Background: an optimization exercise with open tools, aiming at small area, a short achievable clock period and few clock cycles. Do not read the settings as production practice. Where RTL was checked, it was by simulation tests only, not by an equivalence proof against the original. Some runs may be left out. An edit can pass the tests and still lose a function that they never use. For run 2, only the layout was checked, not whether the RTL still works. No activity file was given, so power comes from the tool's default toggle rates.

Figure 1. Register map, names as in the netlist (run 1).
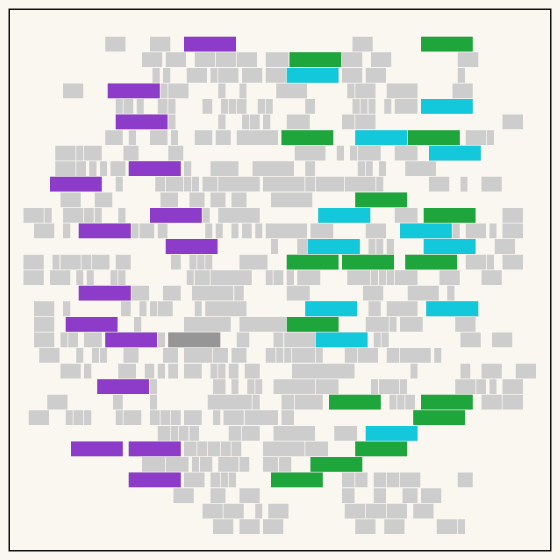
Figure 2. Floorplan with the power grid (run 1).
Pins as bars on the die edge.
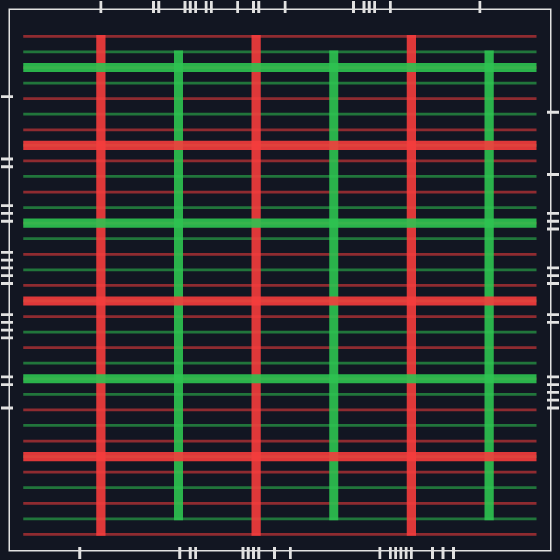
Figure 3. Layout detail (run 1).
Region (0, 44) to (50, 94) um. Cells in grey, sequential cells in the stronger grey; small squares are vias.
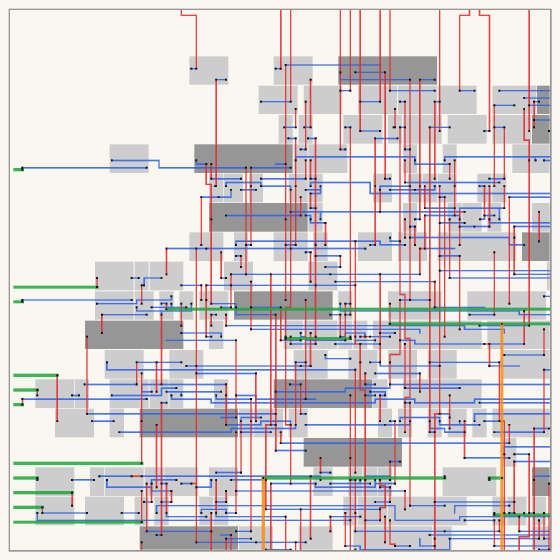
<file path="run.sh">
#!/bin/bash
# synth_recipe.tcl (not shown) runs the flow's synth.tcl, then flattens the netlist and writes it again
# the make line also repeats each setting of config.mk as NAME=value (left out here)
make -C /OpenROAD-flow-scripts/flow DESIGN_CONFIG=/design/flow/config.mk WORK_HOME=/design/flow/orfs CLKGATE_MAP_FILE= SYNTH_SCRIPT=/design/flow/synth_recipe.tcl finish
</file>
<file path="config.mk">
export PLATFORM = sky130hd
export DESIGN_NAME = MU0
export DESIGN_NICKNAME = MU0
export VERILOG_FILES = /design/flow/design.v
export SDC_FILE = /design/flow/constraint.sdc
export NUM_CORES = 8
export LEC_CHECK = 0
export CAP_MARGIN = 20
export CORE_MARGIN = 2
export CORE_UTILIZATION = 40
export SLEW_MARGIN = 20
</file>
<file path="constraint.sdc">
create_clock -name core_clock -period 9.0 [get_ports {Clk}]
set_input_delay 1.8000 -clock core_clock [delete_from_list [all_inputs] [get_ports {Clk}]]
set_output_delay 1.8000 -clock core_clock [all_outputs]
set_load 0.01 [all_outputs]
</file>
<file path="design.v">
`timescale 1ns / 10ps
module BUF (output O, input I);
assign O = I;
endmodule
module INV (output O, input I);
assign O = ~I;
endmodule
module GND (output G);
assign G = 1'b0;
endmodule
module AND2 (output O, input I0, I1);
assign O = I0 & I1;
endmodule
module AND2B1 (output O, input I0, I1);
assign O = ~I0 & I1;
endmodule
module AND3 (output O, input I0, I1, I2);
assign O = I0 & I1 & I2;
endmodule
module AND3B1 (output O, input I0, I1, I2);
assign O = ~I0 & I1 & I2;
endmodule
module AND3B2 (output O, input I0, I1, I2);
assign O = ~I0 & ~I1 & I2;
endmodule
module AND4 (output O, input I0, I1, I2, I3);
assign O = I0 & I1 & I2 & I3;
endmodule
module AND4B1 (output O, input I0, I1, I2, I3);
assign O = ~I0 & I1 & I2 & I3;
endmodule
module AND4B2 (output O, input I0, I1, I2, I3);
assign O = ~I0 & ~I1 & I2 & I3;
endmodule
module AND4B3 (output O, input I0, I1, I2, I3);
assign O = ~I0 & ~I1 & ~I2 & I3;
endmodule
module OR2 (output O, input I0, I1);
assign O = I0 | I1;
endmodule
module OR2B1 (output O, input I0, I1);
assign O = ~I0 | I1;
endmodule
module OR3 (output O, input I0, I1, I2);
assign O = I0 | I1 | I2;
endmodule
module OR4 (output O, input I0, I1, I2, I3);
assign O = I0 | I1 | I2 | I3;
endmodule
module NOR4 (output O, input I0, I1, I2, I3);
assign O = ~(I0 | I1 | I2 | I3);
endmodule
module XOR2 (output O, input I0, I1);
assign O = I0 ^ I1;
endmodule
module FDC (output reg Q, input C, CLR, D);
always @(posedge C or posedge CLR)
  if (CLR) Q <= 1'b0;
  else     Q <= D;
endmodule
module FDCE (output reg Q, input C, CE, CLR, D);
always @(posedge C or posedge CLR)
  if (CLR)     Q <= 1'b0;
  else if (CE) Q <= D;
endmodule
`timescale 1ns / 10ps 
module mux_3_1 ( Q, A, B, C, sel );
output  Q;
input  A, B, C;
input [1:0]  sel;
AND3B1  I2 ( .O(net10), .I2(B), .I1(sel[0]), .I0(sel[1]));
AND3B1  I1 ( .O(net11), .I2(C), .I1(sel[1]), .I0(sel[0]));
AND3B2  I3 ( .O(net12), .I2(A), .I1(sel[1]), .I0(sel[0]));
AND3  I0 ( .O(net13), .I2(sel[1]), .I1(sel[0]), .I0(C));
OR4  I4 ( .O(Q), .I3(net12), .I2(net10), .I1(net11), .I0(net13));
endmodule
`timescale 1ns / 10ps 
module decoder_3_8 ( Q_0, Q_1, Q_2, Q_3, Q_4, Q_5, Q_6, Q_7,
     En, F );
input  En;
output  Q_0, Q_1, Q_2, Q_3, Q_4, Q_5, Q_6, Q_7;
wire [0:7]  Q;
assign {Q_0, Q_1, Q_2, Q_3, Q_4, Q_5, Q_6, Q_7} = Q;
input [2:0]  F;
AND4B3  I4 ( .I0(F[2]), .I1(F[1]), .I2(F[0]), .I3(En), .O(Q[0]));
AND4B1  I1 ( .I0(F[0]), .I1(F[2]), .I2(F[1]), .I3(En), .O(Q[6]));
AND4B1  I2 ( .I0(F[1]), .I1(F[2]), .I2(F[0]), .I3(En), .O(Q[5]));
AND4B1  I7 ( .I0(F[2]), .I1(F[1]), .I2(F[0]), .I3(En), .O(Q[3]));
AND4  I0 ( .I0(F[2]), .I1(F[1]), .I2(F[0]), .I3(En), .O(Q[7]));
AND4B2  I3 ( .I0(F[1]), .I1(F[0]), .I2(F[2]), .I3(En), .O(Q[4]));
AND4B2  I5 ( .I0(F[2]), .I1(F[1]), .I2(F[0]), .I3(En), .O(Q[1]));
AND4B2  I6 ( .I0(F[2]), .I1(F[0]), .I2(F[1]), .I3(En), .O(Q[2]));
endmodule
`timescale 1ns / 10ps 
module MU0_control ( Acc_En, Halted, IR_En, M, PC_En, Rd, Wr, X_sel,
     Y_sel, addr_sel, fetch, Clk, F, N, Reset, Z );
output  Acc_En, Halted, IR_En, PC_En, Rd, Wr, X_sel, Y_sel, addr_sel,
     fetch;
input  Clk, N, Reset, Z;
output [1:0]  M;
input [3:0]  F;
decoder_3_8 I2 ( lda, sta, add, sub, jmp, jge, jne, stp, addr_sel,
     F[2:0]);
BUF  I10 ( .I(F[2]), .O(Y_sel));
BUF  I8 ( .I(stp), .O(Halted));
FDC  I0 ( .C(Clk), .CLR(Reset), .Q(addr_sel), .D(net110));
AND2  I12 ( .I0(net120), .I1(addr_sel), .O(M[0]));
AND2  I9 ( .I0(net103), .I1(addr_sel), .O(Acc_En));
AND2  I4 ( .I0(sta), .I1(addr_sel), .O(Wr));
INV  I3 ( .I(addr_sel), .O(X_sel));
INV  I11 ( .I(addr_sel), .O(IR_En));
INV  I5 ( .I(addr_sel), .O(fetch));
AND2B1  I15 ( .I0(Z), .I1(jne), .O(net123));
AND2B1  I17 ( .I0(N), .I1(jge), .O(net126));
OR4  I16 ( .I0(net123), .I1(net126), .I2(jmp), .I3(fetch), .O(PC_En));
OR2B1  I14 ( .I0(addr_sel), .I1(sub), .O(M[1]));
OR2B1  I1 ( .I0(addr_sel), .I1(stp), .O(net110));
OR2B1  I6 ( .I0(addr_sel), .I1(net103), .O(Rd));
OR2  I13 ( .I0(sub), .I1(add), .O(net120));
OR3  I7 ( .I0(add), .I1(sub), .I2(lda), .O(net103));
endmodule
`timescale 1ns / 10ps 
module fulladder ( cout, s, a, b, cin );
output  cout, s;
input  a, b, cin;
XOR2  I5 ( .O(s), .I1(cin), .I0(net12));
XOR2  I3 ( .O(net12), .I1(b), .I0(a));
AND2  I7 ( .O(net15), .I1(b), .I0(a));
AND2  I6 ( .O(net14), .I1(cin), .I0(net12));
OR2  I8 ( .O(cout), .I1(net14), .I0(net15));
endmodule
`timescale 1ns / 10ps 
module adder_4bit ( cout, s, a, b, cin );
output  cout;
input  cin;
output [3:0]  s;
input [3:0]  a;
input [3:0]  b;
fulladder I3 ( cout, s[3], a[3], b[3], net03);
fulladder I2 ( net03, s[2], a[2], b[2], net04);
fulladder I1 ( net04, s[1], a[1], b[1], net8);
fulladder I0 ( net8, s[0], a[0], b[0], cin);
endmodule
`timescale 1ns / 10ps 
module adder_16bit ( cout, s, a, b, cin );
output  cout;
input  cin;
output [15:0]  s;
input [15:0]  b;
input [15:0]  a;
adder_4bit I3 ( cout, s[15:12], a[15:12], b[15:12], net8);
adder_4bit I2 ( net8, s[11:8], a[11:8], b[11:8], net9);
adder_4bit I1 ( net9, s[7:4], a[7:4], b[7:4], net10);
adder_4bit I0 ( net10, s[3:0], a[3:0], b[3:0], cin);
endmodule
`timescale 1ns / 10ps 
module MU0_ALU ( Q, M, X, Y );
output [15:0]  Q;
input [15:0]  Y;
input [15:0]  X;
input [1:0]  M;
wire  [0:15]  net6;
wire  [0:15]  net15;
wire  [0:15]  net9;
wire  [0:15]  net18;
AND2B1  I3[15:0] ( .O(net9[0:15]), .I0(Y[15:0]), .I1(net12));
adder_16bit I8 ( net018, Q[15:0], net18[0:15], net6[0:15], M[1]);
OR2  I4[15:0] ( .O(net6[0:15]), .I0(net15[0:15]), .I1(net9[0:15]));
OR2  I5 ( .I0(M[1]), .I1(M[0]), .O(net3));
AND2  I1[15:0] ( .O(net18[0:15]), .I0(net3), .I1(X[15:0]));
AND2  I2[15:0] ( .O(net15[0:15]), .I0(net1), .I1(Y[15:0]));
AND2  I7 ( .I0(M[1]), .I1(M[0]), .O(net12));
INV  I6 ( .I(M[1]), .O(net1));
endmodule
`timescale 1ns / 10ps 
module MU0_conditions ( N, Z, Acc );
output  N, Z;
input [15:0]  Acc;
OR4  I0 ( .I0(Acc[15]), .I1(Acc[14]), .I2(Acc[13]), .I3(Acc[12]),
     .O(net26));
OR4  I1 ( .I0(Acc[11]), .I1(Acc[10]), .I2(Acc[9]), .I3(Acc[8]),
     .O(net21));
OR4  I2 ( .I0(Acc[7]), .I1(Acc[6]), .I2(Acc[5]), .I3(Acc[4]),
     .O(net16));
OR4  I3 ( .I0(Acc[3]), .I1(Acc[2]), .I2(Acc[1]), .I3(Acc[0]),
     .O(net11));
BUF  I5 ( .I(Acc[15]), .O(N));
NOR4  I4 ( .I0(net26), .I1(net21), .I2(net16), .I3(net11), .O(Z));
endmodule
`timescale 1ns / 10ps
module mux_2to1_12bit ( output reg [11:0] q,
			input [11:0] a,
			input [11:0] b,
			input sel );
always @ (*)
begin
    case(sel)
        1'b0:    q = a;
	1'b1:    q = b;
        default: q = 12'bX;
    endcase
end
endmodule
`timescale 1ns / 10ps
module mux_2to1_16bit ( output reg [15:0] q,
			input [15:0] a,
			input [15:0] b,
			input sel);
always @ (*)
begin
    case (sel)
        1'b0: q = a;
        1'b1: q = b;
	default: q = 16'bX;
    endcase
end
endmodule
`timescale 1ns / 10ps 
module MU0_datapath ( Acc, Addr, Dout, F, N, PC, Z, Acc_En, Clk, Din,
     IR_En, M, PC_En, Reset, X_sel, Y_sel, addr_sel );
output  N, Z;
input  Acc_En, Clk, IR_En, PC_En, Reset, X_sel, Y_sel, addr_sel;
output [15:0]  Dout;
output [11:0]  Addr;
output [3:0]  F;
output [15:0]  PC;
output [15:0]  Acc;
input [15:0]  Din;
input [1:0]  M;
wire  [15:0]  Y;
wire  [15:0]  ALU;
wire  [15:0]  IR;
BUF  I8[3:0] ( .O(F[3:0]), .I(IR[15:12]));
MU0_ALU I0 ( ALU[15:0], M[1:0], Dout[15:0], Y[15:0]);
MU0_conditions I7 ( N, Z, Acc[15:0]);
mux_2to1_12bit I12 ( Addr[11:0], PC[11:0], IR[11:0], addr_sel);
GND  I11[3:0] ( .G(PC[15:12]));
mux_2to1_16bit I14 ( Y[15:0], Din[15:0], IR[15:0], Y_sel);
mux_2to1_16bit I13 ( Dout[15:0], Acc[15:0], PC[15:0], X_sel);
FDCE  I15[15:0] ( .Q(IR[15:0]), .C(Clk), .CE(IR_En), .CLR(Reset),
     .D(Din[15:0]));
FDCE  I16[11:0] ( .Q(PC[11:0]), .C(Clk), .CE(PC_En), .CLR(Reset),
     .D(ALU[11:0]));
FDCE  I18[15:0] ( .Q(Acc[15:0]), .C(Clk), .CE(Acc_En), .CLR(Reset),
     .D(ALU[15:0]));
endmodule
`timescale 1ns / 10ps 
module MU0 ( Addr, Dout, Halted, Rd, Wr, cc, fetch, regC, Clk, Din,
     Reset, srcC );
output  Halted, Rd, Wr, fetch;
input  Clk, Reset;
output [11:0]  Addr;
output [1:0]  cc;
output [15:0]  Dout;
output [15:0]  regC;
input [15:0]  Din;
input [1:0]  srcC;
wire  [15:0]  flags;
wire  [0:15]  net028;
wire  [0:1]  net34;
wire  [0:3]  net35;
wire  [0:15]  net027;
mux_3_1 I9[15:0] ( regC[15:0], net028[0:15], net027[0:15], flags[15:0],
     srcC[1:0]);
MU0_control I0 ( net26, Halted, net25, net34[0:1], net24, Rd, Wr,
     net28, net27, net29, fetch, Clk, net35[0:3], cc[1], Reset, cc[0]);
MU0_datapath I1 ( net028[0:15], Addr[11:0], Dout[15:0], net35[0:3],
     cc[1], net027[0:15], cc[0], net26, Clk, Din[15:0], net25,
     net34[0:1], net24, Reset, net28, net27, net29);
GND  I6[15:2] ( .G(flags[15:2]));
BUF  I8 ( .O(flags[0]), .I(cc[0]));
BUF  I7 ( .O(flags[1]), .I(cc[1]));
endmodule
</file>
==> results.toml, run 1 <==
[floorplan]
start_util = 0.4184
top_level_ports = 70
die_area_um2 = 8906
number_of_standard_cell_rows_in_the_floorplan = 32

[finish]
syn2layout_area_growth_pct = 19.84
antenna-diode-count = 0
proportion_of_layout_cells_with_a_drive_suffix_above_1 = 0.1304
final_cell_utilization_of_the_core = 0.5014
design.final.nets = 425
number_of_standard_cells_in_the_layout_taps_in_and_fillers_out = 493
ff_latch_area_um2 = 1101
multi_input_comb_area_um2 = 1757
fillerInstances = 767
final_design_area_no_fill_um2 = 3915

[detailed_routing]
remaining_drc_errors = 0
detail_route.wirelength_mm = 7.941
route.detailed.vias_per_inst = 5.016
detailroute.via_count = 2473
detail_route.iter0.violations = 109
drtPass1Iterations = 4
drtAntennaViolNets = 0
detail_route.wl_per_cell_um = 16.11

[synth]
synth.most_common_cell = "nand2_1"
synth-async-reset-ratio = 1.000
netlist.top_cell.by_area = "dfrtp_1"
syn_area_um2 = 3267
synth_cells = 362
synth-seq-area-share = 0.3370
synth_warnings = 44
netlist_top_cells_area = "dfrtp_1 34%, fa_1 9.2%, buf_4 8.0%"
synth_seq_cells = 44
yosys_top_cell_area_share = 0.3370
synth_edf_count = 0
synth_nets = 397
avgSynthCellArea_um2 = 9.025
post_synth_num_cell_types = 31
synth_flop_cell = "dfrtp_1"
synth_top_cells_by_count = "69 x nand2_1, 44 x dfrtp_1, 35 x buf_4"

[sta]
timing.hold.ws_ps = 513.0
final-setup-viol-count = 0
tightest_slew_ps = 899.6
setup_skew_ps = 13.09
setup_ws_ps = 263.6
totalNegativeSetupSlack_ps = 0
maxSlewViolCount = 0
finalWorstPathRequiredPeriod_ps = 8736
post-route-period-util = 0.9707
slew_headroom = 0.3996
finalHoldViolations = 0
fmaxAchievable_mhz = 114.5

[outcome]
run_status = "timing/DRC/antenna clean"

[worst_setup_path]
crit_arrival_ps = 8950
critical_path.reg2reg.startpoint = "I1.I15[13].Q"
path_class = "in -> reg"
worst-endpoint-required_ps = 9210
critical_path.slowest_cell = "clkdlybuf4s50_1"
cp_max_fo = 3
timing.critical_path.to = "I1.I18[15].Q"
r2r_slack_ps = 1460
reg2reg_to = "I1.I18[15].Q"
timing.critical_path.from_type = "input port"
critPathMaxStageDelay_ps = 450
sort_of_element_at_the_end_of_the_critical_path = "flop"
critical-path-top-cell-by-count = "fa_1"
reg2reg_depth = 22
startpoint = "Din[0]"

[global_route]
pin_count_of_the_biggest_net_entering_global_routing = 50
antenna_found_initial = 0
grt_pass1_vias = 2455
grt_first_pass_wirelength_mm = 13.12
grt.overflow.total = 0
grt_util_all_layers = 0.1910

[placed_design]
dp_hpwl_mm = 5.875
io_buffer_count = 69
pre_cts_slack_ps = -173.2
gp_routability_congestion = 0.8291
post_dp_cell_area_um2 = 3787
post-place-cells = 485

[run]
drv.max_cap_violation_count = 0

[cts]
cts_root_buffer = "clkbuf_8"
tritoncts_clock_tree = "done"
cts-root-to-sink-buffers = 2
path_clk_slew_ps = 100
htreeDepth = 2
postCtsSetupRepairBufs = 0
cts.repair.resized = 0
cts_num_sinks = 44
worstSkewPairLatency_ps = 310
cts-hold-fix-buffers = 0
tritoncts.num_buffers = 5

[worst_hold_path]
hold_path_depth = 2
worst_hold_path_type = "reg -> reg"
hold_start = "I1.I15[10].Q"
worstHoldEndpoint = "I1.I15[10].Q"

[power]
finalPower_w = 0.001840
power.density_nw_per_um2 = 470.1
power.static_leakage_nw = 1.788
Testbench counts for the RTL of run 1, summed over its fixed seeds: cycles 54,166.
## Picture notes: Figure 1
netlist name	colour	placed flops
`I1.I16.Q`	cyan	12
`I1.I15.Q`	purple	15
`I1.I18.Q`	green	16

## Picture notes: Figure 2
net	colour
VDD	green
VSS	red
met4 straps	6
met1 rails	33
width of the die: 94.37 um
floorplan core area: 7807 um2
Die Y-Extent: 94.37 um
VDD IR-drop max: 0.1926 mV

## Picture notes: Figure 3
layer	colour
metal 2	red
metal 4	orange
metal 3	green
metal 1	blue
most frequent	nand2_1 (30), clkdlybuf4s50_1 (23), xnor2_1 (10)
netlist names of flops here include	`I1.I15.Q` (9)
cells with their middle in the window	128
sequential cells in the window	9

## run 1: cell families (layout without fill, tap and decap cells)
| family | count (synthesis) | in the layout | share of synthesized area |
|---|---|---|---|
| AND/OR/NAND/NOR | 119 | 119 | 0.1563 |
| buffers and inverters | 74 | 103 | 0.1291 |
| AO/OA/AOI/OAI | 55 | 55 | 0.1019 |
| flip-flops | 44 | 44 | 0.3370 |
| multiplexers | 41 | 41 | 0.1463 |
| adder cells (fa/ha/maj) | 15 | 15 | 0.09192 |
| XOR/XNOR | 14 | 14 | 0.03753 |
## run 1: layer usage
metal  up-vias  routed length, um  global-route usage
met2        61               3574              0.2804
met3         8                348             0.02713
met4         0                105             0.04710
met1      1191               3913              0.2968
li1       1213                  -                   -
met5         -                  0                   0
## run 1: power by group
| group | internal (W) | total (W) | leakage, nW | switching (W) |
|---|---|---|---|---|
| registers | 0.000309 | 0.000415 | 0.531 | 0.000106 |
| logic | 0.000651 | 0.00127 | 1.20 | 0.000614 |
| clock network | 0.0000837 | 0.000161 | 0.0548 | 0.0000770 |
| total | 0.00104 | 0.00184 | 1.79 | 0.000797 |
## run 1: state kept, by name (all words and copies together), names as in the netlist
register  flops
I1.I18.Q     16
I1.I15.Q     15
I1.I16.Q     12
I0.I0.Q       1
## run 1: critical path: cells and delay by family
family / cells / cell delay, ps
buffers and inverters: 4 / 700
XOR/XNOR: 2 / 320
adder cells (fa/ha/maj): 15 / 5650
AO/OA/AOI/OAI: 2 / 310
AND/OR/NAND/NOR: 2 / 170
## run 1: cell type report
cell class	instances	area share
clock buffers	5	0.01758
clock inverters	3	0.01182
inverters	19	0.01822
multi-input cells	244	0.4487
flip-flops and latches	44	0.2812
well taps	102	0.03260
repair buffers	76	0.1898
## run 1: cell usage in the layout (no fill, tap or decap)
cell type and count:
nand2_1 69, clkdlybuf4s50_1 69, dfrtp_1 44, nor2_1 27, o21ai_0 22, inv_1 19
mux2_2 18, a21oi_1 16, mux2i_1 14, xnor2_1 13, fa_1 13, a211oi_1 11
mux2_4 9, buf_4 7, and2_1 6, clkbuf_8 5, nor4_1 4, nor2b_1 3
and3_1 3, nand2b_1 2, and2_2 2, fa_2 2, and4_4 1, a211o_2 1
o311a_4 1, nor2_2 1, a32oi_1 1, a31oi_1 1, xnor2_2 1, o21ai_1 1
o221ai_1 1, nor3_1 1, inv_6 1, bufinv_16 1, clkinvlp_4 1
Figure 4. Clock routing (run 1).
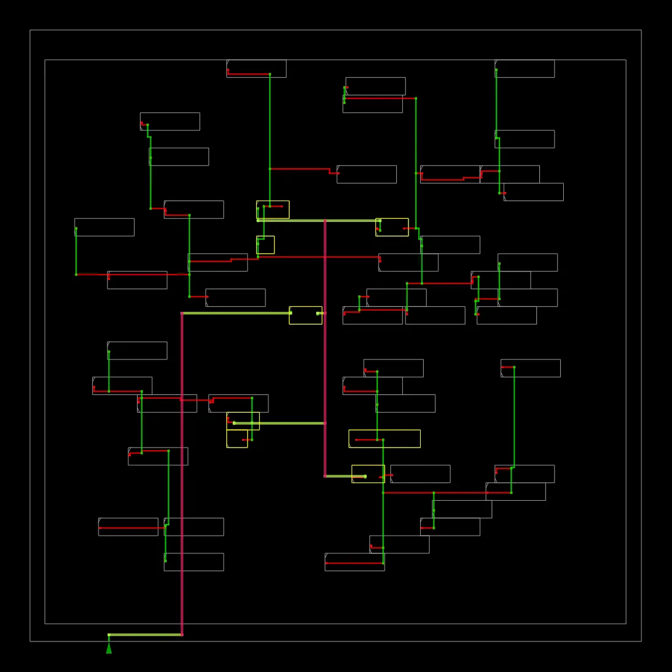

--- run 2 (diff from run 1) ---
==> design.v (replaced) <==
`timescale 1ns / 10ps
module MU0 ( Addr, Dout, Halted, Rd, Wr, cc, fetch, regC, Clk, Din,
     Reset, srcC );
output  Halted, Rd, Wr, fetch;
input  Clk, Reset;
output [11:0]  Addr;
output [1:0]  cc;
output [15:0]  Dout;
output [15:0]  regC;
input [15:0]  Din;
input [1:0]  srcC;
reg  [15:0] acc;      
reg  [11:0] a;        
reg  [11:0] p;        
reg         ex_rd;    
reg         ex_wr;    
reg         ex_sub;   
reg         ex_lda;   
reg         halt;
wire n = acc[15];
wire z = ~|acc;
wire fet = ~(ex_rd | ex_wr | halt);
wire [2:0] op = Din[14:12];
wire mem_op = ~op[2];
wire taken = op[2] & ~(op[1] & op[0]) &
             (~(op[1] | op[0]) | (op[0] & ~n) | (op[1] & ~z));
wire load_s = fet & (mem_op | taken);
wire [11:0] a_inc = a + {11'd0, ~halt};
always @(posedge Clk or posedge Reset)
  if (Reset) begin
    a <= 12'd0;
    ex_rd <= 1'b0;
    ex_wr <= 1'b0;
    ex_sub <= 1'b0;
    ex_lda <= 1'b0;
    halt <= 1'b0;
  end else begin
    a <= load_s ? Din[11:0] : (ex_rd | ex_wr) ? p : a_inc;
    ex_rd <= fet & mem_op & ~(~op[1] & op[0]);
    ex_wr <= fet & mem_op & ~op[1] & op[0];
    ex_sub <= fet & mem_op & op[1] & op[0];
    ex_lda <= fet & mem_op & ~op[1] & ~op[0];
    halt <= halt | (fet & (&op));
  end
always @(posedge Clk)
  p <= a_inc;
wire [15:0] x = ex_lda ? 16'd0 : acc;
wire [15:0] y = (Din ^ {16{ex_sub}}) & {16{ex_rd}};
always @(posedge Clk or posedge Reset)
  if (Reset) acc <= 16'd0;
  else       acc <= x + y + {15'd0, ex_sub};
assign Addr = a;
assign Dout = acc;
assign Rd = ~ex_wr;
assign Wr = ex_wr;
assign fetch = fet;
assign Halted = halt;
assign cc = {n, z};
assign regC = srcC[1] ? {14'd0, n, z} : srcC[0] ? {4'd0, a} : acc;
endmodule
Figure 5. Clock routing (run 2).
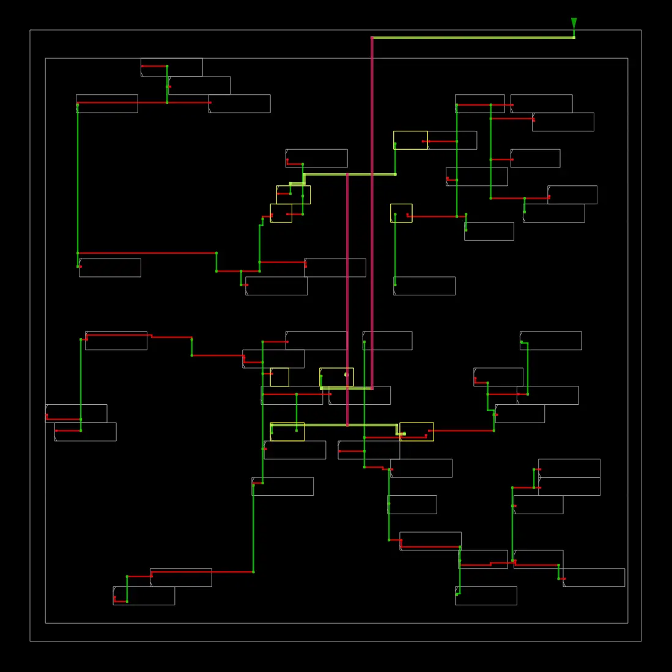
Clk. pwr: 0.000135 W
number of clock sinks: 45
number of buffers inserted during clock tree synthesis: 5
clock latency (worst-skew pair): 310 ps
layout clock buffer count: 5

Figure 6. Layout detail (run 2).
Region (0, 41) to (50, 91) um. Cells in grey, sequential cells in the stronger grey; small squares are vias.
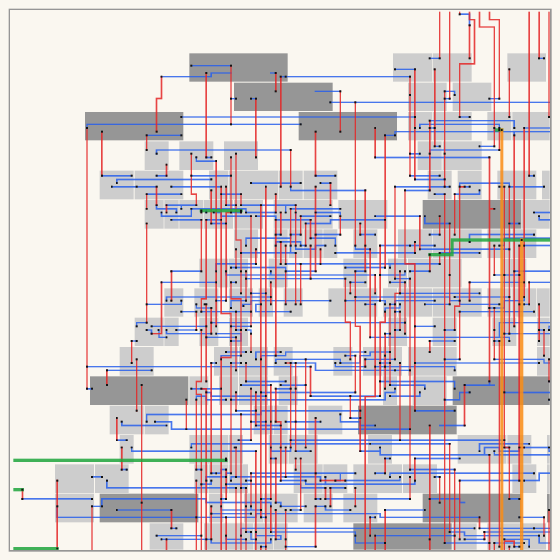

==> results.toml, run 2 <==
[power]
power.density_nw_per_um2 = 260.2
peakVddDrop_mv = 0.1150
power.static_leakage_nw = 1.765

[synth]
netlist_top_cells_area = "dfrtp_1 27%, xor2_1 8.6%, dfxtp_1 7.9%"
synth_edf_count = 0
synth_seq_cells = 45
netlist.top_cell.by_area = "dfrtp_1"
synth_warnings = 1
synth_cells = 335
synth-seq-area-share = 0.3500
synth_nets = 373
yosys_top_cell_area_share = 0.2712
post_synth_num_cell_types = 46
synth-async-reset-ratio = 0.7333
synth_top_cells_by_count = "33 x dfrtp_1, 33 x nand2_1, 30 x xor2_1"
avgSynthCellArea_um2 = 9.091
synth_flop_cell = "dfrtp_1"
syn_area_um2 = 3045

[detailed_routing]
remaining_drc_errors = 0
detail_route.wl_per_cell_um = 16.54
detail_route.wirelength_mm = 8.204
detail_route.iter0.violations = 92
detailroute.via_count = 2547
drtPass1Iterations = 4
drtAntennaViolNets = 0
route.detailed.vias_per_inst = 5.135

[sta]
finalWorstPathRequiredPeriod_ps = 5670
post-route-period-util = 0.6300
finalHoldViolations = 0
maxSlewViolCount = 0
totalNegativeSetupSlack_ps = 0
final-setup-viol-count = 0
slew_headroom = 0.4203
fmaxAchievable_mhz = 176.4
grt_setup_unrepaired = "no"
tightest_slew_ps = 868.6
setup_skew_ps = 12.88

[placed_design]
post-place-cells = 488
dp_hpwl_mm = 6.284
io_buffer_count = 69
gp_routability_congestion = 0.8562

[cts]
cts_root_buffer = "clkbuf_8"
path_clk_slew_ps = 90
cts-hold-fix-buffers = 0
postCtsSetupRepairBufs = 0
htreeDepth = 2
cts.repair.resized = 0
cts-root-to-sink-buffers = 2
tritoncts_clock_tree = "done"

[worst_setup_path]
reg2reg_to = "acc[12]"
critPathMaxStageDelay_ps = 810
cp_cell_sequence = "clkdlybuf4s50_1 > nor2_1 > and2_1 > clkdlybuf4s50_1"
crit_arrival_ps = 3870
timing.critical_path.max_delay_family = "buffers and inverters"
critical_path.reg2reg.startpoint = "ex_sub"
r2r_slack_ps = 5810
critPathBufInv = 2
cp_max_fo = 13
critical_path.slowest_cell = "clkdlybuf4s50_1"
critical-path-top-cell-by-count = "clkdlybuf4s50_1"
sort_of_element_at_the_end_of_the_critical_path = "output port"
timing.critical_path.from_type = "input port"
reg2reg_depth = 9
path_class = "in -> out"
worst-endpoint-required_ps = 7200

[global_route]
pin_count_of_the_biggest_net_entering_global_routing = 34
grt_util_all_layers = 0.2062
antenna_found_initial = 0
grt_pass1_vias = 2531
grt.overflow.total = 0
grt_first_pass_wirelength_mm = 13.50

[floorplan]
number_of_standard_cell_rows_in_the_floorplan = 31
die_area_um2 = 8327
fp.dieH_um = 91.26
chipWidth_um = 91.26
start_util = 0.4154
top_level_ports = 70
core_region_area_um2 = 7331

[finish]
final_cell_mix = "69 x clkdlybuf4s50_1, 33 x nand2_1, 33 x dfrtp_1"
largest_register_ffs = 16
regMostFlops = "acc"
design.final.nets = 434
reg_top3 = "acc x16, a x12, p x12"
final_cell_utilization_of_the_core = 0.5281
syn2layout_area_growth_pct = 27.12
antenna-diode-count = 0
proportion_of_layout_cells_with_a_drive_suffix_above_1 = 0.04534
number_of_standard_cells_in_the_layout_taps_in_and_fillers_out = 496
layout.cells.most_common = "clkdlybuf4s50_1"
fillerInstances = 695

[worst_hold_path]
hold_start = "p[9]"
hold_path_depth = 2
worstHoldEndpoint = "a[9]"
worst_hold_path_type = "reg -> reg"

[run]
drv.max_cap_violation_count = 0

[outcome]
run_status = "timing/DRC/antenna clean"
run 2: power by group:
group	leakage (nW)	internal [W]	switching, W
registers	0.506	0.000291	0.000107
clock network	0.0447	0.0000562	0.0000793
logic	1.21	0.000264	0.000209
total	1.76	0.000611	0.000396
run 2: cell families after synthesis:
kind of cell	count (synthesis)	synth area share
AND/OR/NAND/NOR	128	0.2251
AO/OA/AOI/OAI	55	0.1134
flip-flops	45	0.3500
XOR/XNOR	40	0.1150
buffers and inverters	26	0.04191
multiplexers	23	0.07560
adder cells (fa/ha/maj)	18	0.07888
run 2: stage by stage:
step,instance area [um2],setup WS (ps),total power [W],hold WS (ps)
after global placement,3777,3406,0.0008719,480.4
after detailed placement,3777,3382,0.0008763,494.2
after CTS,3871,3384,0.001014,515.3
after global routing,3871,3320,0.001075,531.5
after floorplan,3045,4671,0.0006291,474.7
final,3871,3330,0.001007,512.0
run 2: cell type report:
cell class                 instances  area, um2  area share
multi-input combinational        264       1852      0.4783
sequential                        45       1066      0.2754
timing repair buffer              70      698.2      0.1803
tap                               99      123.9     0.03200
clock buffer                       5      68.82     0.01778
inverter                          10      37.54    0.009696
clock inverter                     3      25.02    0.006464
run 2: worst max-delay path by stage:
stage | start | cells after the start | slack, ps | to
6_report | srcC[0] | 4 | 3330 | regC[13]
4_1_cts | srcC[0] | 4 | 3380 | regC[13]
3_5_place_dp | srcC[0] | 4 | 3380 | regC[13]
2_1_floorplan | srcC[0] | 4 | 4670 | regC[2]
3_3_place_gp | srcC[0] | 4 | 3410 | regC[15]
5_1_grt | srcC[0] | 4 | 3320 | regC[13]
run 2: worst reg2reg max path: cells and delay by family (launching register included):
| family | cells | cell delay (ps) |
|---|---|---|
| flops | 1 | 900 |
| fa+ha+maj | 2 | 860 |
| compound gates | 3 | 690 |
| xor+xnor | 2 | 380 |
| simple gates | 2 | 280 |
run 2: layer usage:
layer / track usage / wire length, um
met5: 0 / 0
met1: 0.2799 / 3859
met2: 0.3346 / 3878
met3: 0.03320 / 274
met4: 0.06944 / 191
Figure 7. M3 wires (run 2).
The bar under the picture is 20 um long.
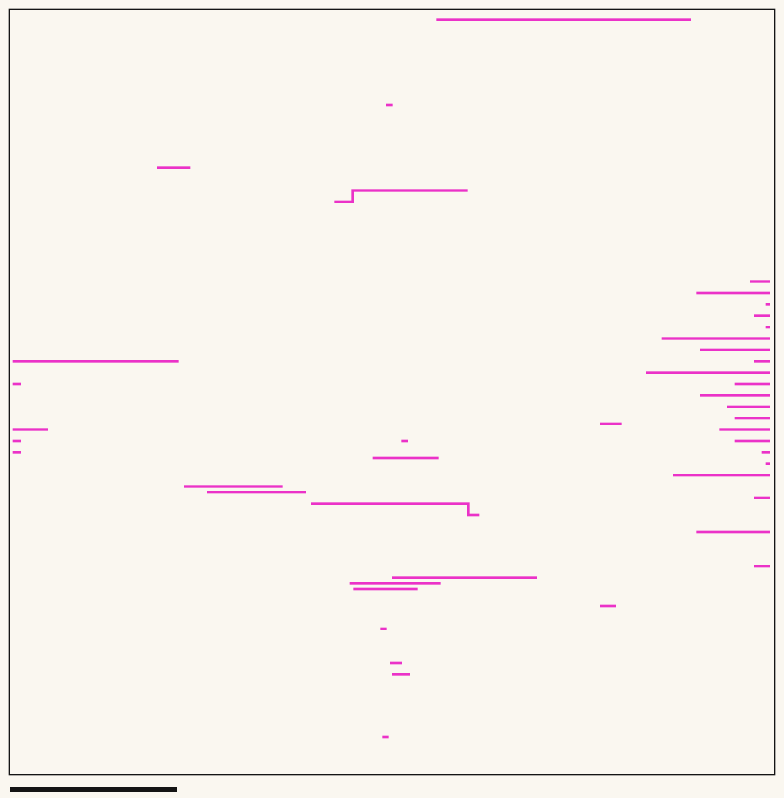

--- run 3 (diff from run 2) ---
==> design.v (replaced) <==
`timescale 1ns / 10ps
module MU0 ( Addr, Dout, Halted, Rd, Wr, cc, fetch, regC, Clk, Din,
     Reset, srcC );
output  Halted, Rd, Wr, fetch;
input  Clk, Reset;
output [11:0]  Addr;
output [1:0]  cc;
output [15:0]  Dout;
output [15:0]  regC;
input [15:0]  Din;
input [1:0]  srcC;
reg  [15:0] ir;       
reg  [15:0] acc;      
reg  [11:0] pc;       
reg         dec;      
reg         pend;     
reg         sub;      
reg         lda;      
reg         halt;
wire n = acc[15];
wire z = ~|acc;
wire [2:0] op = ir[14:12];
wire mem_op = ~op[2];
wire is_sta = mem_op & ~op[1] & op[0];
wire is_jmp = op[2] & ~(op[1] & op[0]);
wire is_stp = &op;
wire taken = is_jmp & (~(op[1] | op[0]) | (op[0] & ~n) | (op[1] & ~z));
wire halted = halt | (dec & is_stp);
wire fet = ~halt & (~dec | is_jmp);
wire use_s = dec & (mem_op | taken);
assign Addr = use_s ? ir[11:0] : pc;
wire [11:0] ic;
assign ic[0] = Addr[0];
genvar j;
generate for (j = 1; j < 12; j = j + 1) begin : inc
  assign ic[j] = ic[j-1] & Addr[j];
end endgenerate
always @(posedge Clk)
  ir <= Din;
always @(posedge Clk or posedge Reset)
  if (Reset) begin
    pc <= 12'd0;
    dec <= 1'b0;
    pend <= 1'b0;
    sub <= 1'b0;
    lda <= 1'b0;
    halt <= 1'b0;
  end else begin
    if (fet) pc <= Addr ^ {ic[10:0], 1'b1};
    dec <= fet;
    pend <= dec & mem_op & ~is_sta;
    sub <= dec & mem_op & op[1] & op[0];
    lda <= dec & mem_op & ~op[1] & ~op[0];
    halt <= halted;
  end
wire [15:0] x = acc & {16{~lda}};
wire [15:0] y = (ir ^ {16{sub}}) & {16{pend}};
wire [16:0] c;
wire [15:0] g = x & y;
wire [15:0] p = x ^ y;
assign c[0] = sub;
genvar i;
generate for (i = 0; i < 16; i = i + 1) begin : add
  assign c[i+1] = g[i] | (p[i] & c[i]);
end endgenerate
always @(posedge Clk or posedge Reset)
  if (Reset) acc <= 16'd0;
  else       acc <= p ^ c[15:0];
assign Dout = acc;
assign Wr = dec & is_sta;
assign Rd = ~Wr;
assign fetch = fet;
assign Halted = halted;
assign cc = {n, z};
assign regC = srcC[1] ? {14'd0, n, z} : srcC[0] ? {4'd0, pc} : acc;
endmodule
==> flow/run.sh (new file) <==
#!/bin/bash
# Layout flow: the standard flow (standard.sh) with
#  - synthesis mapped by flow/abc.script (area-oriented ABC mapping) and no
#    full/half-adder cell extraction,
#  - sky130_fd_sc_hd__buf_1 as the port buffer cell, sized up by repair,
#  - repair_timing aiming at a setup margin of SETUP_MARGIN ns.
# The whole make output goes to flow.log in the work folder; ORFS's own
# per-step logs are under orfs/logs/.
set -euo pipefail
W=$(pwd)
F=$W/flow
export MY_ABC_SCRIPT=$F/abc.script
export MY_ABC_DONTUSE="sky130_fd_sc_hd__maj3_1 sky130_fd_sc_hd__maj3_2 sky130_fd_sc_hd__maj3_4"
bash "$W/standard.sh" \
  SYNTH_SCRIPT="$F/synth.tcl" \
  ADDER_MAP_FILE= \
  SETUP_SLACK_MARGIN=4.5 \
  "BUFFER_PORTS_ARGS=-buffer_cell sky130_fd_sc_hd__buf_1" \
  finish > "$W/flow.log" 2>&1
==> flow/abc.script (new file) <==
strash
dch
map -D 3000
topo
stime -c
==> flow/synth.tcl (new file) <==
proc synth {args} { yosys synth -nofsm -noshare {*}$args }
proc abc {args} {
  set i [lsearch $args -script]
  if {$i >= 0} { set args [lreplace $args $i [expr {$i+1}] -script $::env(MY_ABC_SCRIPT)] }
  if {[info exists ::env(MY_ABC_DONTUSE)]} {
    foreach c $::env(MY_ABC_DONTUSE) { lappend args -dont_use $c }
  }
  yosys abc {*}$args
}
source $::env(SCRIPTS_DIR)/synth.tcl
# left out here: clear keep_hierarchy, flatten, clean up, hide names made inside functions, write 1_2_yosys.v
==> standard.sh (new file) <==
#!/bin/bash
# synth_recipe.tcl (not shown) runs the flow's synth.tcl, then flattens the netlist and writes it again
# the make line also repeats each setting of config.mk as NAME=value (left out here)
make -C /OpenROAD-flow-scripts/flow DESIGN_CONFIG=/design/flow/config.mk WORK_HOME=/design/flow/orfs CLKGATE_MAP_FILE= SYNTH_SCRIPT=/design/flow/synth_recipe.tcl "${@:-finish}"
removed: run.sh
Figure 8. M3 wires (run 3).
The bar under the picture is 20 um long.
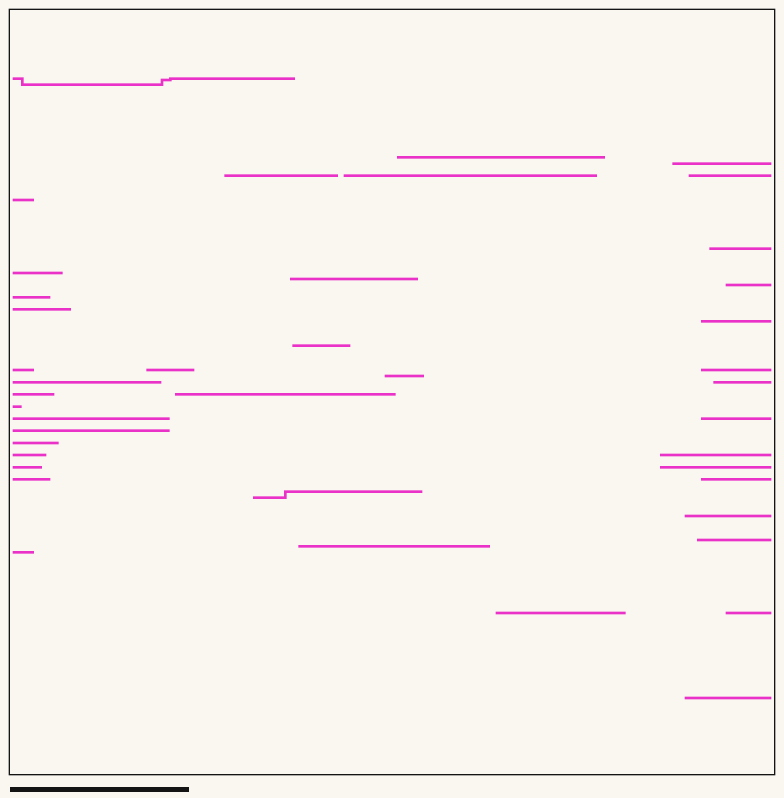
share of all routed wire	6.0%
main direction	horizontal
longest straight run	28.1 um
nets with wire on the layer	39

Figure 9. Routing congestion map (run 3).
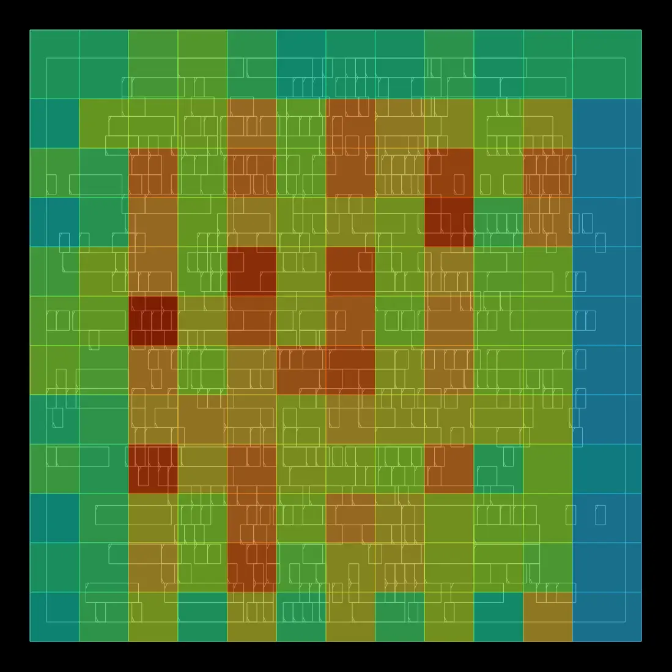
met1 track demand over resource: 0.2848
fraction of met2 tracks used by global routing: 0.2898

==> results.toml, run 3 <==
[outcome]
run_status = "timing/DRC/antenna clean"

[synth]
netlist.top_cell.by_area = "dfrtp_1"
syn_area_um2 = 2659
netlist_top_cells_area = "dfrtp_1 31%, dfxtp_1 12%, o21ai_0 9.8%"
yosys_top_cell_area_share = 0.3106
synth-async-reset-ratio = 0.6735
synth_top_cells_by_count = "65 x clkinv_1, 52 x nor2_1, 52 x o21ai_0"
synth_warnings = 1
synth_flop_cell = "dfrtp_1"
post_synth_num_cell_types = 21
avgSynthCellArea_um2 = 7.345
synth.most_common_cell = "clkinv_1"
synth-seq-area-share = 0.4311
synth_seq_cells = 49

[power]
power.static_leakage_nw = 1.249

[finish]
syn2layout_area_growth_pct = 21.79
reg_top3 = "acc x16, ir x16, pc x12"
final_cell_mix = "66 x buf_1, 62 x clkinv_1, 48 x nor2_1"
proportion_of_layout_cells_with_a_drive_suffix_above_1 = 0.09255
antenna-diode-count = 0
layout.cells.most_common = "buf_1"

[sta]
slew_headroom = 0.6958
setup_skew_ps = 7.361
maxSlewViolCount = 0
setup_ws_ps = 4541
totalNegativeSetupSlack_ps = 0
timing.hold.ws_ps = 445.8
fmaxAchievable_mhz = 224.3
tightest_slew_ps = 456.3
finalWorstPathRequiredPeriod_ps = 4459
finalHoldViolations = 0
grt_setup_unrepaired = "no"
final-setup-viol-count = 0

[cts]
worstSkewPairLatency_ps = 300
cts_num_sinks = 49
htreeDepth = 2
tritoncts_clock_tree = "done"
cts-root-to-sink-buffers = 2

[detailed_routing]
detailroute.via_count = 2543
route.detailed.vias_per_inst = 4.890
detail_route.wirelength_mm = 6.974
detail_route.iter0.violations = 78
drtAntennaViolNets = 0

[run]
drv.max_cap_violation_count = 0

[placed_design]
gp_routability_congestion = 0.8430
io_buffer_count = 69
dp_hpwl_mm = 5.199

[global_route]
grt_util_all_layers = 0.1926
antenna_found_initial = 0
grt_first_pass_wirelength_mm = 11.09
grt.overflow.total = 0
grt_pass1_vias = 2255

[worst_setup_path]
path_class = "in -> out"
sort_of_element_at_the_end_of_the_critical_path = "output port"
crit_arrival_ps = 2660
startpoint = "srcC[0]"
cp_max_fo = 17
timing.critical_path.from_type = "input port"

[floorplan]
start_util = 0.4163
number_of_standard_cell_rows_in_the_floorplan = 29
core_region_area_um2 = 6386
die_area_um2 = 7315
top_level_ports = 70

[worst_hold_path]
hold_start = "ir[14]"
worst_hold_path_type = "reg -> reg"
Testbench counts for the RTL of run 3, summed over its fixed seeds: cycles 48,860.
[run 3: path summary, 6_finish.rpt]
kind	to	slack, ps	cells past startpoint
min reg2reg	sub	450	1
min in group asynchronous	dec	1550	3
min	sub	450	1
max	regC[0]	4540	6
max reg2reg	acc[15]	4880	26
max in group asynchronous	lda	7090	3
[run 3: critical path, stage by stage]
cell and delay (ps):
buf_6 160, clkinv_4 120, o21ai_1 190, a21oi_1 80, a21oi_2 150, clkbuf_2 160
[run 3: timing repair]
item,CTS,global route
pin swaps,0,5
endpoints found under the setup margin,26,17
hold buffers,0,0
resized for setup,23,28
buffers inserted,0,5
[run 3: power breakdown]
group          switching [W]  internal, W  leakage (nW)  total (W)
combinational       0.000300     0.000168         0.682   0.000468
sequential         0.0000774     0.000291         0.521   0.000368
clock              0.0000714    0.0000629        0.0455   0.000134
[run 3: per-layer routing]
layer	share of wire	track usage	up-vias
li1	-	-	1352
met1	0.49	0.2848	1134
met2	0.44	0.2898	52
met3	0.060	0.04235	5
met4	0.0076	0.04329	0
met5	0	0	-
[run 3: layout make-up]
cell class	count	area, um2	area share
clock buffer	8	90.09	0.02782
inverter	65	256.5	0.07921
multi-input combinational	245	1319	0.4073
sequential	49	1155	0.3566
tap	77	96.34	0.02975
timing repair buffer	76	321.6	0.09930
[run 3: cell families after synthesis]
family | share of synthesized area
buffers and inverters | 0.1002
flip-flops | 0.4311
AND/OR/NAND/NOR | 0.1812
XOR/XNOR | 0.08564
AO/OA/AOI/OAI | 0.2019
[run 3: metrics by stage]
step / instances / total power [W] / instance area (um2)
after floorplan: 362 / 0.0006689 / 2659
after global placement: 507 / 0.0008013 / 3012
after detailed placement: 507 / 0.0008089 / 3012
after CTS: 515 / 0.0009565 / 3136
after global routing: 520 / 0.001059 / 3238
final: 520 / 0.0009700 / 3238
Figure 10. Clock routing (run 3).
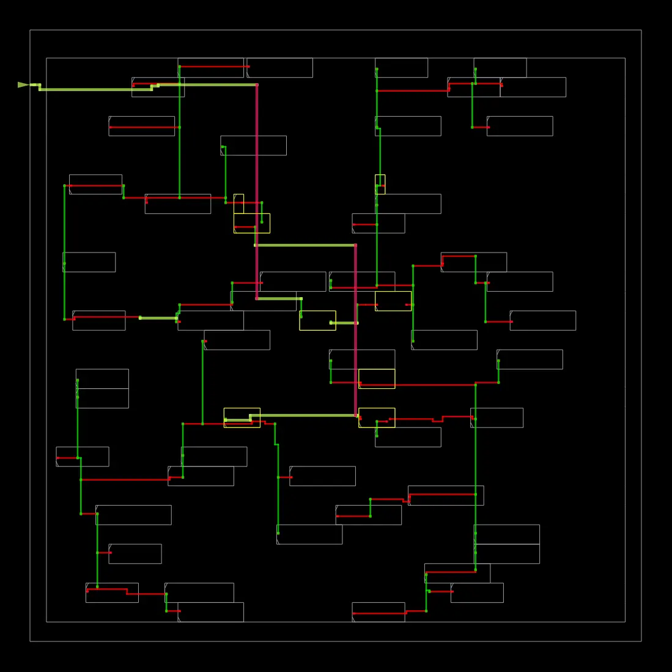

--- run 4 (diff from run 3) ---
--- a/design.v
+++ b/design.v
@@ -18,6 +18,6 @@
 reg         lda;      
 reg         halt;
+reg         z;        
 wire n = acc[15];
-wire z = ~|acc;
 wire [2:0] op = ir[14:12];
 wire mem_op = ~op[2];
@@ -36,6 +36,7 @@
   assign ic[j] = ic[j-1] & Addr[j];
 end endgenerate
+wire inv_d = dec & mem_op & op[1] & op[0];
 always @(posedge Clk)
-  ir <= Din;
+  ir <= Din ^ {16{inv_d}};
 always @(posedge Clk or posedge Reset)
   if (Reset) begin
@@ -50,10 +51,10 @@
     dec <= fet;
     pend <= dec & mem_op & ~is_sta;
-    sub <= dec & mem_op & op[1] & op[0];
+    sub <= inv_d;
     lda <= dec & mem_op & ~op[1] & ~op[0];
     halt <= halted;
   end
 wire [15:0] x = acc & {16{~lda}};
-wire [15:0] y = (ir ^ {16{sub}}) & {16{pend}};
+wire [15:0] y = ir & {16{pend}};
 wire [16:0] c;
 wire [15:0] g = x & y;
@@ -64,7 +65,12 @@
   assign c[i+1] = g[i] | (p[i] & c[i]);
 end endgenerate
+wire [15:0] sum = p ^ c[15:0];
+wire zero = ~|sum;
 always @(posedge Clk or posedge Reset)
   if (Reset) acc <= 16'd0;
-  else       acc <= p ^ c[15:0];
+  else       acc <= sum;
+always @(posedge Clk or posedge Reset)
+  if (Reset) z <= 1'b1;
+  else       z <= zero;
 assign Dout = acc;
 assign Wr = dec & is_sta;
@@ -73,4 +79,13 @@
 assign Halted = halted;
 assign cc = {n, z};
-assign regC = srcC[1] ? {14'd0, n, z} : srcC[0] ? {4'd0, pc} : acc;
+MU0_regc rc (.regC(regC), .acc(acc), .pc(pc), .n(n), .z(z), .srcC(srcC));
 endmodule
+module MU0_regc (regC, acc, pc, n, z, srcC);
+output [15:0] regC;
+input  [15:0] acc;
+input  [11:0] pc;
+input         n, z;
+input  [1:0]  srcC;
+wire [15:0] m = srcC[0] ? {4'd0, pc} : acc;
+assign regC = srcC[1] ? {14'd0, n, z} : m;
+endmodule
--- a/flow/run.sh
+++ b/flow/run.sh
@@ -1,6 +1,7 @@
 #!/bin/bash
 # Layout flow: the standard flow (standard.sh) with
-#  - synthesis mapped by flow/abc.script (area-oriented ABC mapping) and no
-#    full/half-adder cell extraction,
+#  - synthesis mapped by flow/abc.script (area-oriented ABC mapping), no
+#    full/half-adder cell extraction, and the regC multiplexer (MU0_regc)
+#    mapped on its own before the design is flattened,
 #  - sky130_fd_sc_hd__buf_1 as the port buffer cell, sized up by repair,
 #  - repair_timing aiming at a setup margin of SETUP_MARGIN ns.
@@ -15,5 +16,6 @@
   SYNTH_SCRIPT="$F/synth.tcl" \
   ADDER_MAP_FILE= \
-  SETUP_SLACK_MARGIN=4.5 \
+  SYNTH_KEEP_MODULES=MU0_regc \
+  SETUP_SLACK_MARGIN=4.7 \
   "BUFFER_PORTS_ARGS=-buffer_cell sky130_fd_sc_hd__buf_1" \
   finish > "$W/flow.log" 2>&1
==> flow/abc.script (replaced) <==
strash
&get -n
&dch -f
&nf -D 3000
&put
topo
stime -c
Figure 11. Clock routing (run 4).
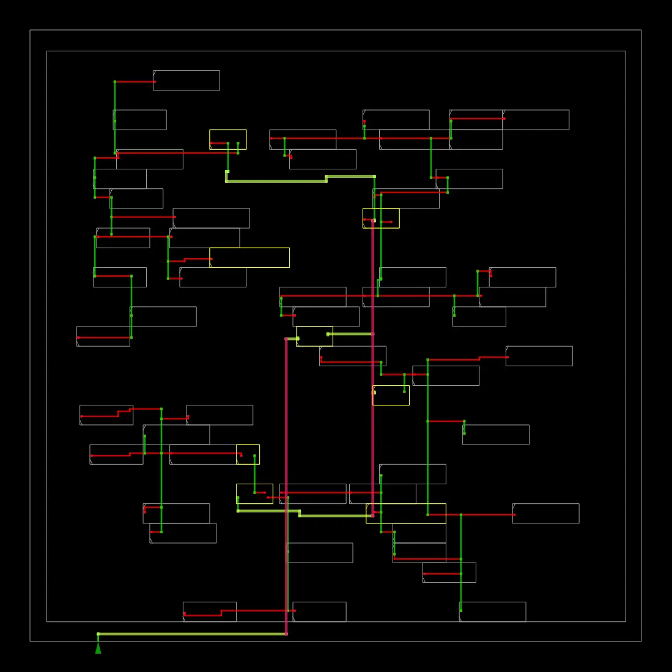
number of clock sinks: 50
FF+latch count: 50

Figure 12. Register map, names as in the netlist (run 4).
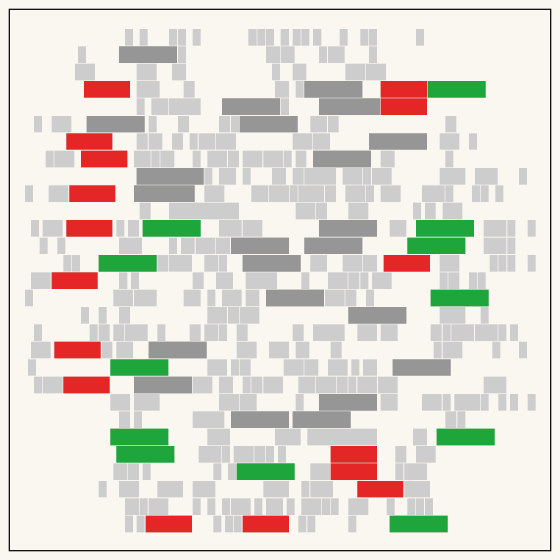
netlist name	colour	placed flops
`pc`	green	12
`ir`	red	16

==> results.toml, run 4 <==
[sta]
totalNegativeSetupSlack_ps = 0
finalWorstPathRequiredPeriod_ps = 4270
slew_headroom = 0.5935
maxSlewViolCount = 0
fmaxAchievable_mhz = 234.2
finalHoldViolations = 0
final-setup-viol-count = 0
timing.hold.ws_ps = 521.3
tightest_slew_ps = 608.0
setup_skew_ps = 6.677
setup_ws_ps = 4730
post-route-period-util = 0.4744
grt_setup_unrepaired = "yes"

[floorplan]
fp.dieH_um = 84.51
core_region_area_um2 = 6314
die_area_um2 = 7141
top_level_ports = 70
start_util = 0.4106
chipWidth_um = 84.51

[run]
drv.max_cap_violation_count = 0

[worst_setup_path]
reg2reg_to = "z"
r2r_slack_ps = 5030
path_class = "in -> out"
timing.critical_path.to = "regC[1]"
worst-endpoint-required_ps = 7200
startpoint = "srcC[0]"
reg2reg_depth = 16
critical_path.reg2reg.startpoint = "lda"
sort_of_element_at_the_end_of_the_critical_path = "output port"

[finish]
final_cell_mix = "67 x buf_1, 32 x nor2_1, 31 x dfrtp_1"
number_of_standard_cells_in_the_layout_taps_in_and_fillers_out = 426
layout.cells.most_common = "buf_1"
reg_top3 = "acc x16, ir x16, pc x12"
final_cell_utilization_of_the_core = 0.4988
design.final.nets = 368
antenna-diode-count = 0
syn2layout_area_growth_pct = 21.48
proportion_of_layout_cells_with_a_drive_suffix_above_1 = 0.06877

[cts]
cts_root_buffer = "clkbuf_8"
worstSkewPairLatency_ps = 310
htreeDepth = 2
tritoncts_clock_tree = "done"
cts-hold-fix-buffers = 0
tritoncts.num_buffers = 5

[synth]
synth-seq-area-share = 0.4522
synth_cells = 268
syn_area_um2 = 2592
synth_flop_cell = "dfrtp_1"
yosys_top_cell_area_share = 0.3185
synth_seq_cells = 50
synth_warnings = 1
post_synth_num_cell_types = 29
synth_edf_count = 0
synth_nets = 288
synth_top_cells_by_count = "33 x dfrtp_1, 33 x nor2_1, 28 x xnor2_1"
netlist.top_cell.by_area = "dfrtp_1"
netlist_top_cells_area = "dfrtp_1 32%, dfxtp_1 12%, xnor2_1 9.5%"

[detailed_routing]
remaining_drc_errors = 0
detail_route.wirelength_mm = 6.134
detail_route.wl_per_cell_um = 14.40
detailroute.via_count = 2183
drtPass1Iterations = 4
route.detailed.vias_per_inst = 5.124
detail_route.iter0.violations = 74

[global_route]
grt.overflow.total = 0
antenna_found_initial = 0
grt_util_all_layers = 0.1762
grt_pass1_vias = 2032
pin_count_of_the_biggest_net_entering_global_routing = 35
grt_first_pass_wirelength_mm = 9.901

[placed_design]
post-place-cells = 415
gp_routability_congestion = 0.7970
pre_cts_slack_ps = 4048
io_buffer_count = 69

[outcome]
run_status = "timing/DRC/antenna clean"

[power]
power.static_leakage_nw = 1.249
peakVddDrop_mv = 0.1390

[worst_hold_path]
worst_hold_path_type = "reg -> reg"
Testbench counts for the RTL of run 4, summed over its fixed seeds: cycles 48,860.
[run 4: changes by cell type in the layout (fill, tap and decap cells not counted), moves of 10 or more]
cell / delta
nor2_1: -16
o21ai_0: -31
nor3_1: -10
xnor2_1: +24
mux2i_1: +17
clkinv_1: -53
nand2_1: -20
a21oi_1: -12
[run 4: final cells by class]
class / count / area (um2)
flip-flops and latches: 50 / 1177
fillers: 650 / 3164
inverters: 10 / 42.54
repair buffers: 75 / 315.3
multi-input cells: 205 / 1375
repair inverters: 1 / 5.005
clock inverters: 3 / 68.82
clock buffers: 5 / 68.82
well taps: 77 / 96.34
[run 4: power breakdown]
group          switching (W)  leakage [nW]  internal [W]
Sequential         0.0000810         0.525      0.000305
Clock              0.0000784        0.0683      0.000111
Combinational       0.000298         0.656      0.000211
[run 4: layer usage]
metal | vias up | track usage | part of all wire
li1 | 1102 | - | -
met1 | 1018 | 0.2306 | 0.46
met2 | 53 | 0.2863 | 0.47
met3 | 10 | 0.03736 | 0.051
met4 | 0 | 0.06782 | 0.022
met5 | - | 0 | 0
[run 4: Yosys stat by module, one instance, submodules excluded]
module	cell area, um2	flops+latches
MU0	2389	50
MU0_regc	203.9	0
[run 4: cells by family (layout without fill, tap and decap cells)]
kind of cell | count (synthesis) | in the layout | synth area share
simple gates | 87 | 87 | 0.1641
flops | 50 | 50 | 0.4522
compound gates | 51 | 51 | 0.1192
mux | 24 | 24 | 0.09604
buf+inv | 13 | 94 | 0.02317
xor+xnor | 43 | 43 | 0.1453
[run 4: timing repair]
action                                  CTS  global route
setup buffers                             1             1
pin swaps                                 0             1
endpoints found under the setup margin   19             9
gates cloned                              0             1
resized for setup                        15             8
[run 4: worst min path at each step]
stage,from,to,slack [ps],cells past startpoint
after floorplan,sub,acc[0],460,1
after global placement,sub,acc[0],500,1
after detailed placement,sub,acc[0],500,1
after CTS,sub,acc[0],530,1
after global routing,sub,acc[0],540,1
final,halt,halt,520,1
[run 4: critical path: stages]
cell     delay, ps
buf_6          180
mux2i_1        100
o21ai_0        200
buf_1          180
[run 4: through the flow]
| step | instance area, um2 | total power [W] |
|---|---|---|
| after floorplan | 2592 | 0.0007391 |
| after global placement | 2959 | 0.0008857 |
| after detailed placement | 2959 | 0.0008935 |
| after CTS | 3129 | 0.001090 |
| after global routing | 3149 | 0.001174 |
| final | 3149 | 0.001085 |
Figure 13. M3 wires (run 4).
The bar under the picture is 20 um long.
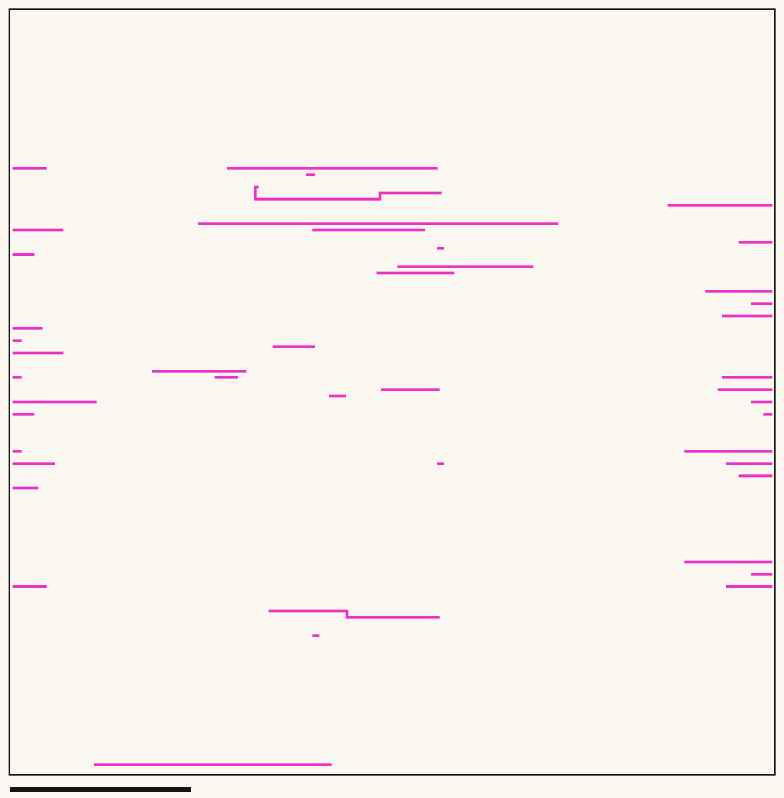

--- run 5 (diff from run 4) ---
--- a/design.v
+++ b/design.v
@@ -45,5 +45,4 @@
     pend <= 1'b0;
     sub <= 1'b0;
-    lda <= 1'b0;
     halt <= 1'b0;
   end else begin
@@ -52,7 +51,9 @@
     pend <= dec & mem_op & ~is_sta;
     sub <= inv_d;
-    lda <= dec & mem_op & ~op[1] & ~op[0];
     halt <= halted;
   end
+always @(posedge Clk or posedge Reset)
+  if (Reset) lda <= 1'b1;
+  else       lda <= dec & mem_op & ~op[1] & ~op[0];
 wire [15:0] x = acc & {16{~lda}};
 wire [15:0] y = ir & {16{pend}};
@@ -67,10 +68,8 @@
 wire [15:0] sum = p ^ c[15:0];
 wire zero = ~|sum;
-always @(posedge Clk or posedge Reset)
-  if (Reset) acc <= 16'd0;
-  else       acc <= sum;
-always @(posedge Clk or posedge Reset)
-  if (Reset) z <= 1'b1;
-  else       z <= zero;
+always @(posedge Clk) begin
+  acc <= sum;
+  z <= zero;
+end
 assign Dout = acc;
 assign Wr = dec & is_sta;
--- a/flow/run.sh
+++ b/flow/run.sh
@@ -5,5 +5,6 @@
 #    mapped on its own before the design is flattened,
 #  - sky130_fd_sc_hd__buf_1 as the port buffer cell, sized up by repair,
-#  - repair_timing aiming at a setup margin of SETUP_MARGIN ns.
+#  - repair_timing aiming at a setup slack of 4.75 ns (a period of 4.25 ns),
+#  - 60% core utilization.
 # The whole make output goes to flow.log in the work folder; ORFS's own
 # per-step logs are under orfs/logs/.
@@ -17,5 +18,6 @@
   ADDER_MAP_FILE= \
   SYNTH_KEEP_MODULES=MU0_regc \
-  SETUP_SLACK_MARGIN=4.7 \
+  CORE_UTILIZATION=60 \
+  SETUP_SLACK_MARGIN=4.75 \
   "BUFFER_PORTS_ARGS=-buffer_cell sky130_fd_sc_hd__buf_1" \
   finish > "$W/flow.log" 2>&1
Figure 14. M3 wires (run 5).
The bar under the picture is 20 um long.
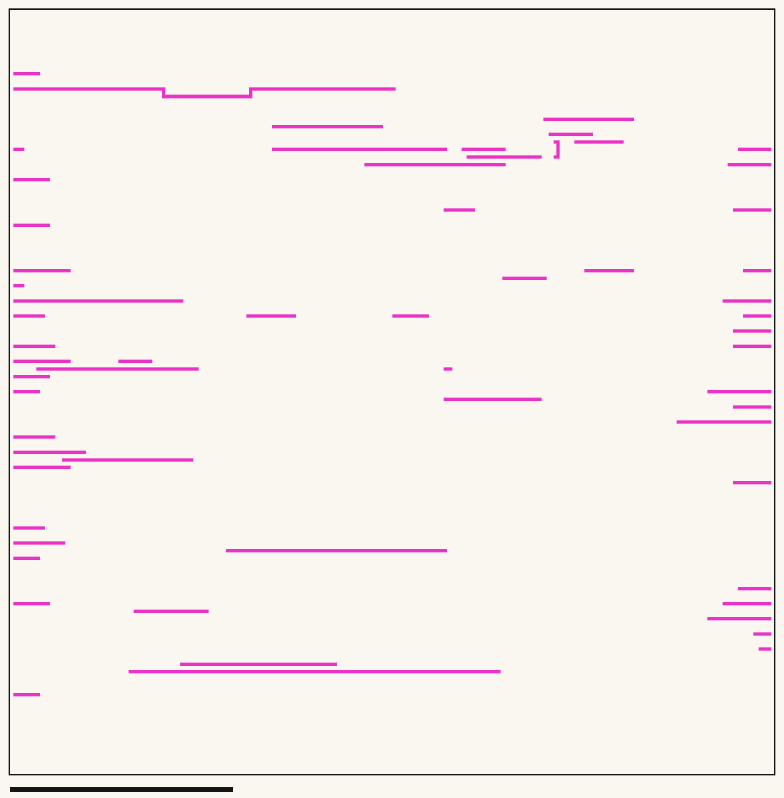
nets with wire on the layer	53
longest straight run	33.1 um
main direction	horizontal
wirelength, routed: 5.874 mm
met3 track utilization from global routing: 0.06169

==> results.toml, run 5 <==
[outcome]
run_status = "timing/DRC/antenna clean"

[placed_design]
io_buffer_count = 69
gp_routability_congestion = 0.8586
post_dp_cell_area_um2 = 2825
dp_hpwl_mm = 3.883

[synth]
synth_edf_count = 0
netlist.top_cell.by_area = "dfxtp_1"
synth_top_cells_by_count = "33 x dfxtp_1, 33 x nor2_1, 27 x xnor2_1"
synth_nets = 288
synth_cells = 268
syn_area_um2 = 2506
synth_seq_cells = 50
avgSynthCellArea_um2 = 9.351
yosys_top_cell_area_share = 0.2636
synth_flop_cell = "dfxtp_1"
post_synth_num_cell_types = 29
netlist_top_cells_area = "dfxtp_1 26%, dfrtp_1 16%, xnor2_1 9.4%"
synth-async-reset-ratio = 0.3400
synth-seq-area-share = 0.4338
synth_warnings = 1

[worst_setup_path]
timing.critical_path.max_delay_family = "buffers and inverters"
cp_max_fo = 15
crit_arrival_ps = 2410
sort_of_element_at_the_end_of_the_critical_path = "output port"
path_class = "in -> out"
timing.critical_path.from_type = "input port"
critPathBufInv = 2
critical_path.slowest_cell = "buf_4"
critPathMaxStageDelay_ps = 180
worst-endpoint-required_ps = 7200
cp_cell_sequence = "buf_4 > nor2_4 > and2_0 > buf_1"

[power]
power.density_nw_per_um2 = 356.5
power.static_leakage_nw = 1.220
finalPower_w = 0.001103
peakVddDrop_mv = 0.1744

[cts]
cts-root-to-sink-buffers = 2
cts-hold-fix-buffers = 0
worstSkewPairLatency_ps = 310
tritoncts_clock_tree = "done"
path_clk_slew_ps = 100
cts_root_buffer = "clkbuf_8"
tritoncts.num_buffers = 5
cts_num_sinks = 50
htreeDepth = 2

[finish]
final_cell_mix = "65 x buf_1, 33 x dfxtp_1, 32 x nor2_1"
reg_top3 = "acc x16, ir x16, pc x12"
antenna-diode-count = 0
ff_latch_area_um2 = 1091
proportion_of_layout_cells_with_a_drive_suffix_above_1 = 0.09972
layout.cells.most_common = "buf_1"
syn2layout_area_growth_pct = 23.51
design.final.nets = 370
multi_input_comb_area_um2 = 1405
fillerInstances = 282
final_design_area_no_fill_um2 = 3095

[detailed_routing]
detail_route.iter0.violations = 136
detailroute.via_count = 2248
remaining_drc_errors = 0
route.detailed.vias_per_inst = 5.606
detail_route.wl_per_cell_um = 14.65
drtPass1Iterations = 5
drtAntennaViolNets = 0

[sta]
tightest_slew_ps = 679.2
totalNegativeSetupSlack_ps = 0
fmaxAchievable_mhz = 237.3
grt_setup_unrepaired = "no"
final-setup-viol-count = 0
timing.hold.ws_ps = 532.5
setup_skew_ps = 12.22
maxSlewViolCount = 0
finalHoldViolations = 0
finalWorstPathRequiredPeriod_ps = 4214
slew_headroom = 0.5444
post-route-period-util = 0.4682

[floorplan]
chipWidth_um = 68.63
core_region_area_um2 = 4000
number_of_standard_cell_rows_in_the_floorplan = 23
top_level_ports = 70
die_area_um2 = 4710
start_util = 0.6265
fp.dieH_um = 68.63

[global_route]
grt_util_all_layers = 0.2607
grt_first_pass_wirelength_mm = 8.880
pin_count_of_the_biggest_net_entering_global_routing = 27
grt_pass1_vias = 1933
antenna_found_initial = 0
grt.overflow.total = 0

[run]
drv.max_cap_violation_count = 0

[worst_hold_path]
worst_hold_path_type = "reg -> reg"
Testbench counts for the RTL of run 5, summed over its fixed seeds: cycles 48,860.
Figure 15. Floorplan with the power grid (run 5).
Pins as bars on the die edge.
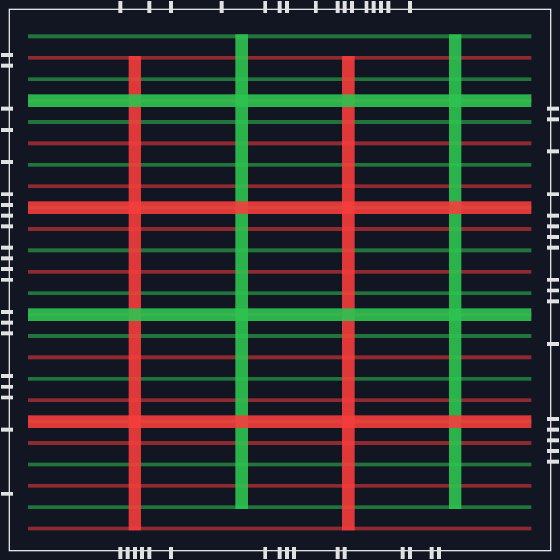
net	colour
VSS	red
VDD	green
met5 straps	4
met4 straps	4
met1 rails	24

run 5: cell types whose count changed after synthesis:
cell and change:
nand3_1 +1, dfxtp_1 +17, xor2_1 +1, dfrtp_1 -17
xnor2_1 -1, and3_1 -1
run 5: final cells by class:
type	count	share of cell area
repair buffers	78	0.1112
flip-flops and latches	50	0.3525
inverters	10	0.01617
well taps	50	0.02021
multi-input cells	205	0.4539
clock buffers	6	0.02668
clock inverters	2	0.01940
run 5: where the power goes:
group | internal (W) | switching (W) | total [W]
clock network | 0.000119 | 0.0000764 | 0.000195
logic | 0.000215 | 0.000310 | 0.000525
registers | 0.000307 | 0.0000767 | 0.000383
run 5: worst paths after layout:
path                       slack (ps)     from  cells after the start  endpoint
setup / recovery                 4790  srcC[1]                      4  regC[13]
setup reg to reg                 5050      lda                     16         z
max in group asynchronous        7160    Reset                      2      pend
min in group asynchronous        1470    Reset                      2     pc[2]
hold / removal                    530      sub                      1    acc[0]
hold reg to reg                   530      sub                      1    acc[0]
run 5: kinds of logic after synthesis:
family | Yosys count | synth area share
buf+inv | 13 | 0.02397
mux | 24 | 0.09935
compound gates | 51 | 0.1233
flops | 50 | 0.4338
simple gates | 87 | 0.1692
xor+xnor | 43 | 0.1503
run 5: metal layers:
| metal | wire, um | global-route usage | vias to the layer above |
|---|---|---|---|
| met2 | 2851 | 0.4291 | 80 |
| met5 | 0 | 0 | - |
| li1 | - | - | 1097 |
| met4 | 56 | 0.09000 | 0 |
| met3 | 360 | 0.06169 | 7 |
| met1 | 2605 | 0.3344 | 1064 |
run 5: modules after synthesis (local to each module, per instance):
module | flip-flops and latches | cells inside | copies in the design
MU0 | 50 | 237 | 1
MU0_regc | 0 | 31 | 1
run 5: per-stage QoR:
step | utilization | cells | setup WS, ps
CTS | 0.7626 | 400 | 4748
detailed placement | 0.7063 | 386 | 4148
global placement | 0.7063 | 386 | 4165
finish | 0.7739 | 401 | 4786
global route | 0.7739 | 401 | 4671
floorplan | - | 268 | 4766
run 5: what timing repair did:
action / CTS / global route
setup buffers: 6 / 1
pin swaps: 6 / 2
setup endpoints to repair: 20 / 7
resized for setup: 18 / 15
Figure 16. Nets reached from selected ports (run 5).
The bar under the picture is 20 um long.
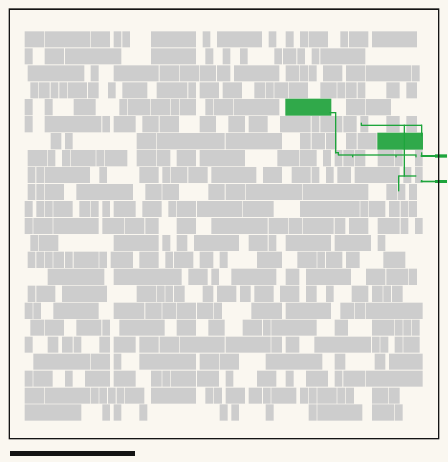

--- run 6 (diff from run 5) ---
--- a/flow/run.sh
+++ b/flow/run.sh
@@ -6,5 +6,6 @@
 #  - sky130_fd_sc_hd__buf_1 as the port buffer cell, sized up by repair,
 #  - repair_timing aiming at a setup slack of 4.75 ns (a period of 4.25 ns),
-#  - 60% core utilization.
+#  - 60% core utilization,
+#  - clock tree synthesis without dummy load cells.
 # The whole make output goes to flow.log in the work folder; ORFS's own
 # per-step logs are under orfs/logs/.
@@ -19,4 +20,5 @@
   SYNTH_KEEP_MODULES=MU0_regc \
   CORE_UTILIZATION=60 \
+  "CTS_ARGS=-sink_clustering_enable -repair_clock_nets -dont_use_dummy_load" \
   SETUP_SLACK_MARGIN=4.75 \
   "BUFFER_PORTS_ARGS=-buffer_cell sky130_fd_sc_hd__buf_1" \
Figure 17. Nets reached from selected ports (run 6).
The bar under the picture is 20 um long.
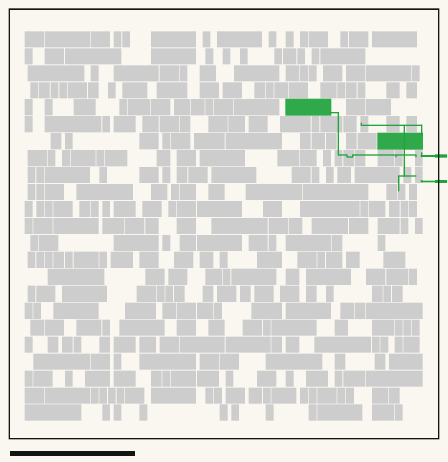
port	colour	direction	edge	end cells	buffers	wire
`cc`	green	output	right	2	2	52.1 um
number of port buffers: 69
number of ports placed on the die boundary: 70

Figure 18. Routing congestion map (run 6).
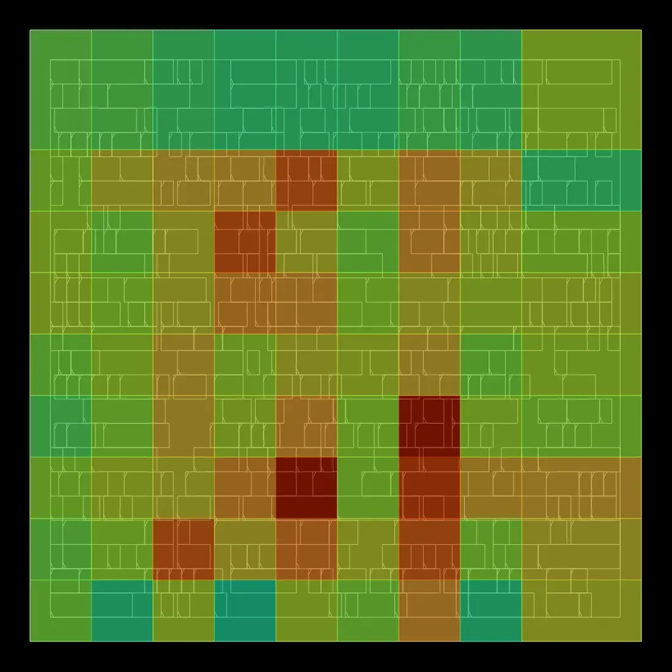
met1 track demand over resource: 0.3200
met3 track utilization from global routing: 0.05682

==> results.toml, run 6 <==
[global_route]
grt_first_pass_wirelength_mm = 8.618
grt_util_all_layers = 0.2517
antenna_found_initial = 0
grt_pass1_vias = 1912
pin_count_of_the_biggest_net_entering_global_routing = 27
grt.overflow.total = 0

[worst_setup_path]
sort_of_element_at_the_end_of_the_critical_path = "output port"
timing.critical_path.from_type = "input port"
crit_arrival_ps = 2400
cp_max_fo = 15
path_class = "in -> out"
worst-endpoint-required_ps = 7200

[power]
peakVddDrop_mv = 0.1756
power.density_nw_per_um2 = 339.4
power.static_leakage_nw = 1.178
finalPower_w = 0.001022

[detailed_routing]
detail_route.iter0.violations = 118
route.detailed.vias_per_inst = 5.597
detailroute.via_count = 2222
detail_route.wl_per_cell_um = 14.20
drtAntennaViolNets = 0
detail_route.wirelength_mm = 5.639
drtPass1Iterations = 4
remaining_drc_errors = 0

[finish]
final_cell_mix = "65 x buf_1, 33 x dfxtp_1, 32 x nor2_1"
fillerInstances = 301
proportion_of_layout_cells_with_a_drive_suffix_above_1 = 0.08646
ff_latch_area_um2 = 1091
antenna-diode-count = 0
multi_input_comb_area_um2 = 1401
reg_top3 = "acc x16, ir x16, pc x12"
final_cell_utilization_of_the_core = 0.7526
final_design_area_no_fill_um2 = 3010
syn2layout_area_growth_pct = 20.12
number_of_standard_cells_in_the_layout_taps_in_and_fillers_out = 397
layout.cells.most_common = "buf_1"
design.final.nets = 369

[floorplan]
number_of_standard_cell_rows_in_the_floorplan = 23
fp.dieH_um = 68.63
start_util = 0.6265
chipWidth_um = 68.63
die_area_um2 = 4710
core_region_area_um2 = 4000

[sta]
timing.hold.ws_ps = 531.3
finalHoldViolations = 0
fmaxAchievable_mhz = 237.9
grt_setup_unrepaired = "yes"
setup_skew_ps = 16.67
maxSlewViolCount = 0
final-setup-viol-count = 0
totalNegativeSetupSlack_ps = 0
post-route-period-util = 0.4670
finalWorstPathRequiredPeriod_ps = 4203
slew_headroom = 0.5459
setup_ws_ps = 4797
tightest_slew_ps = 676.9

[placed_design]
post_dp_cell_area_um2 = 2825
gp_routability_congestion = 0.8586
post-place-cells = 386
dp_hpwl_mm = 3.883
pre_cts_slack_ps = 4148

[cts]
cts_num_sinks = 50
cts-root-to-sink-buffers = 2
htreeDepth = 2
path_clk_slew_ps = 80
cts-hold-fix-buffers = 0
tritoncts.num_buffers = 5
cts_root_buffer = "clkbuf_8"
tritoncts_clock_tree = "done"
worstSkewPairLatency_ps = 300

[synth]
synth_flop_cell = "dfxtp_1"
synth-seq-area-share = 0.4338
synth_nets = 288
netlist_top_cells_area = "dfxtp_1 26%, dfrtp_1 16%, xnor2_1 9.4%"
synth_edf_count = 0
netlist.top_cell.by_area = "dfxtp_1"
syn_area_um2 = 2506
post_synth_num_cell_types = 29
synth-async-reset-ratio = 0.3400
synth_cells = 268
yosys_top_cell_area_share = 0.2636
synth_top_cells_by_count = "33 x dfxtp_1, 33 x nor2_1, 27 x xnor2_1"
synth_warnings = 1
avgSynthCellArea_um2 = 9.351
synth_seq_cells = 50

[worst_hold_path]
worst_hold_path_type = "reg -> reg"

[run]
drv.max_cap_violation_count = 0

[outcome]
run_status = "timing/DRC/antenna clean"
-- run 6: cell counts after synthesis --
Identical to the previous run, type by type.
-- run 6: final timing paths --
| check | start | end | slack (ps) | cells past startpoint |
|---|---|---|---|---|
| min reg2reg | pc[2] | pc[2] | 530 | 1 |
| max in group asynchronous | Reset | pend | 7160 | 2 |
| min | pc[2] | pc[2] | 530 | 1 |
| max | srcC[1] | regC[12] | 4800 | 4 |
| min in group asynchronous | Reset | pend | 1470 | 2 |
| max reg2reg | lda | z | 5080 | 16 |
-- run 6: per-layer routing --
layer	GRT usage	wire, um	vias to the layer above
li1	-	-	1092
met1	0.3200	2506	1039
met2	0.4219	2714	84
met3	0.05682	353	7
met4	0.08250	64	0
met5	0	0	-
-- run 6: layout make-up --
class                           instances  area share
Timing Repair Buffer                   77      0.1118
Tap cell                               50     0.02078
Inverter                               10     0.01663
Clock buffer                            5     0.02286
Multi-Input combinational cell        205      0.4655
Sequential cell                        50      0.3624
-- run 6: modules after synthesis, one instance, submodules excluded --
module | flip-flops and latches | times used | cell area (um2)
MU0 | 50 | 1 | 2302
MU0_regc | 0 | 1 | 203.9
-- run 6: worst max-delay path, cell delays in order --
cell and delay (ps):
buf_4 180, nor2_4 140, and2_0 130, buf_1 150
-- run 6: timing repair --
| item | 4_1_cts | 5_1_grt |
|---|---|---|
| pin swaps | 6 | 4 |
| gates resized for setup | 16 | 15 |
| hold endpoints to repair | 0 | 0 |
| setup buffers | 5 | 1 |
| setup endpoints to repair | 20 | 8 |
-- run 6: power by group --
| part | internal (W) | leakage, nW | total (W) | switching, W |
|---|---|---|---|---|
| logic | 0.000214 | 0.675 | 0.000521 | 0.000307 |
| registers | 0.000307 | 0.467 | 0.000383 | 0.0000761 |
| clock network | 0.0000503 | 0.0359 | 0.000117 | 0.0000671 |
| total | 0.000572 | 1.18 | 0.00102 | 0.000450 |
-- run 6: kinds of logic after synthesis --
| kind of cell | share of synthesized area |
|---|---|
| xor gates and xnor gates | 0.1503 |
| muxes | 0.09935 |
| buffers and inverters | 0.02397 |
| AOI/OAI and AO/OA | 0.1233 |
| DFF | 0.4338 |
| and+or+nand+nor | 0.1692 |
Figure 19. Register map, names as in the netlist (run 6).
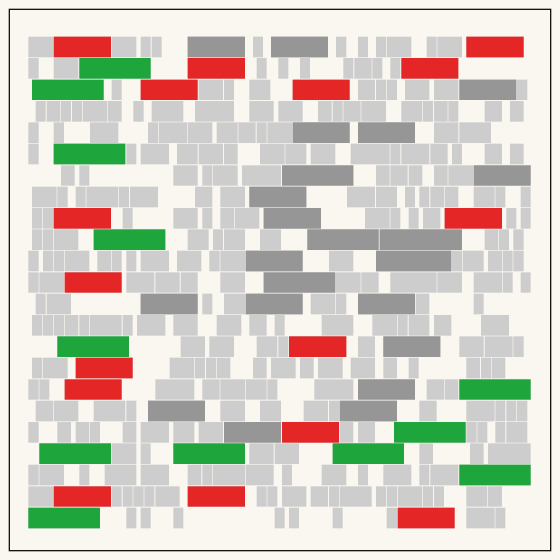

--- run 7 (diff from run 6) ---
--- a/flow/run.sh
+++ b/flow/run.sh
@@ -5,5 +5,6 @@
 #    mapped on its own before the design is flattened,
 #  - sky130_fd_sc_hd__buf_1 as the port buffer cell, sized up by repair,
-#  - repair_timing aiming at a setup slack of 4.75 ns (a period of 4.25 ns),
+#  - repair_timing aiming at a setup slack of 4.8 ns (a period of 4.2 ns),
+#    by resizing cells only,
 #  - 60% core utilization,
 #  - clock tree synthesis without dummy load cells.
@@ -21,5 +22,6 @@
   CORE_UTILIZATION=60 \
   "CTS_ARGS=-sink_clustering_enable -repair_clock_nets -dont_use_dummy_load" \
-  SETUP_SLACK_MARGIN=4.75 \
+  SETUP_SLACK_MARGIN=4.8 \
+  SETUP_MOVE_SEQUENCE=sizeup \
   "BUFFER_PORTS_ARGS=-buffer_cell sky130_fd_sc_hd__buf_1" \
   finish > "$W/flow.log" 2>&1
Figure 20. Register map, names as in the netlist (run 7).
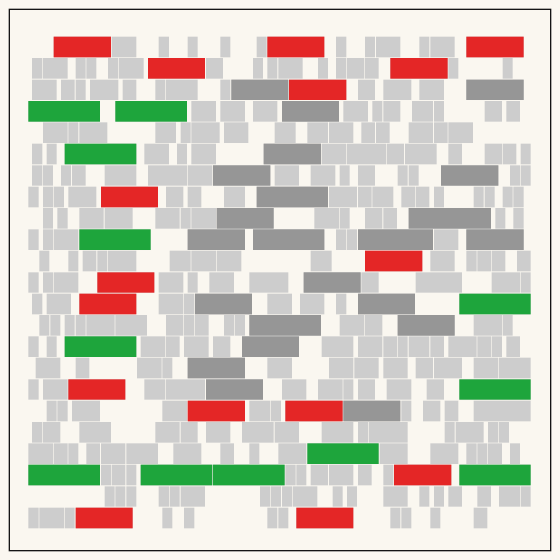
netlist name	colour	placed flops
`ir`	red	16
`pc`	green	12
not coloured	22
sequential cell power: 0.000386 W
fraction of standard cell area that is sequential: 0.3653
final cell utilization of the core: 0.7466
sequential cell area in the final layout: 1091 um2

==> results.toml, run 7 <==
[cts]
cts-hold-fix-buffers = 0
cts-root-to-sink-buffers = 2
htreeDepth = 2
cts_num_sinks = 50
path_clk_slew_ps = 100
cts.repair.resized = 30
cts_root_buffer = "clkbuf_8"
worstSkewPairLatency_ps = 310
tritoncts_clock_tree = "done"
tritoncts.num_buffers = 5

[global_route]
antenna_found_initial = 0
pin_count_of_the_biggest_net_entering_global_routing = 32
grt_first_pass_wirelength_mm = 8.349
grt_pass1_vias = 1837

[finish]
layout.cells.most_common = "buf_1"
fillerInstances = 334
syn2layout_area_growth_pct = 19.17
final_cell_mix = "61 x buf_1, 33 x dfxtp_1, 32 x nor2_1"
antenna-diode-count = 0
reg_top3 = "acc x16, ir x16, pc x12"
design.final.nets = 363
multi_input_comb_area_um2 = 1409
final_design_area_no_fill_um2 = 2987
proportion_of_layout_cells_with_a_drive_suffix_above_1 = 0.08798

[worst_setup_path]
path_class = "in -> out"
critical_path.reg2reg.startpoint = "lda"
worst-endpoint-required_ps = 7200
timing.critical_path.from_type = "input port"
r2r_slack_ps = 5070
startpoint = "srcC[1]"
sort_of_element_at_the_end_of_the_critical_path = "output port"
crit_arrival_ps = 2350

[synth]
post_synth_num_cell_types = 29
avgSynthCellArea_um2 = 9.351
synth-async-reset-ratio = 0.3400
synth_warnings = 1
synth_seq_cells = 50
netlist.top_cell.by_area = "dfxtp_1"
synth_cells = 268
syn_area_um2 = 2506
synth_flop_cell = "dfxtp_1"
yosys_top_cell_area_share = 0.2636
synth_top_cells_by_count = "33 x dfxtp_1, 33 x nor2_1, 27 x xnor2_1"

[placed_design]
gp_routability_congestion = 0.7726
io_buffer_count = 69
dp_hpwl_mm = 3.752

[detailed_routing]
detail_route.iter0.violations = 72
detail_route.wl_per_cell_um = 13.99
route.detailed.vias_per_inst = 5.458
detailroute.via_count = 2134
drtAntennaViolNets = 0
remaining_drc_errors = 0

[power]
power.static_leakage_nw = 1.174
power.clock.fraction = 0.118
comb_power_share = 0.500
net_switching_power_figure_w = 0.0004433
internal_power_of_the_cells_w = 0.0005677
power.share.sequential = 0.382
power_switching_share = 0.4385
power.density_nw_per_um2 = 338.5

[sta]
final-setup-viol-count = 0
totalNegativeSetupSlack_ps = 0
setup_skew_ps = 20.25
tightest_slew_ps = 680.0
finalHoldViolations = 0
grt_setup_unrepaired = "no"
slew_headroom = 0.5438
fmaxAchievable_mhz = 240.9
maxSlewViolCount = 0

[floorplan]
top_level_ports = 70
start_util = 0.6265
number_of_standard_cell_rows_in_the_floorplan = 23
die_area_um2 = 4710
chipWidth_um = 68.63
core_region_area_um2 = 4000

[run]
drv.max_cap_violation_count = 0

[outcome]
run_status = "timing/DRC/antenna clean"

[worst_hold_path]
hold_start = "sub"
Figure 21. Nets reached from selected ports (run 7).
The bar under the picture is 20 um long.
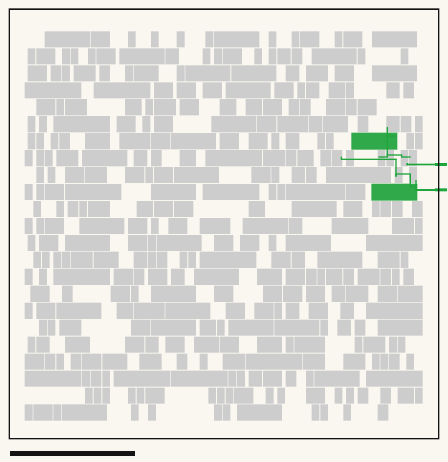
port	colour	direction	edge	end cells	buffers	wire
`cc`	green	output	right	2	2	38.6 um

[run 7: changes by cell type in the layout (fill, tap and decap cells not counted), moves of 2 or more]
cell     previous run  this run
buf_1              65        61
o21ai_0             4         2
buf_4               9         2
buf_2               0         4
[run 7: worst paths after layout]
kind                       endpoint  depth (start not counted)
max in group asynchronous      pend                          2
min reg2reg                  acc[0]                          1
max                        regC[12]                          4
min in group asynchronous      halt                          2
max reg2reg                       z                         16
min                          acc[0]                          1
[run 7: routing by layer]
layer  GRT usage  vias to the layer above  wire length (um)
li1            -                     1084                 -
met1      0.3149                      975              2483
met2      0.3966                       68              2597
met3     0.04058                        7               312
met4      0.1150                        0                78
met5           0                        -                 0
[run 7: kinds of logic after synthesis]
| group | Yosys count | share of synthesized area |
|---|---|---|
| AOI/OAI and AO/OA | 51 | 0.1233 |
| DFF | 50 | 0.4338 |
| and+or+nand+nor | 87 | 0.1692 |
| muxes | 24 | 0.09935 |
| xor gates and xnor gates | 43 | 0.1503 |
| buffers and inverters | 13 | 0.02397 |
[run 7: metrics by stage]
| step | utilization | std cells | setup slack [ps] | total power [W] | hold WS (ps) |
|---|---|---|---|---|---|
| floorplan | - | 268 | 4862 | 0.0007379 | 465.3 |
| global placement | 0.7066 | 386 | 4148 | 0.0008660 | 485.0 |
| detailed placement | 0.7066 | 386 | 4072 | 0.0008769 | 501.9 |
| CTS | 0.7407 | 391 | 4791 | 0.001009 | 519.8 |
| global route | 0.7466 | 391 | 4777 | 0.001098 | 531.3 |
| finish | 0.7466 | 391 | 4849 | 0.001011 | 510.1 |
[run 7: final cells by class]
class,instances,share of cell area
sequential,50,0.3653
multi-input combinational,205,0.4717
clock buffer,5,0.02304
timing repair buffer,71,0.1022
inverter,10,0.01676
tap,50,0.02095
[run 7: worst max-delay path, cell delays in order]
cell    delay [ps]
buf_6          140
nor2_4         140
and2_0         140
buf_2          130
[run 7: power by group through the flow]
stage | Combinational, W | Sequential, W | Clock [W]
2_1_floorplan | 0.000353 | 0.000385 | 0
3_3_place_gp | 0.000479 | 0.000387 | 0
3_5_place_dp | 0.000489 | 0.000388 | 0
4_1_cts | 0.000502 | 0.000385 | 0.000122
5_1_grt | 0.000571 | 0.000399 | 0.000128
6_report | 0.000506 | 0.000386 | 0.000119
[run 7: modules after synthesis, one instance, submodules excluded]
module | cells | copies in the design | flops+latches
MU0 | 237 | 1 | 50
MU0_regc | 31 | 1 | 0
Figure 22. Routing congestion map (run 7).
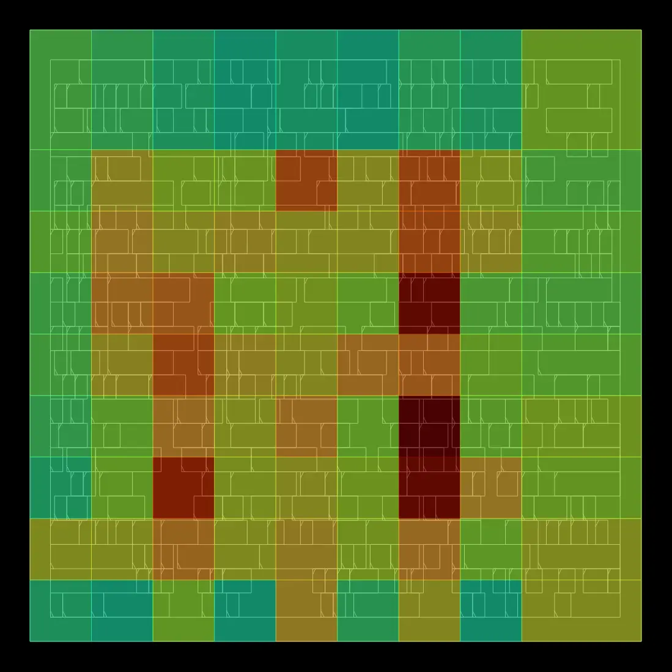

--- run 8 (diff from run 7) ---
--- a/design.v
+++ b/design.v
@@ -45,4 +45,5 @@
     pend <= 1'b0;
     sub <= 1'b0;
+    lda <= 1'b0;
     halt <= 1'b0;
   end else begin
@@ -51,9 +52,7 @@
     pend <= dec & mem_op & ~is_sta;
     sub <= inv_d;
+    lda <= dec & mem_op & ~op[1] & ~op[0];
     halt <= halted;
   end
-always @(posedge Clk or posedge Reset)
-  if (Reset) lda <= 1'b1;
-  else       lda <= dec & mem_op & ~op[1] & ~op[0];
 wire [15:0] x = acc & {16{~lda}};
 wire [15:0] y = ir & {16{pend}};
@@ -68,8 +67,10 @@
 wire [15:0] sum = p ^ c[15:0];
 wire zero = ~|sum;
-always @(posedge Clk) begin
-  acc <= sum;
-  z <= zero;
-end
+always @(posedge Clk or posedge Reset)
+  if (Reset) acc <= 16'd0;
+  else       acc <= sum;
+always @(posedge Clk or posedge Reset)
+  if (Reset) z <= 1'b1;
+  else       z <= zero;
 assign Dout = acc;
 assign Wr = dec & is_sta;
Figure 23. Routing congestion map (run 8).
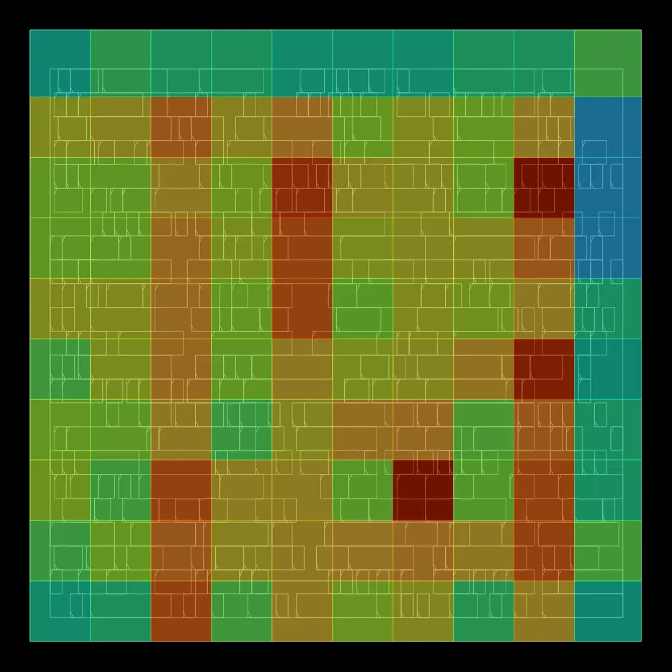
final cell utilization of the core: 0.7471
met1 track demand over resource: 0.3362

Figure 24. M3 wires (run 8).
The bar under the picture is 20 um long.
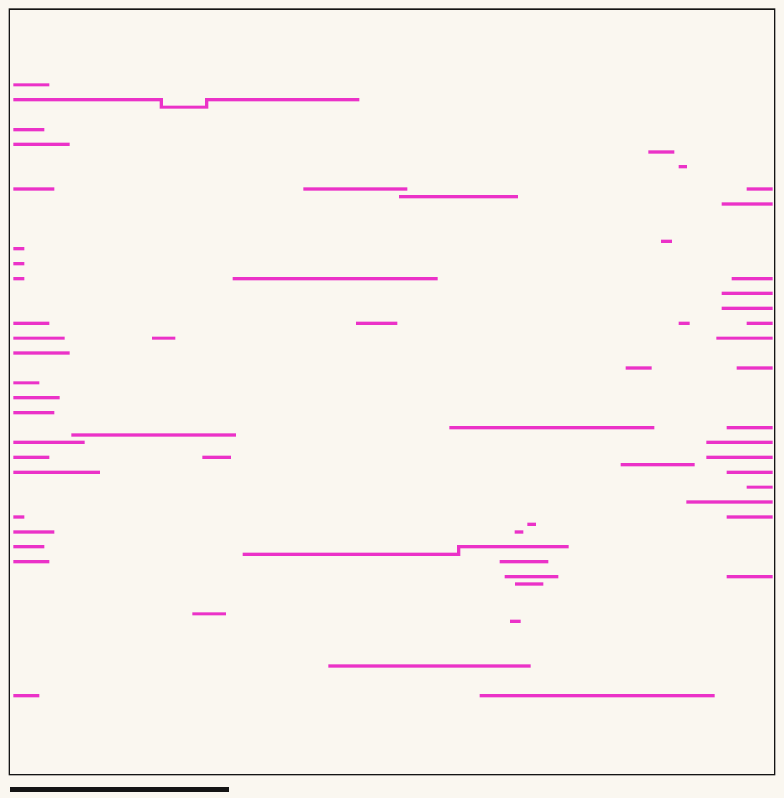
share of all routed wire	6.0%
main direction	horizontal

==> results.toml, run 8 <==
[cts]
cts_num_sinks = 50
cts_root_buffer = "clkbuf_8"
cts.repair.resized = 23
worstSkewPairLatency_ps = 310
postCtsSetupRepairBufs = 0
cts-hold-fix-buffers = 0
tritoncts_clock_tree = "done"
path_clk_slew_ps = 80
htreeDepth = 2
tritoncts.num_buffers = 5
cts-root-to-sink-buffers = 2

[synth]
synth_nets = 288
synth_warnings = 1
synth_edf_count = 0
post_synth_num_cell_types = 29
netlist_top_cells_area = "dfrtp_1 32%, dfxtp_1 12%, xnor2_1 9.5%"
avgSynthCellArea_um2 = 9.673
yosys_top_cell_area_share = 0.3185
synth-seq-area-share = 0.4522
synth_cells = 268
syn_area_um2 = 2592
synth_seq_cells = 50
synth-async-reset-ratio = 0.6800
synth_top_cells_by_count = "33 x dfrtp_1, 33 x nor2_1, 28 x xnor2_1"
netlist.top_cell.by_area = "dfrtp_1"

[worst_setup_path]
worst-endpoint-required_ps = 7200
path_class = "in -> out"
critPathMaxStageDelay_ps = 160
timing.critical_path.max_delay_family = "buffers and inverters"
critPathBufInv = 2
sort_of_element_at_the_end_of_the_critical_path = "output port"
critical_path.slowest_cell = "buf_1"
timing.critical_path.from_type = "input port"
cp_max_fo = 13
cp_cell_sequence = "buf_12 > mux2i_1 > o21ai_0 > buf_1"
crit_arrival_ps = 2350

[detailed_routing]
detail_route.wirelength_mm = 5.666
drtPass1Iterations = 4
detail_route.wl_per_cell_um = 14.42
detail_route.iter0.violations = 107
remaining_drc_errors = 0
detailroute.via_count = 2196
route.detailed.vias_per_inst = 5.588

[finish]
syn2layout_area_growth_pct = 17.76
final_cell_mix = "62 x buf_1, 32 x nor2_1, 31 x dfrtp_1"
number_of_standard_cells_in_the_layout_taps_in_and_fillers_out = 393
antenna-diode-count = 0
layout.cells.most_common = "buf_1"
design.final.nets = 365
proportion_of_layout_cells_with_a_drive_suffix_above_1 = 0.07289
reg_top3 = "acc x16, ir x16, pc x12"
final_design_area_no_fill_um2 = 3053

[sta]
maxSlewViolCount = 0
slew_headroom = 0.6468
grt_setup_unrepaired = "no"
final-setup-viol-count = 0
totalNegativeSetupSlack_ps = 0
post-route-period-util = 0.4607
setup_skew_ps = 16.06
setup_ws_ps = 4853
tightest_slew_ps = 525.8
timing.hold.ws_ps = 513.2
finalHoldViolations = 0
finalWorstPathRequiredPeriod_ps = 4147
fmaxAchievable_mhz = 241.2

[global_route]
grt_util_all_layers = 0.2409
pin_count_of_the_biggest_net_entering_global_routing = 35
grt_pass1_vias = 1999
antenna_found_initial = 0

[placed_design]
io_buffer_count = 69
post_dp_cell_area_um2 = 2927
gp_routability_congestion = 0.7937
pre_cts_slack_ps = 4097
dp_hpwl_mm = 3.933
post-place-cells = 388

[floorplan]
chipWidth_um = 69.73
number_of_standard_cell_rows_in_the_floorplan = 23
core_region_area_um2 = 4086
top_level_ports = 70
die_area_um2 = 4862
fp.dieH_um = 69.73
start_util = 0.6344

[power]
power.static_leakage_nw = 1.234
power.density_nw_per_um2 = 330.6
peakVddDrop_mv = 0.1997

[worst_hold_path]
worst_hold_path_type = "reg -> reg"

[outcome]
run_status = "timing/DRC/antenna clean"

[run]
drv.max_cap_violation_count = 0
Testbench counts for the RTL of run 8, summed over its fixed seeds: cycles 48,860.
## run 8: logic make-up (layout without fill, tap and decap cells)
kind of cell | count (synthesis) | count (layout) | share of synthesized area
AOI/OAI and AO/OA | 51 | 51 | 0.1192
xor gates and xnor gates | 43 | 43 | 0.1453
and+or+nand+nor | 87 | 87 | 0.1641
muxes | 24 | 24 | 0.09604
buffers and inverters | 13 | 88 | 0.02317
DFF | 50 | 50 | 0.4522
## run 8: final cells by class
type,count,area [um2]
Inverter,10,42.54
Multi-Input combinational cell,205,1383
Clock buffer,5,68.82
Fill cell,314,1033
Sequential cell,50,1177
Tap cell,50,62.56
Timing Repair Buffer,73,319.1
## run 8: power by group
group	leakage (nW)	switching [W]	internal (W)
combinational	0.673	0.000295	0.000211
sequential	0.525	0.0000782	0.000305
clock	0.0359	0.0000693	0.0000503
## run 8: modules after synthesis (local to each module, per instance)
module	cell area (um2)	times used
MU0	2389	1
MU0_regc	203.9	1
## run 8: stage by stage
step                      utilization   power, W
final                          0.7471   0.001009
after global routing           0.7471   0.001093
after CTS                      0.7416   0.001006
after detailed placement       0.7162  0.0008832
after global placement         0.7162  0.0008733
after floorplan                     -  0.0007393
## run 8: worst paths after layout
| check | from | end | slack, ps | cells after the start |
|---|---|---|---|---|
| worst min register to register | halt | halt | 510 | 1 |
| worst max register to register | pend | z | 5080 | 17 |
| worst min-delay path | halt | halt | 510 | 1 |
| worst max-delay path | srcC[0] | regC[1] | 4850 | 4 |
| min in group asynchronous | Reset | pc[7] | 1540 | 3 |
| max in group asynchronous | Reset | pend | 7100 | 3 |
## run 8: metal layers
metal	vias up	global-route usage	share of wire
met2	80	0.3750	0.46
met3	12	0.05814	0.060
met5	-	0	0
met1	1016	0.3362	0.46
li1	1088	-	-
met4	0	0.07265	0.017

-- separate check: timing with driven ports --
The flow's constraints put no driver on any port. The routed layouts listed below were extracted and timed again, unchanged, in two steps. Step 1 assumes that a clkbuf_16 drives the clock port and a buf_2 every other input. Step 2 also shifts input and output timing later by t, the mid clock arrival at the registers, as if the neighbouring blocks saw the same clock. Three values: ideal, step 1, step 2; two values: the first two.
run | t (ns) | setup slack, ns | worst setup path after step 2
run 1 | 0.334 | 0.264 / 0.268 / -0.066 | input to register
run 2 | 0.337 | 3.330 / 3.306 / 3.306 | input to output
run 3 | 0.323 | 4.541 / 4.502 / 4.502 | input to output
run 4 | 0.339 | 4.730 / 4.680 / 4.680 | input to output
run 5 | 0.331 | 4.786 / 4.763 / 4.763 | input to output
run 6 | 0.320 | 4.797 / 4.769 / 4.769 | input to output
run 7 | 0.333 | 4.849 / 4.794 / 4.794 | input to output
run 8 | 0.326 | 4.853 / 4.792 / 4.792 | input to output
Met with ideal ports but missed after step 2: setup timing in run 1. For run 1, which loses most, drivers alone change the setup slack by +0.004 ns; drivers and shift together by -0.330 ns.
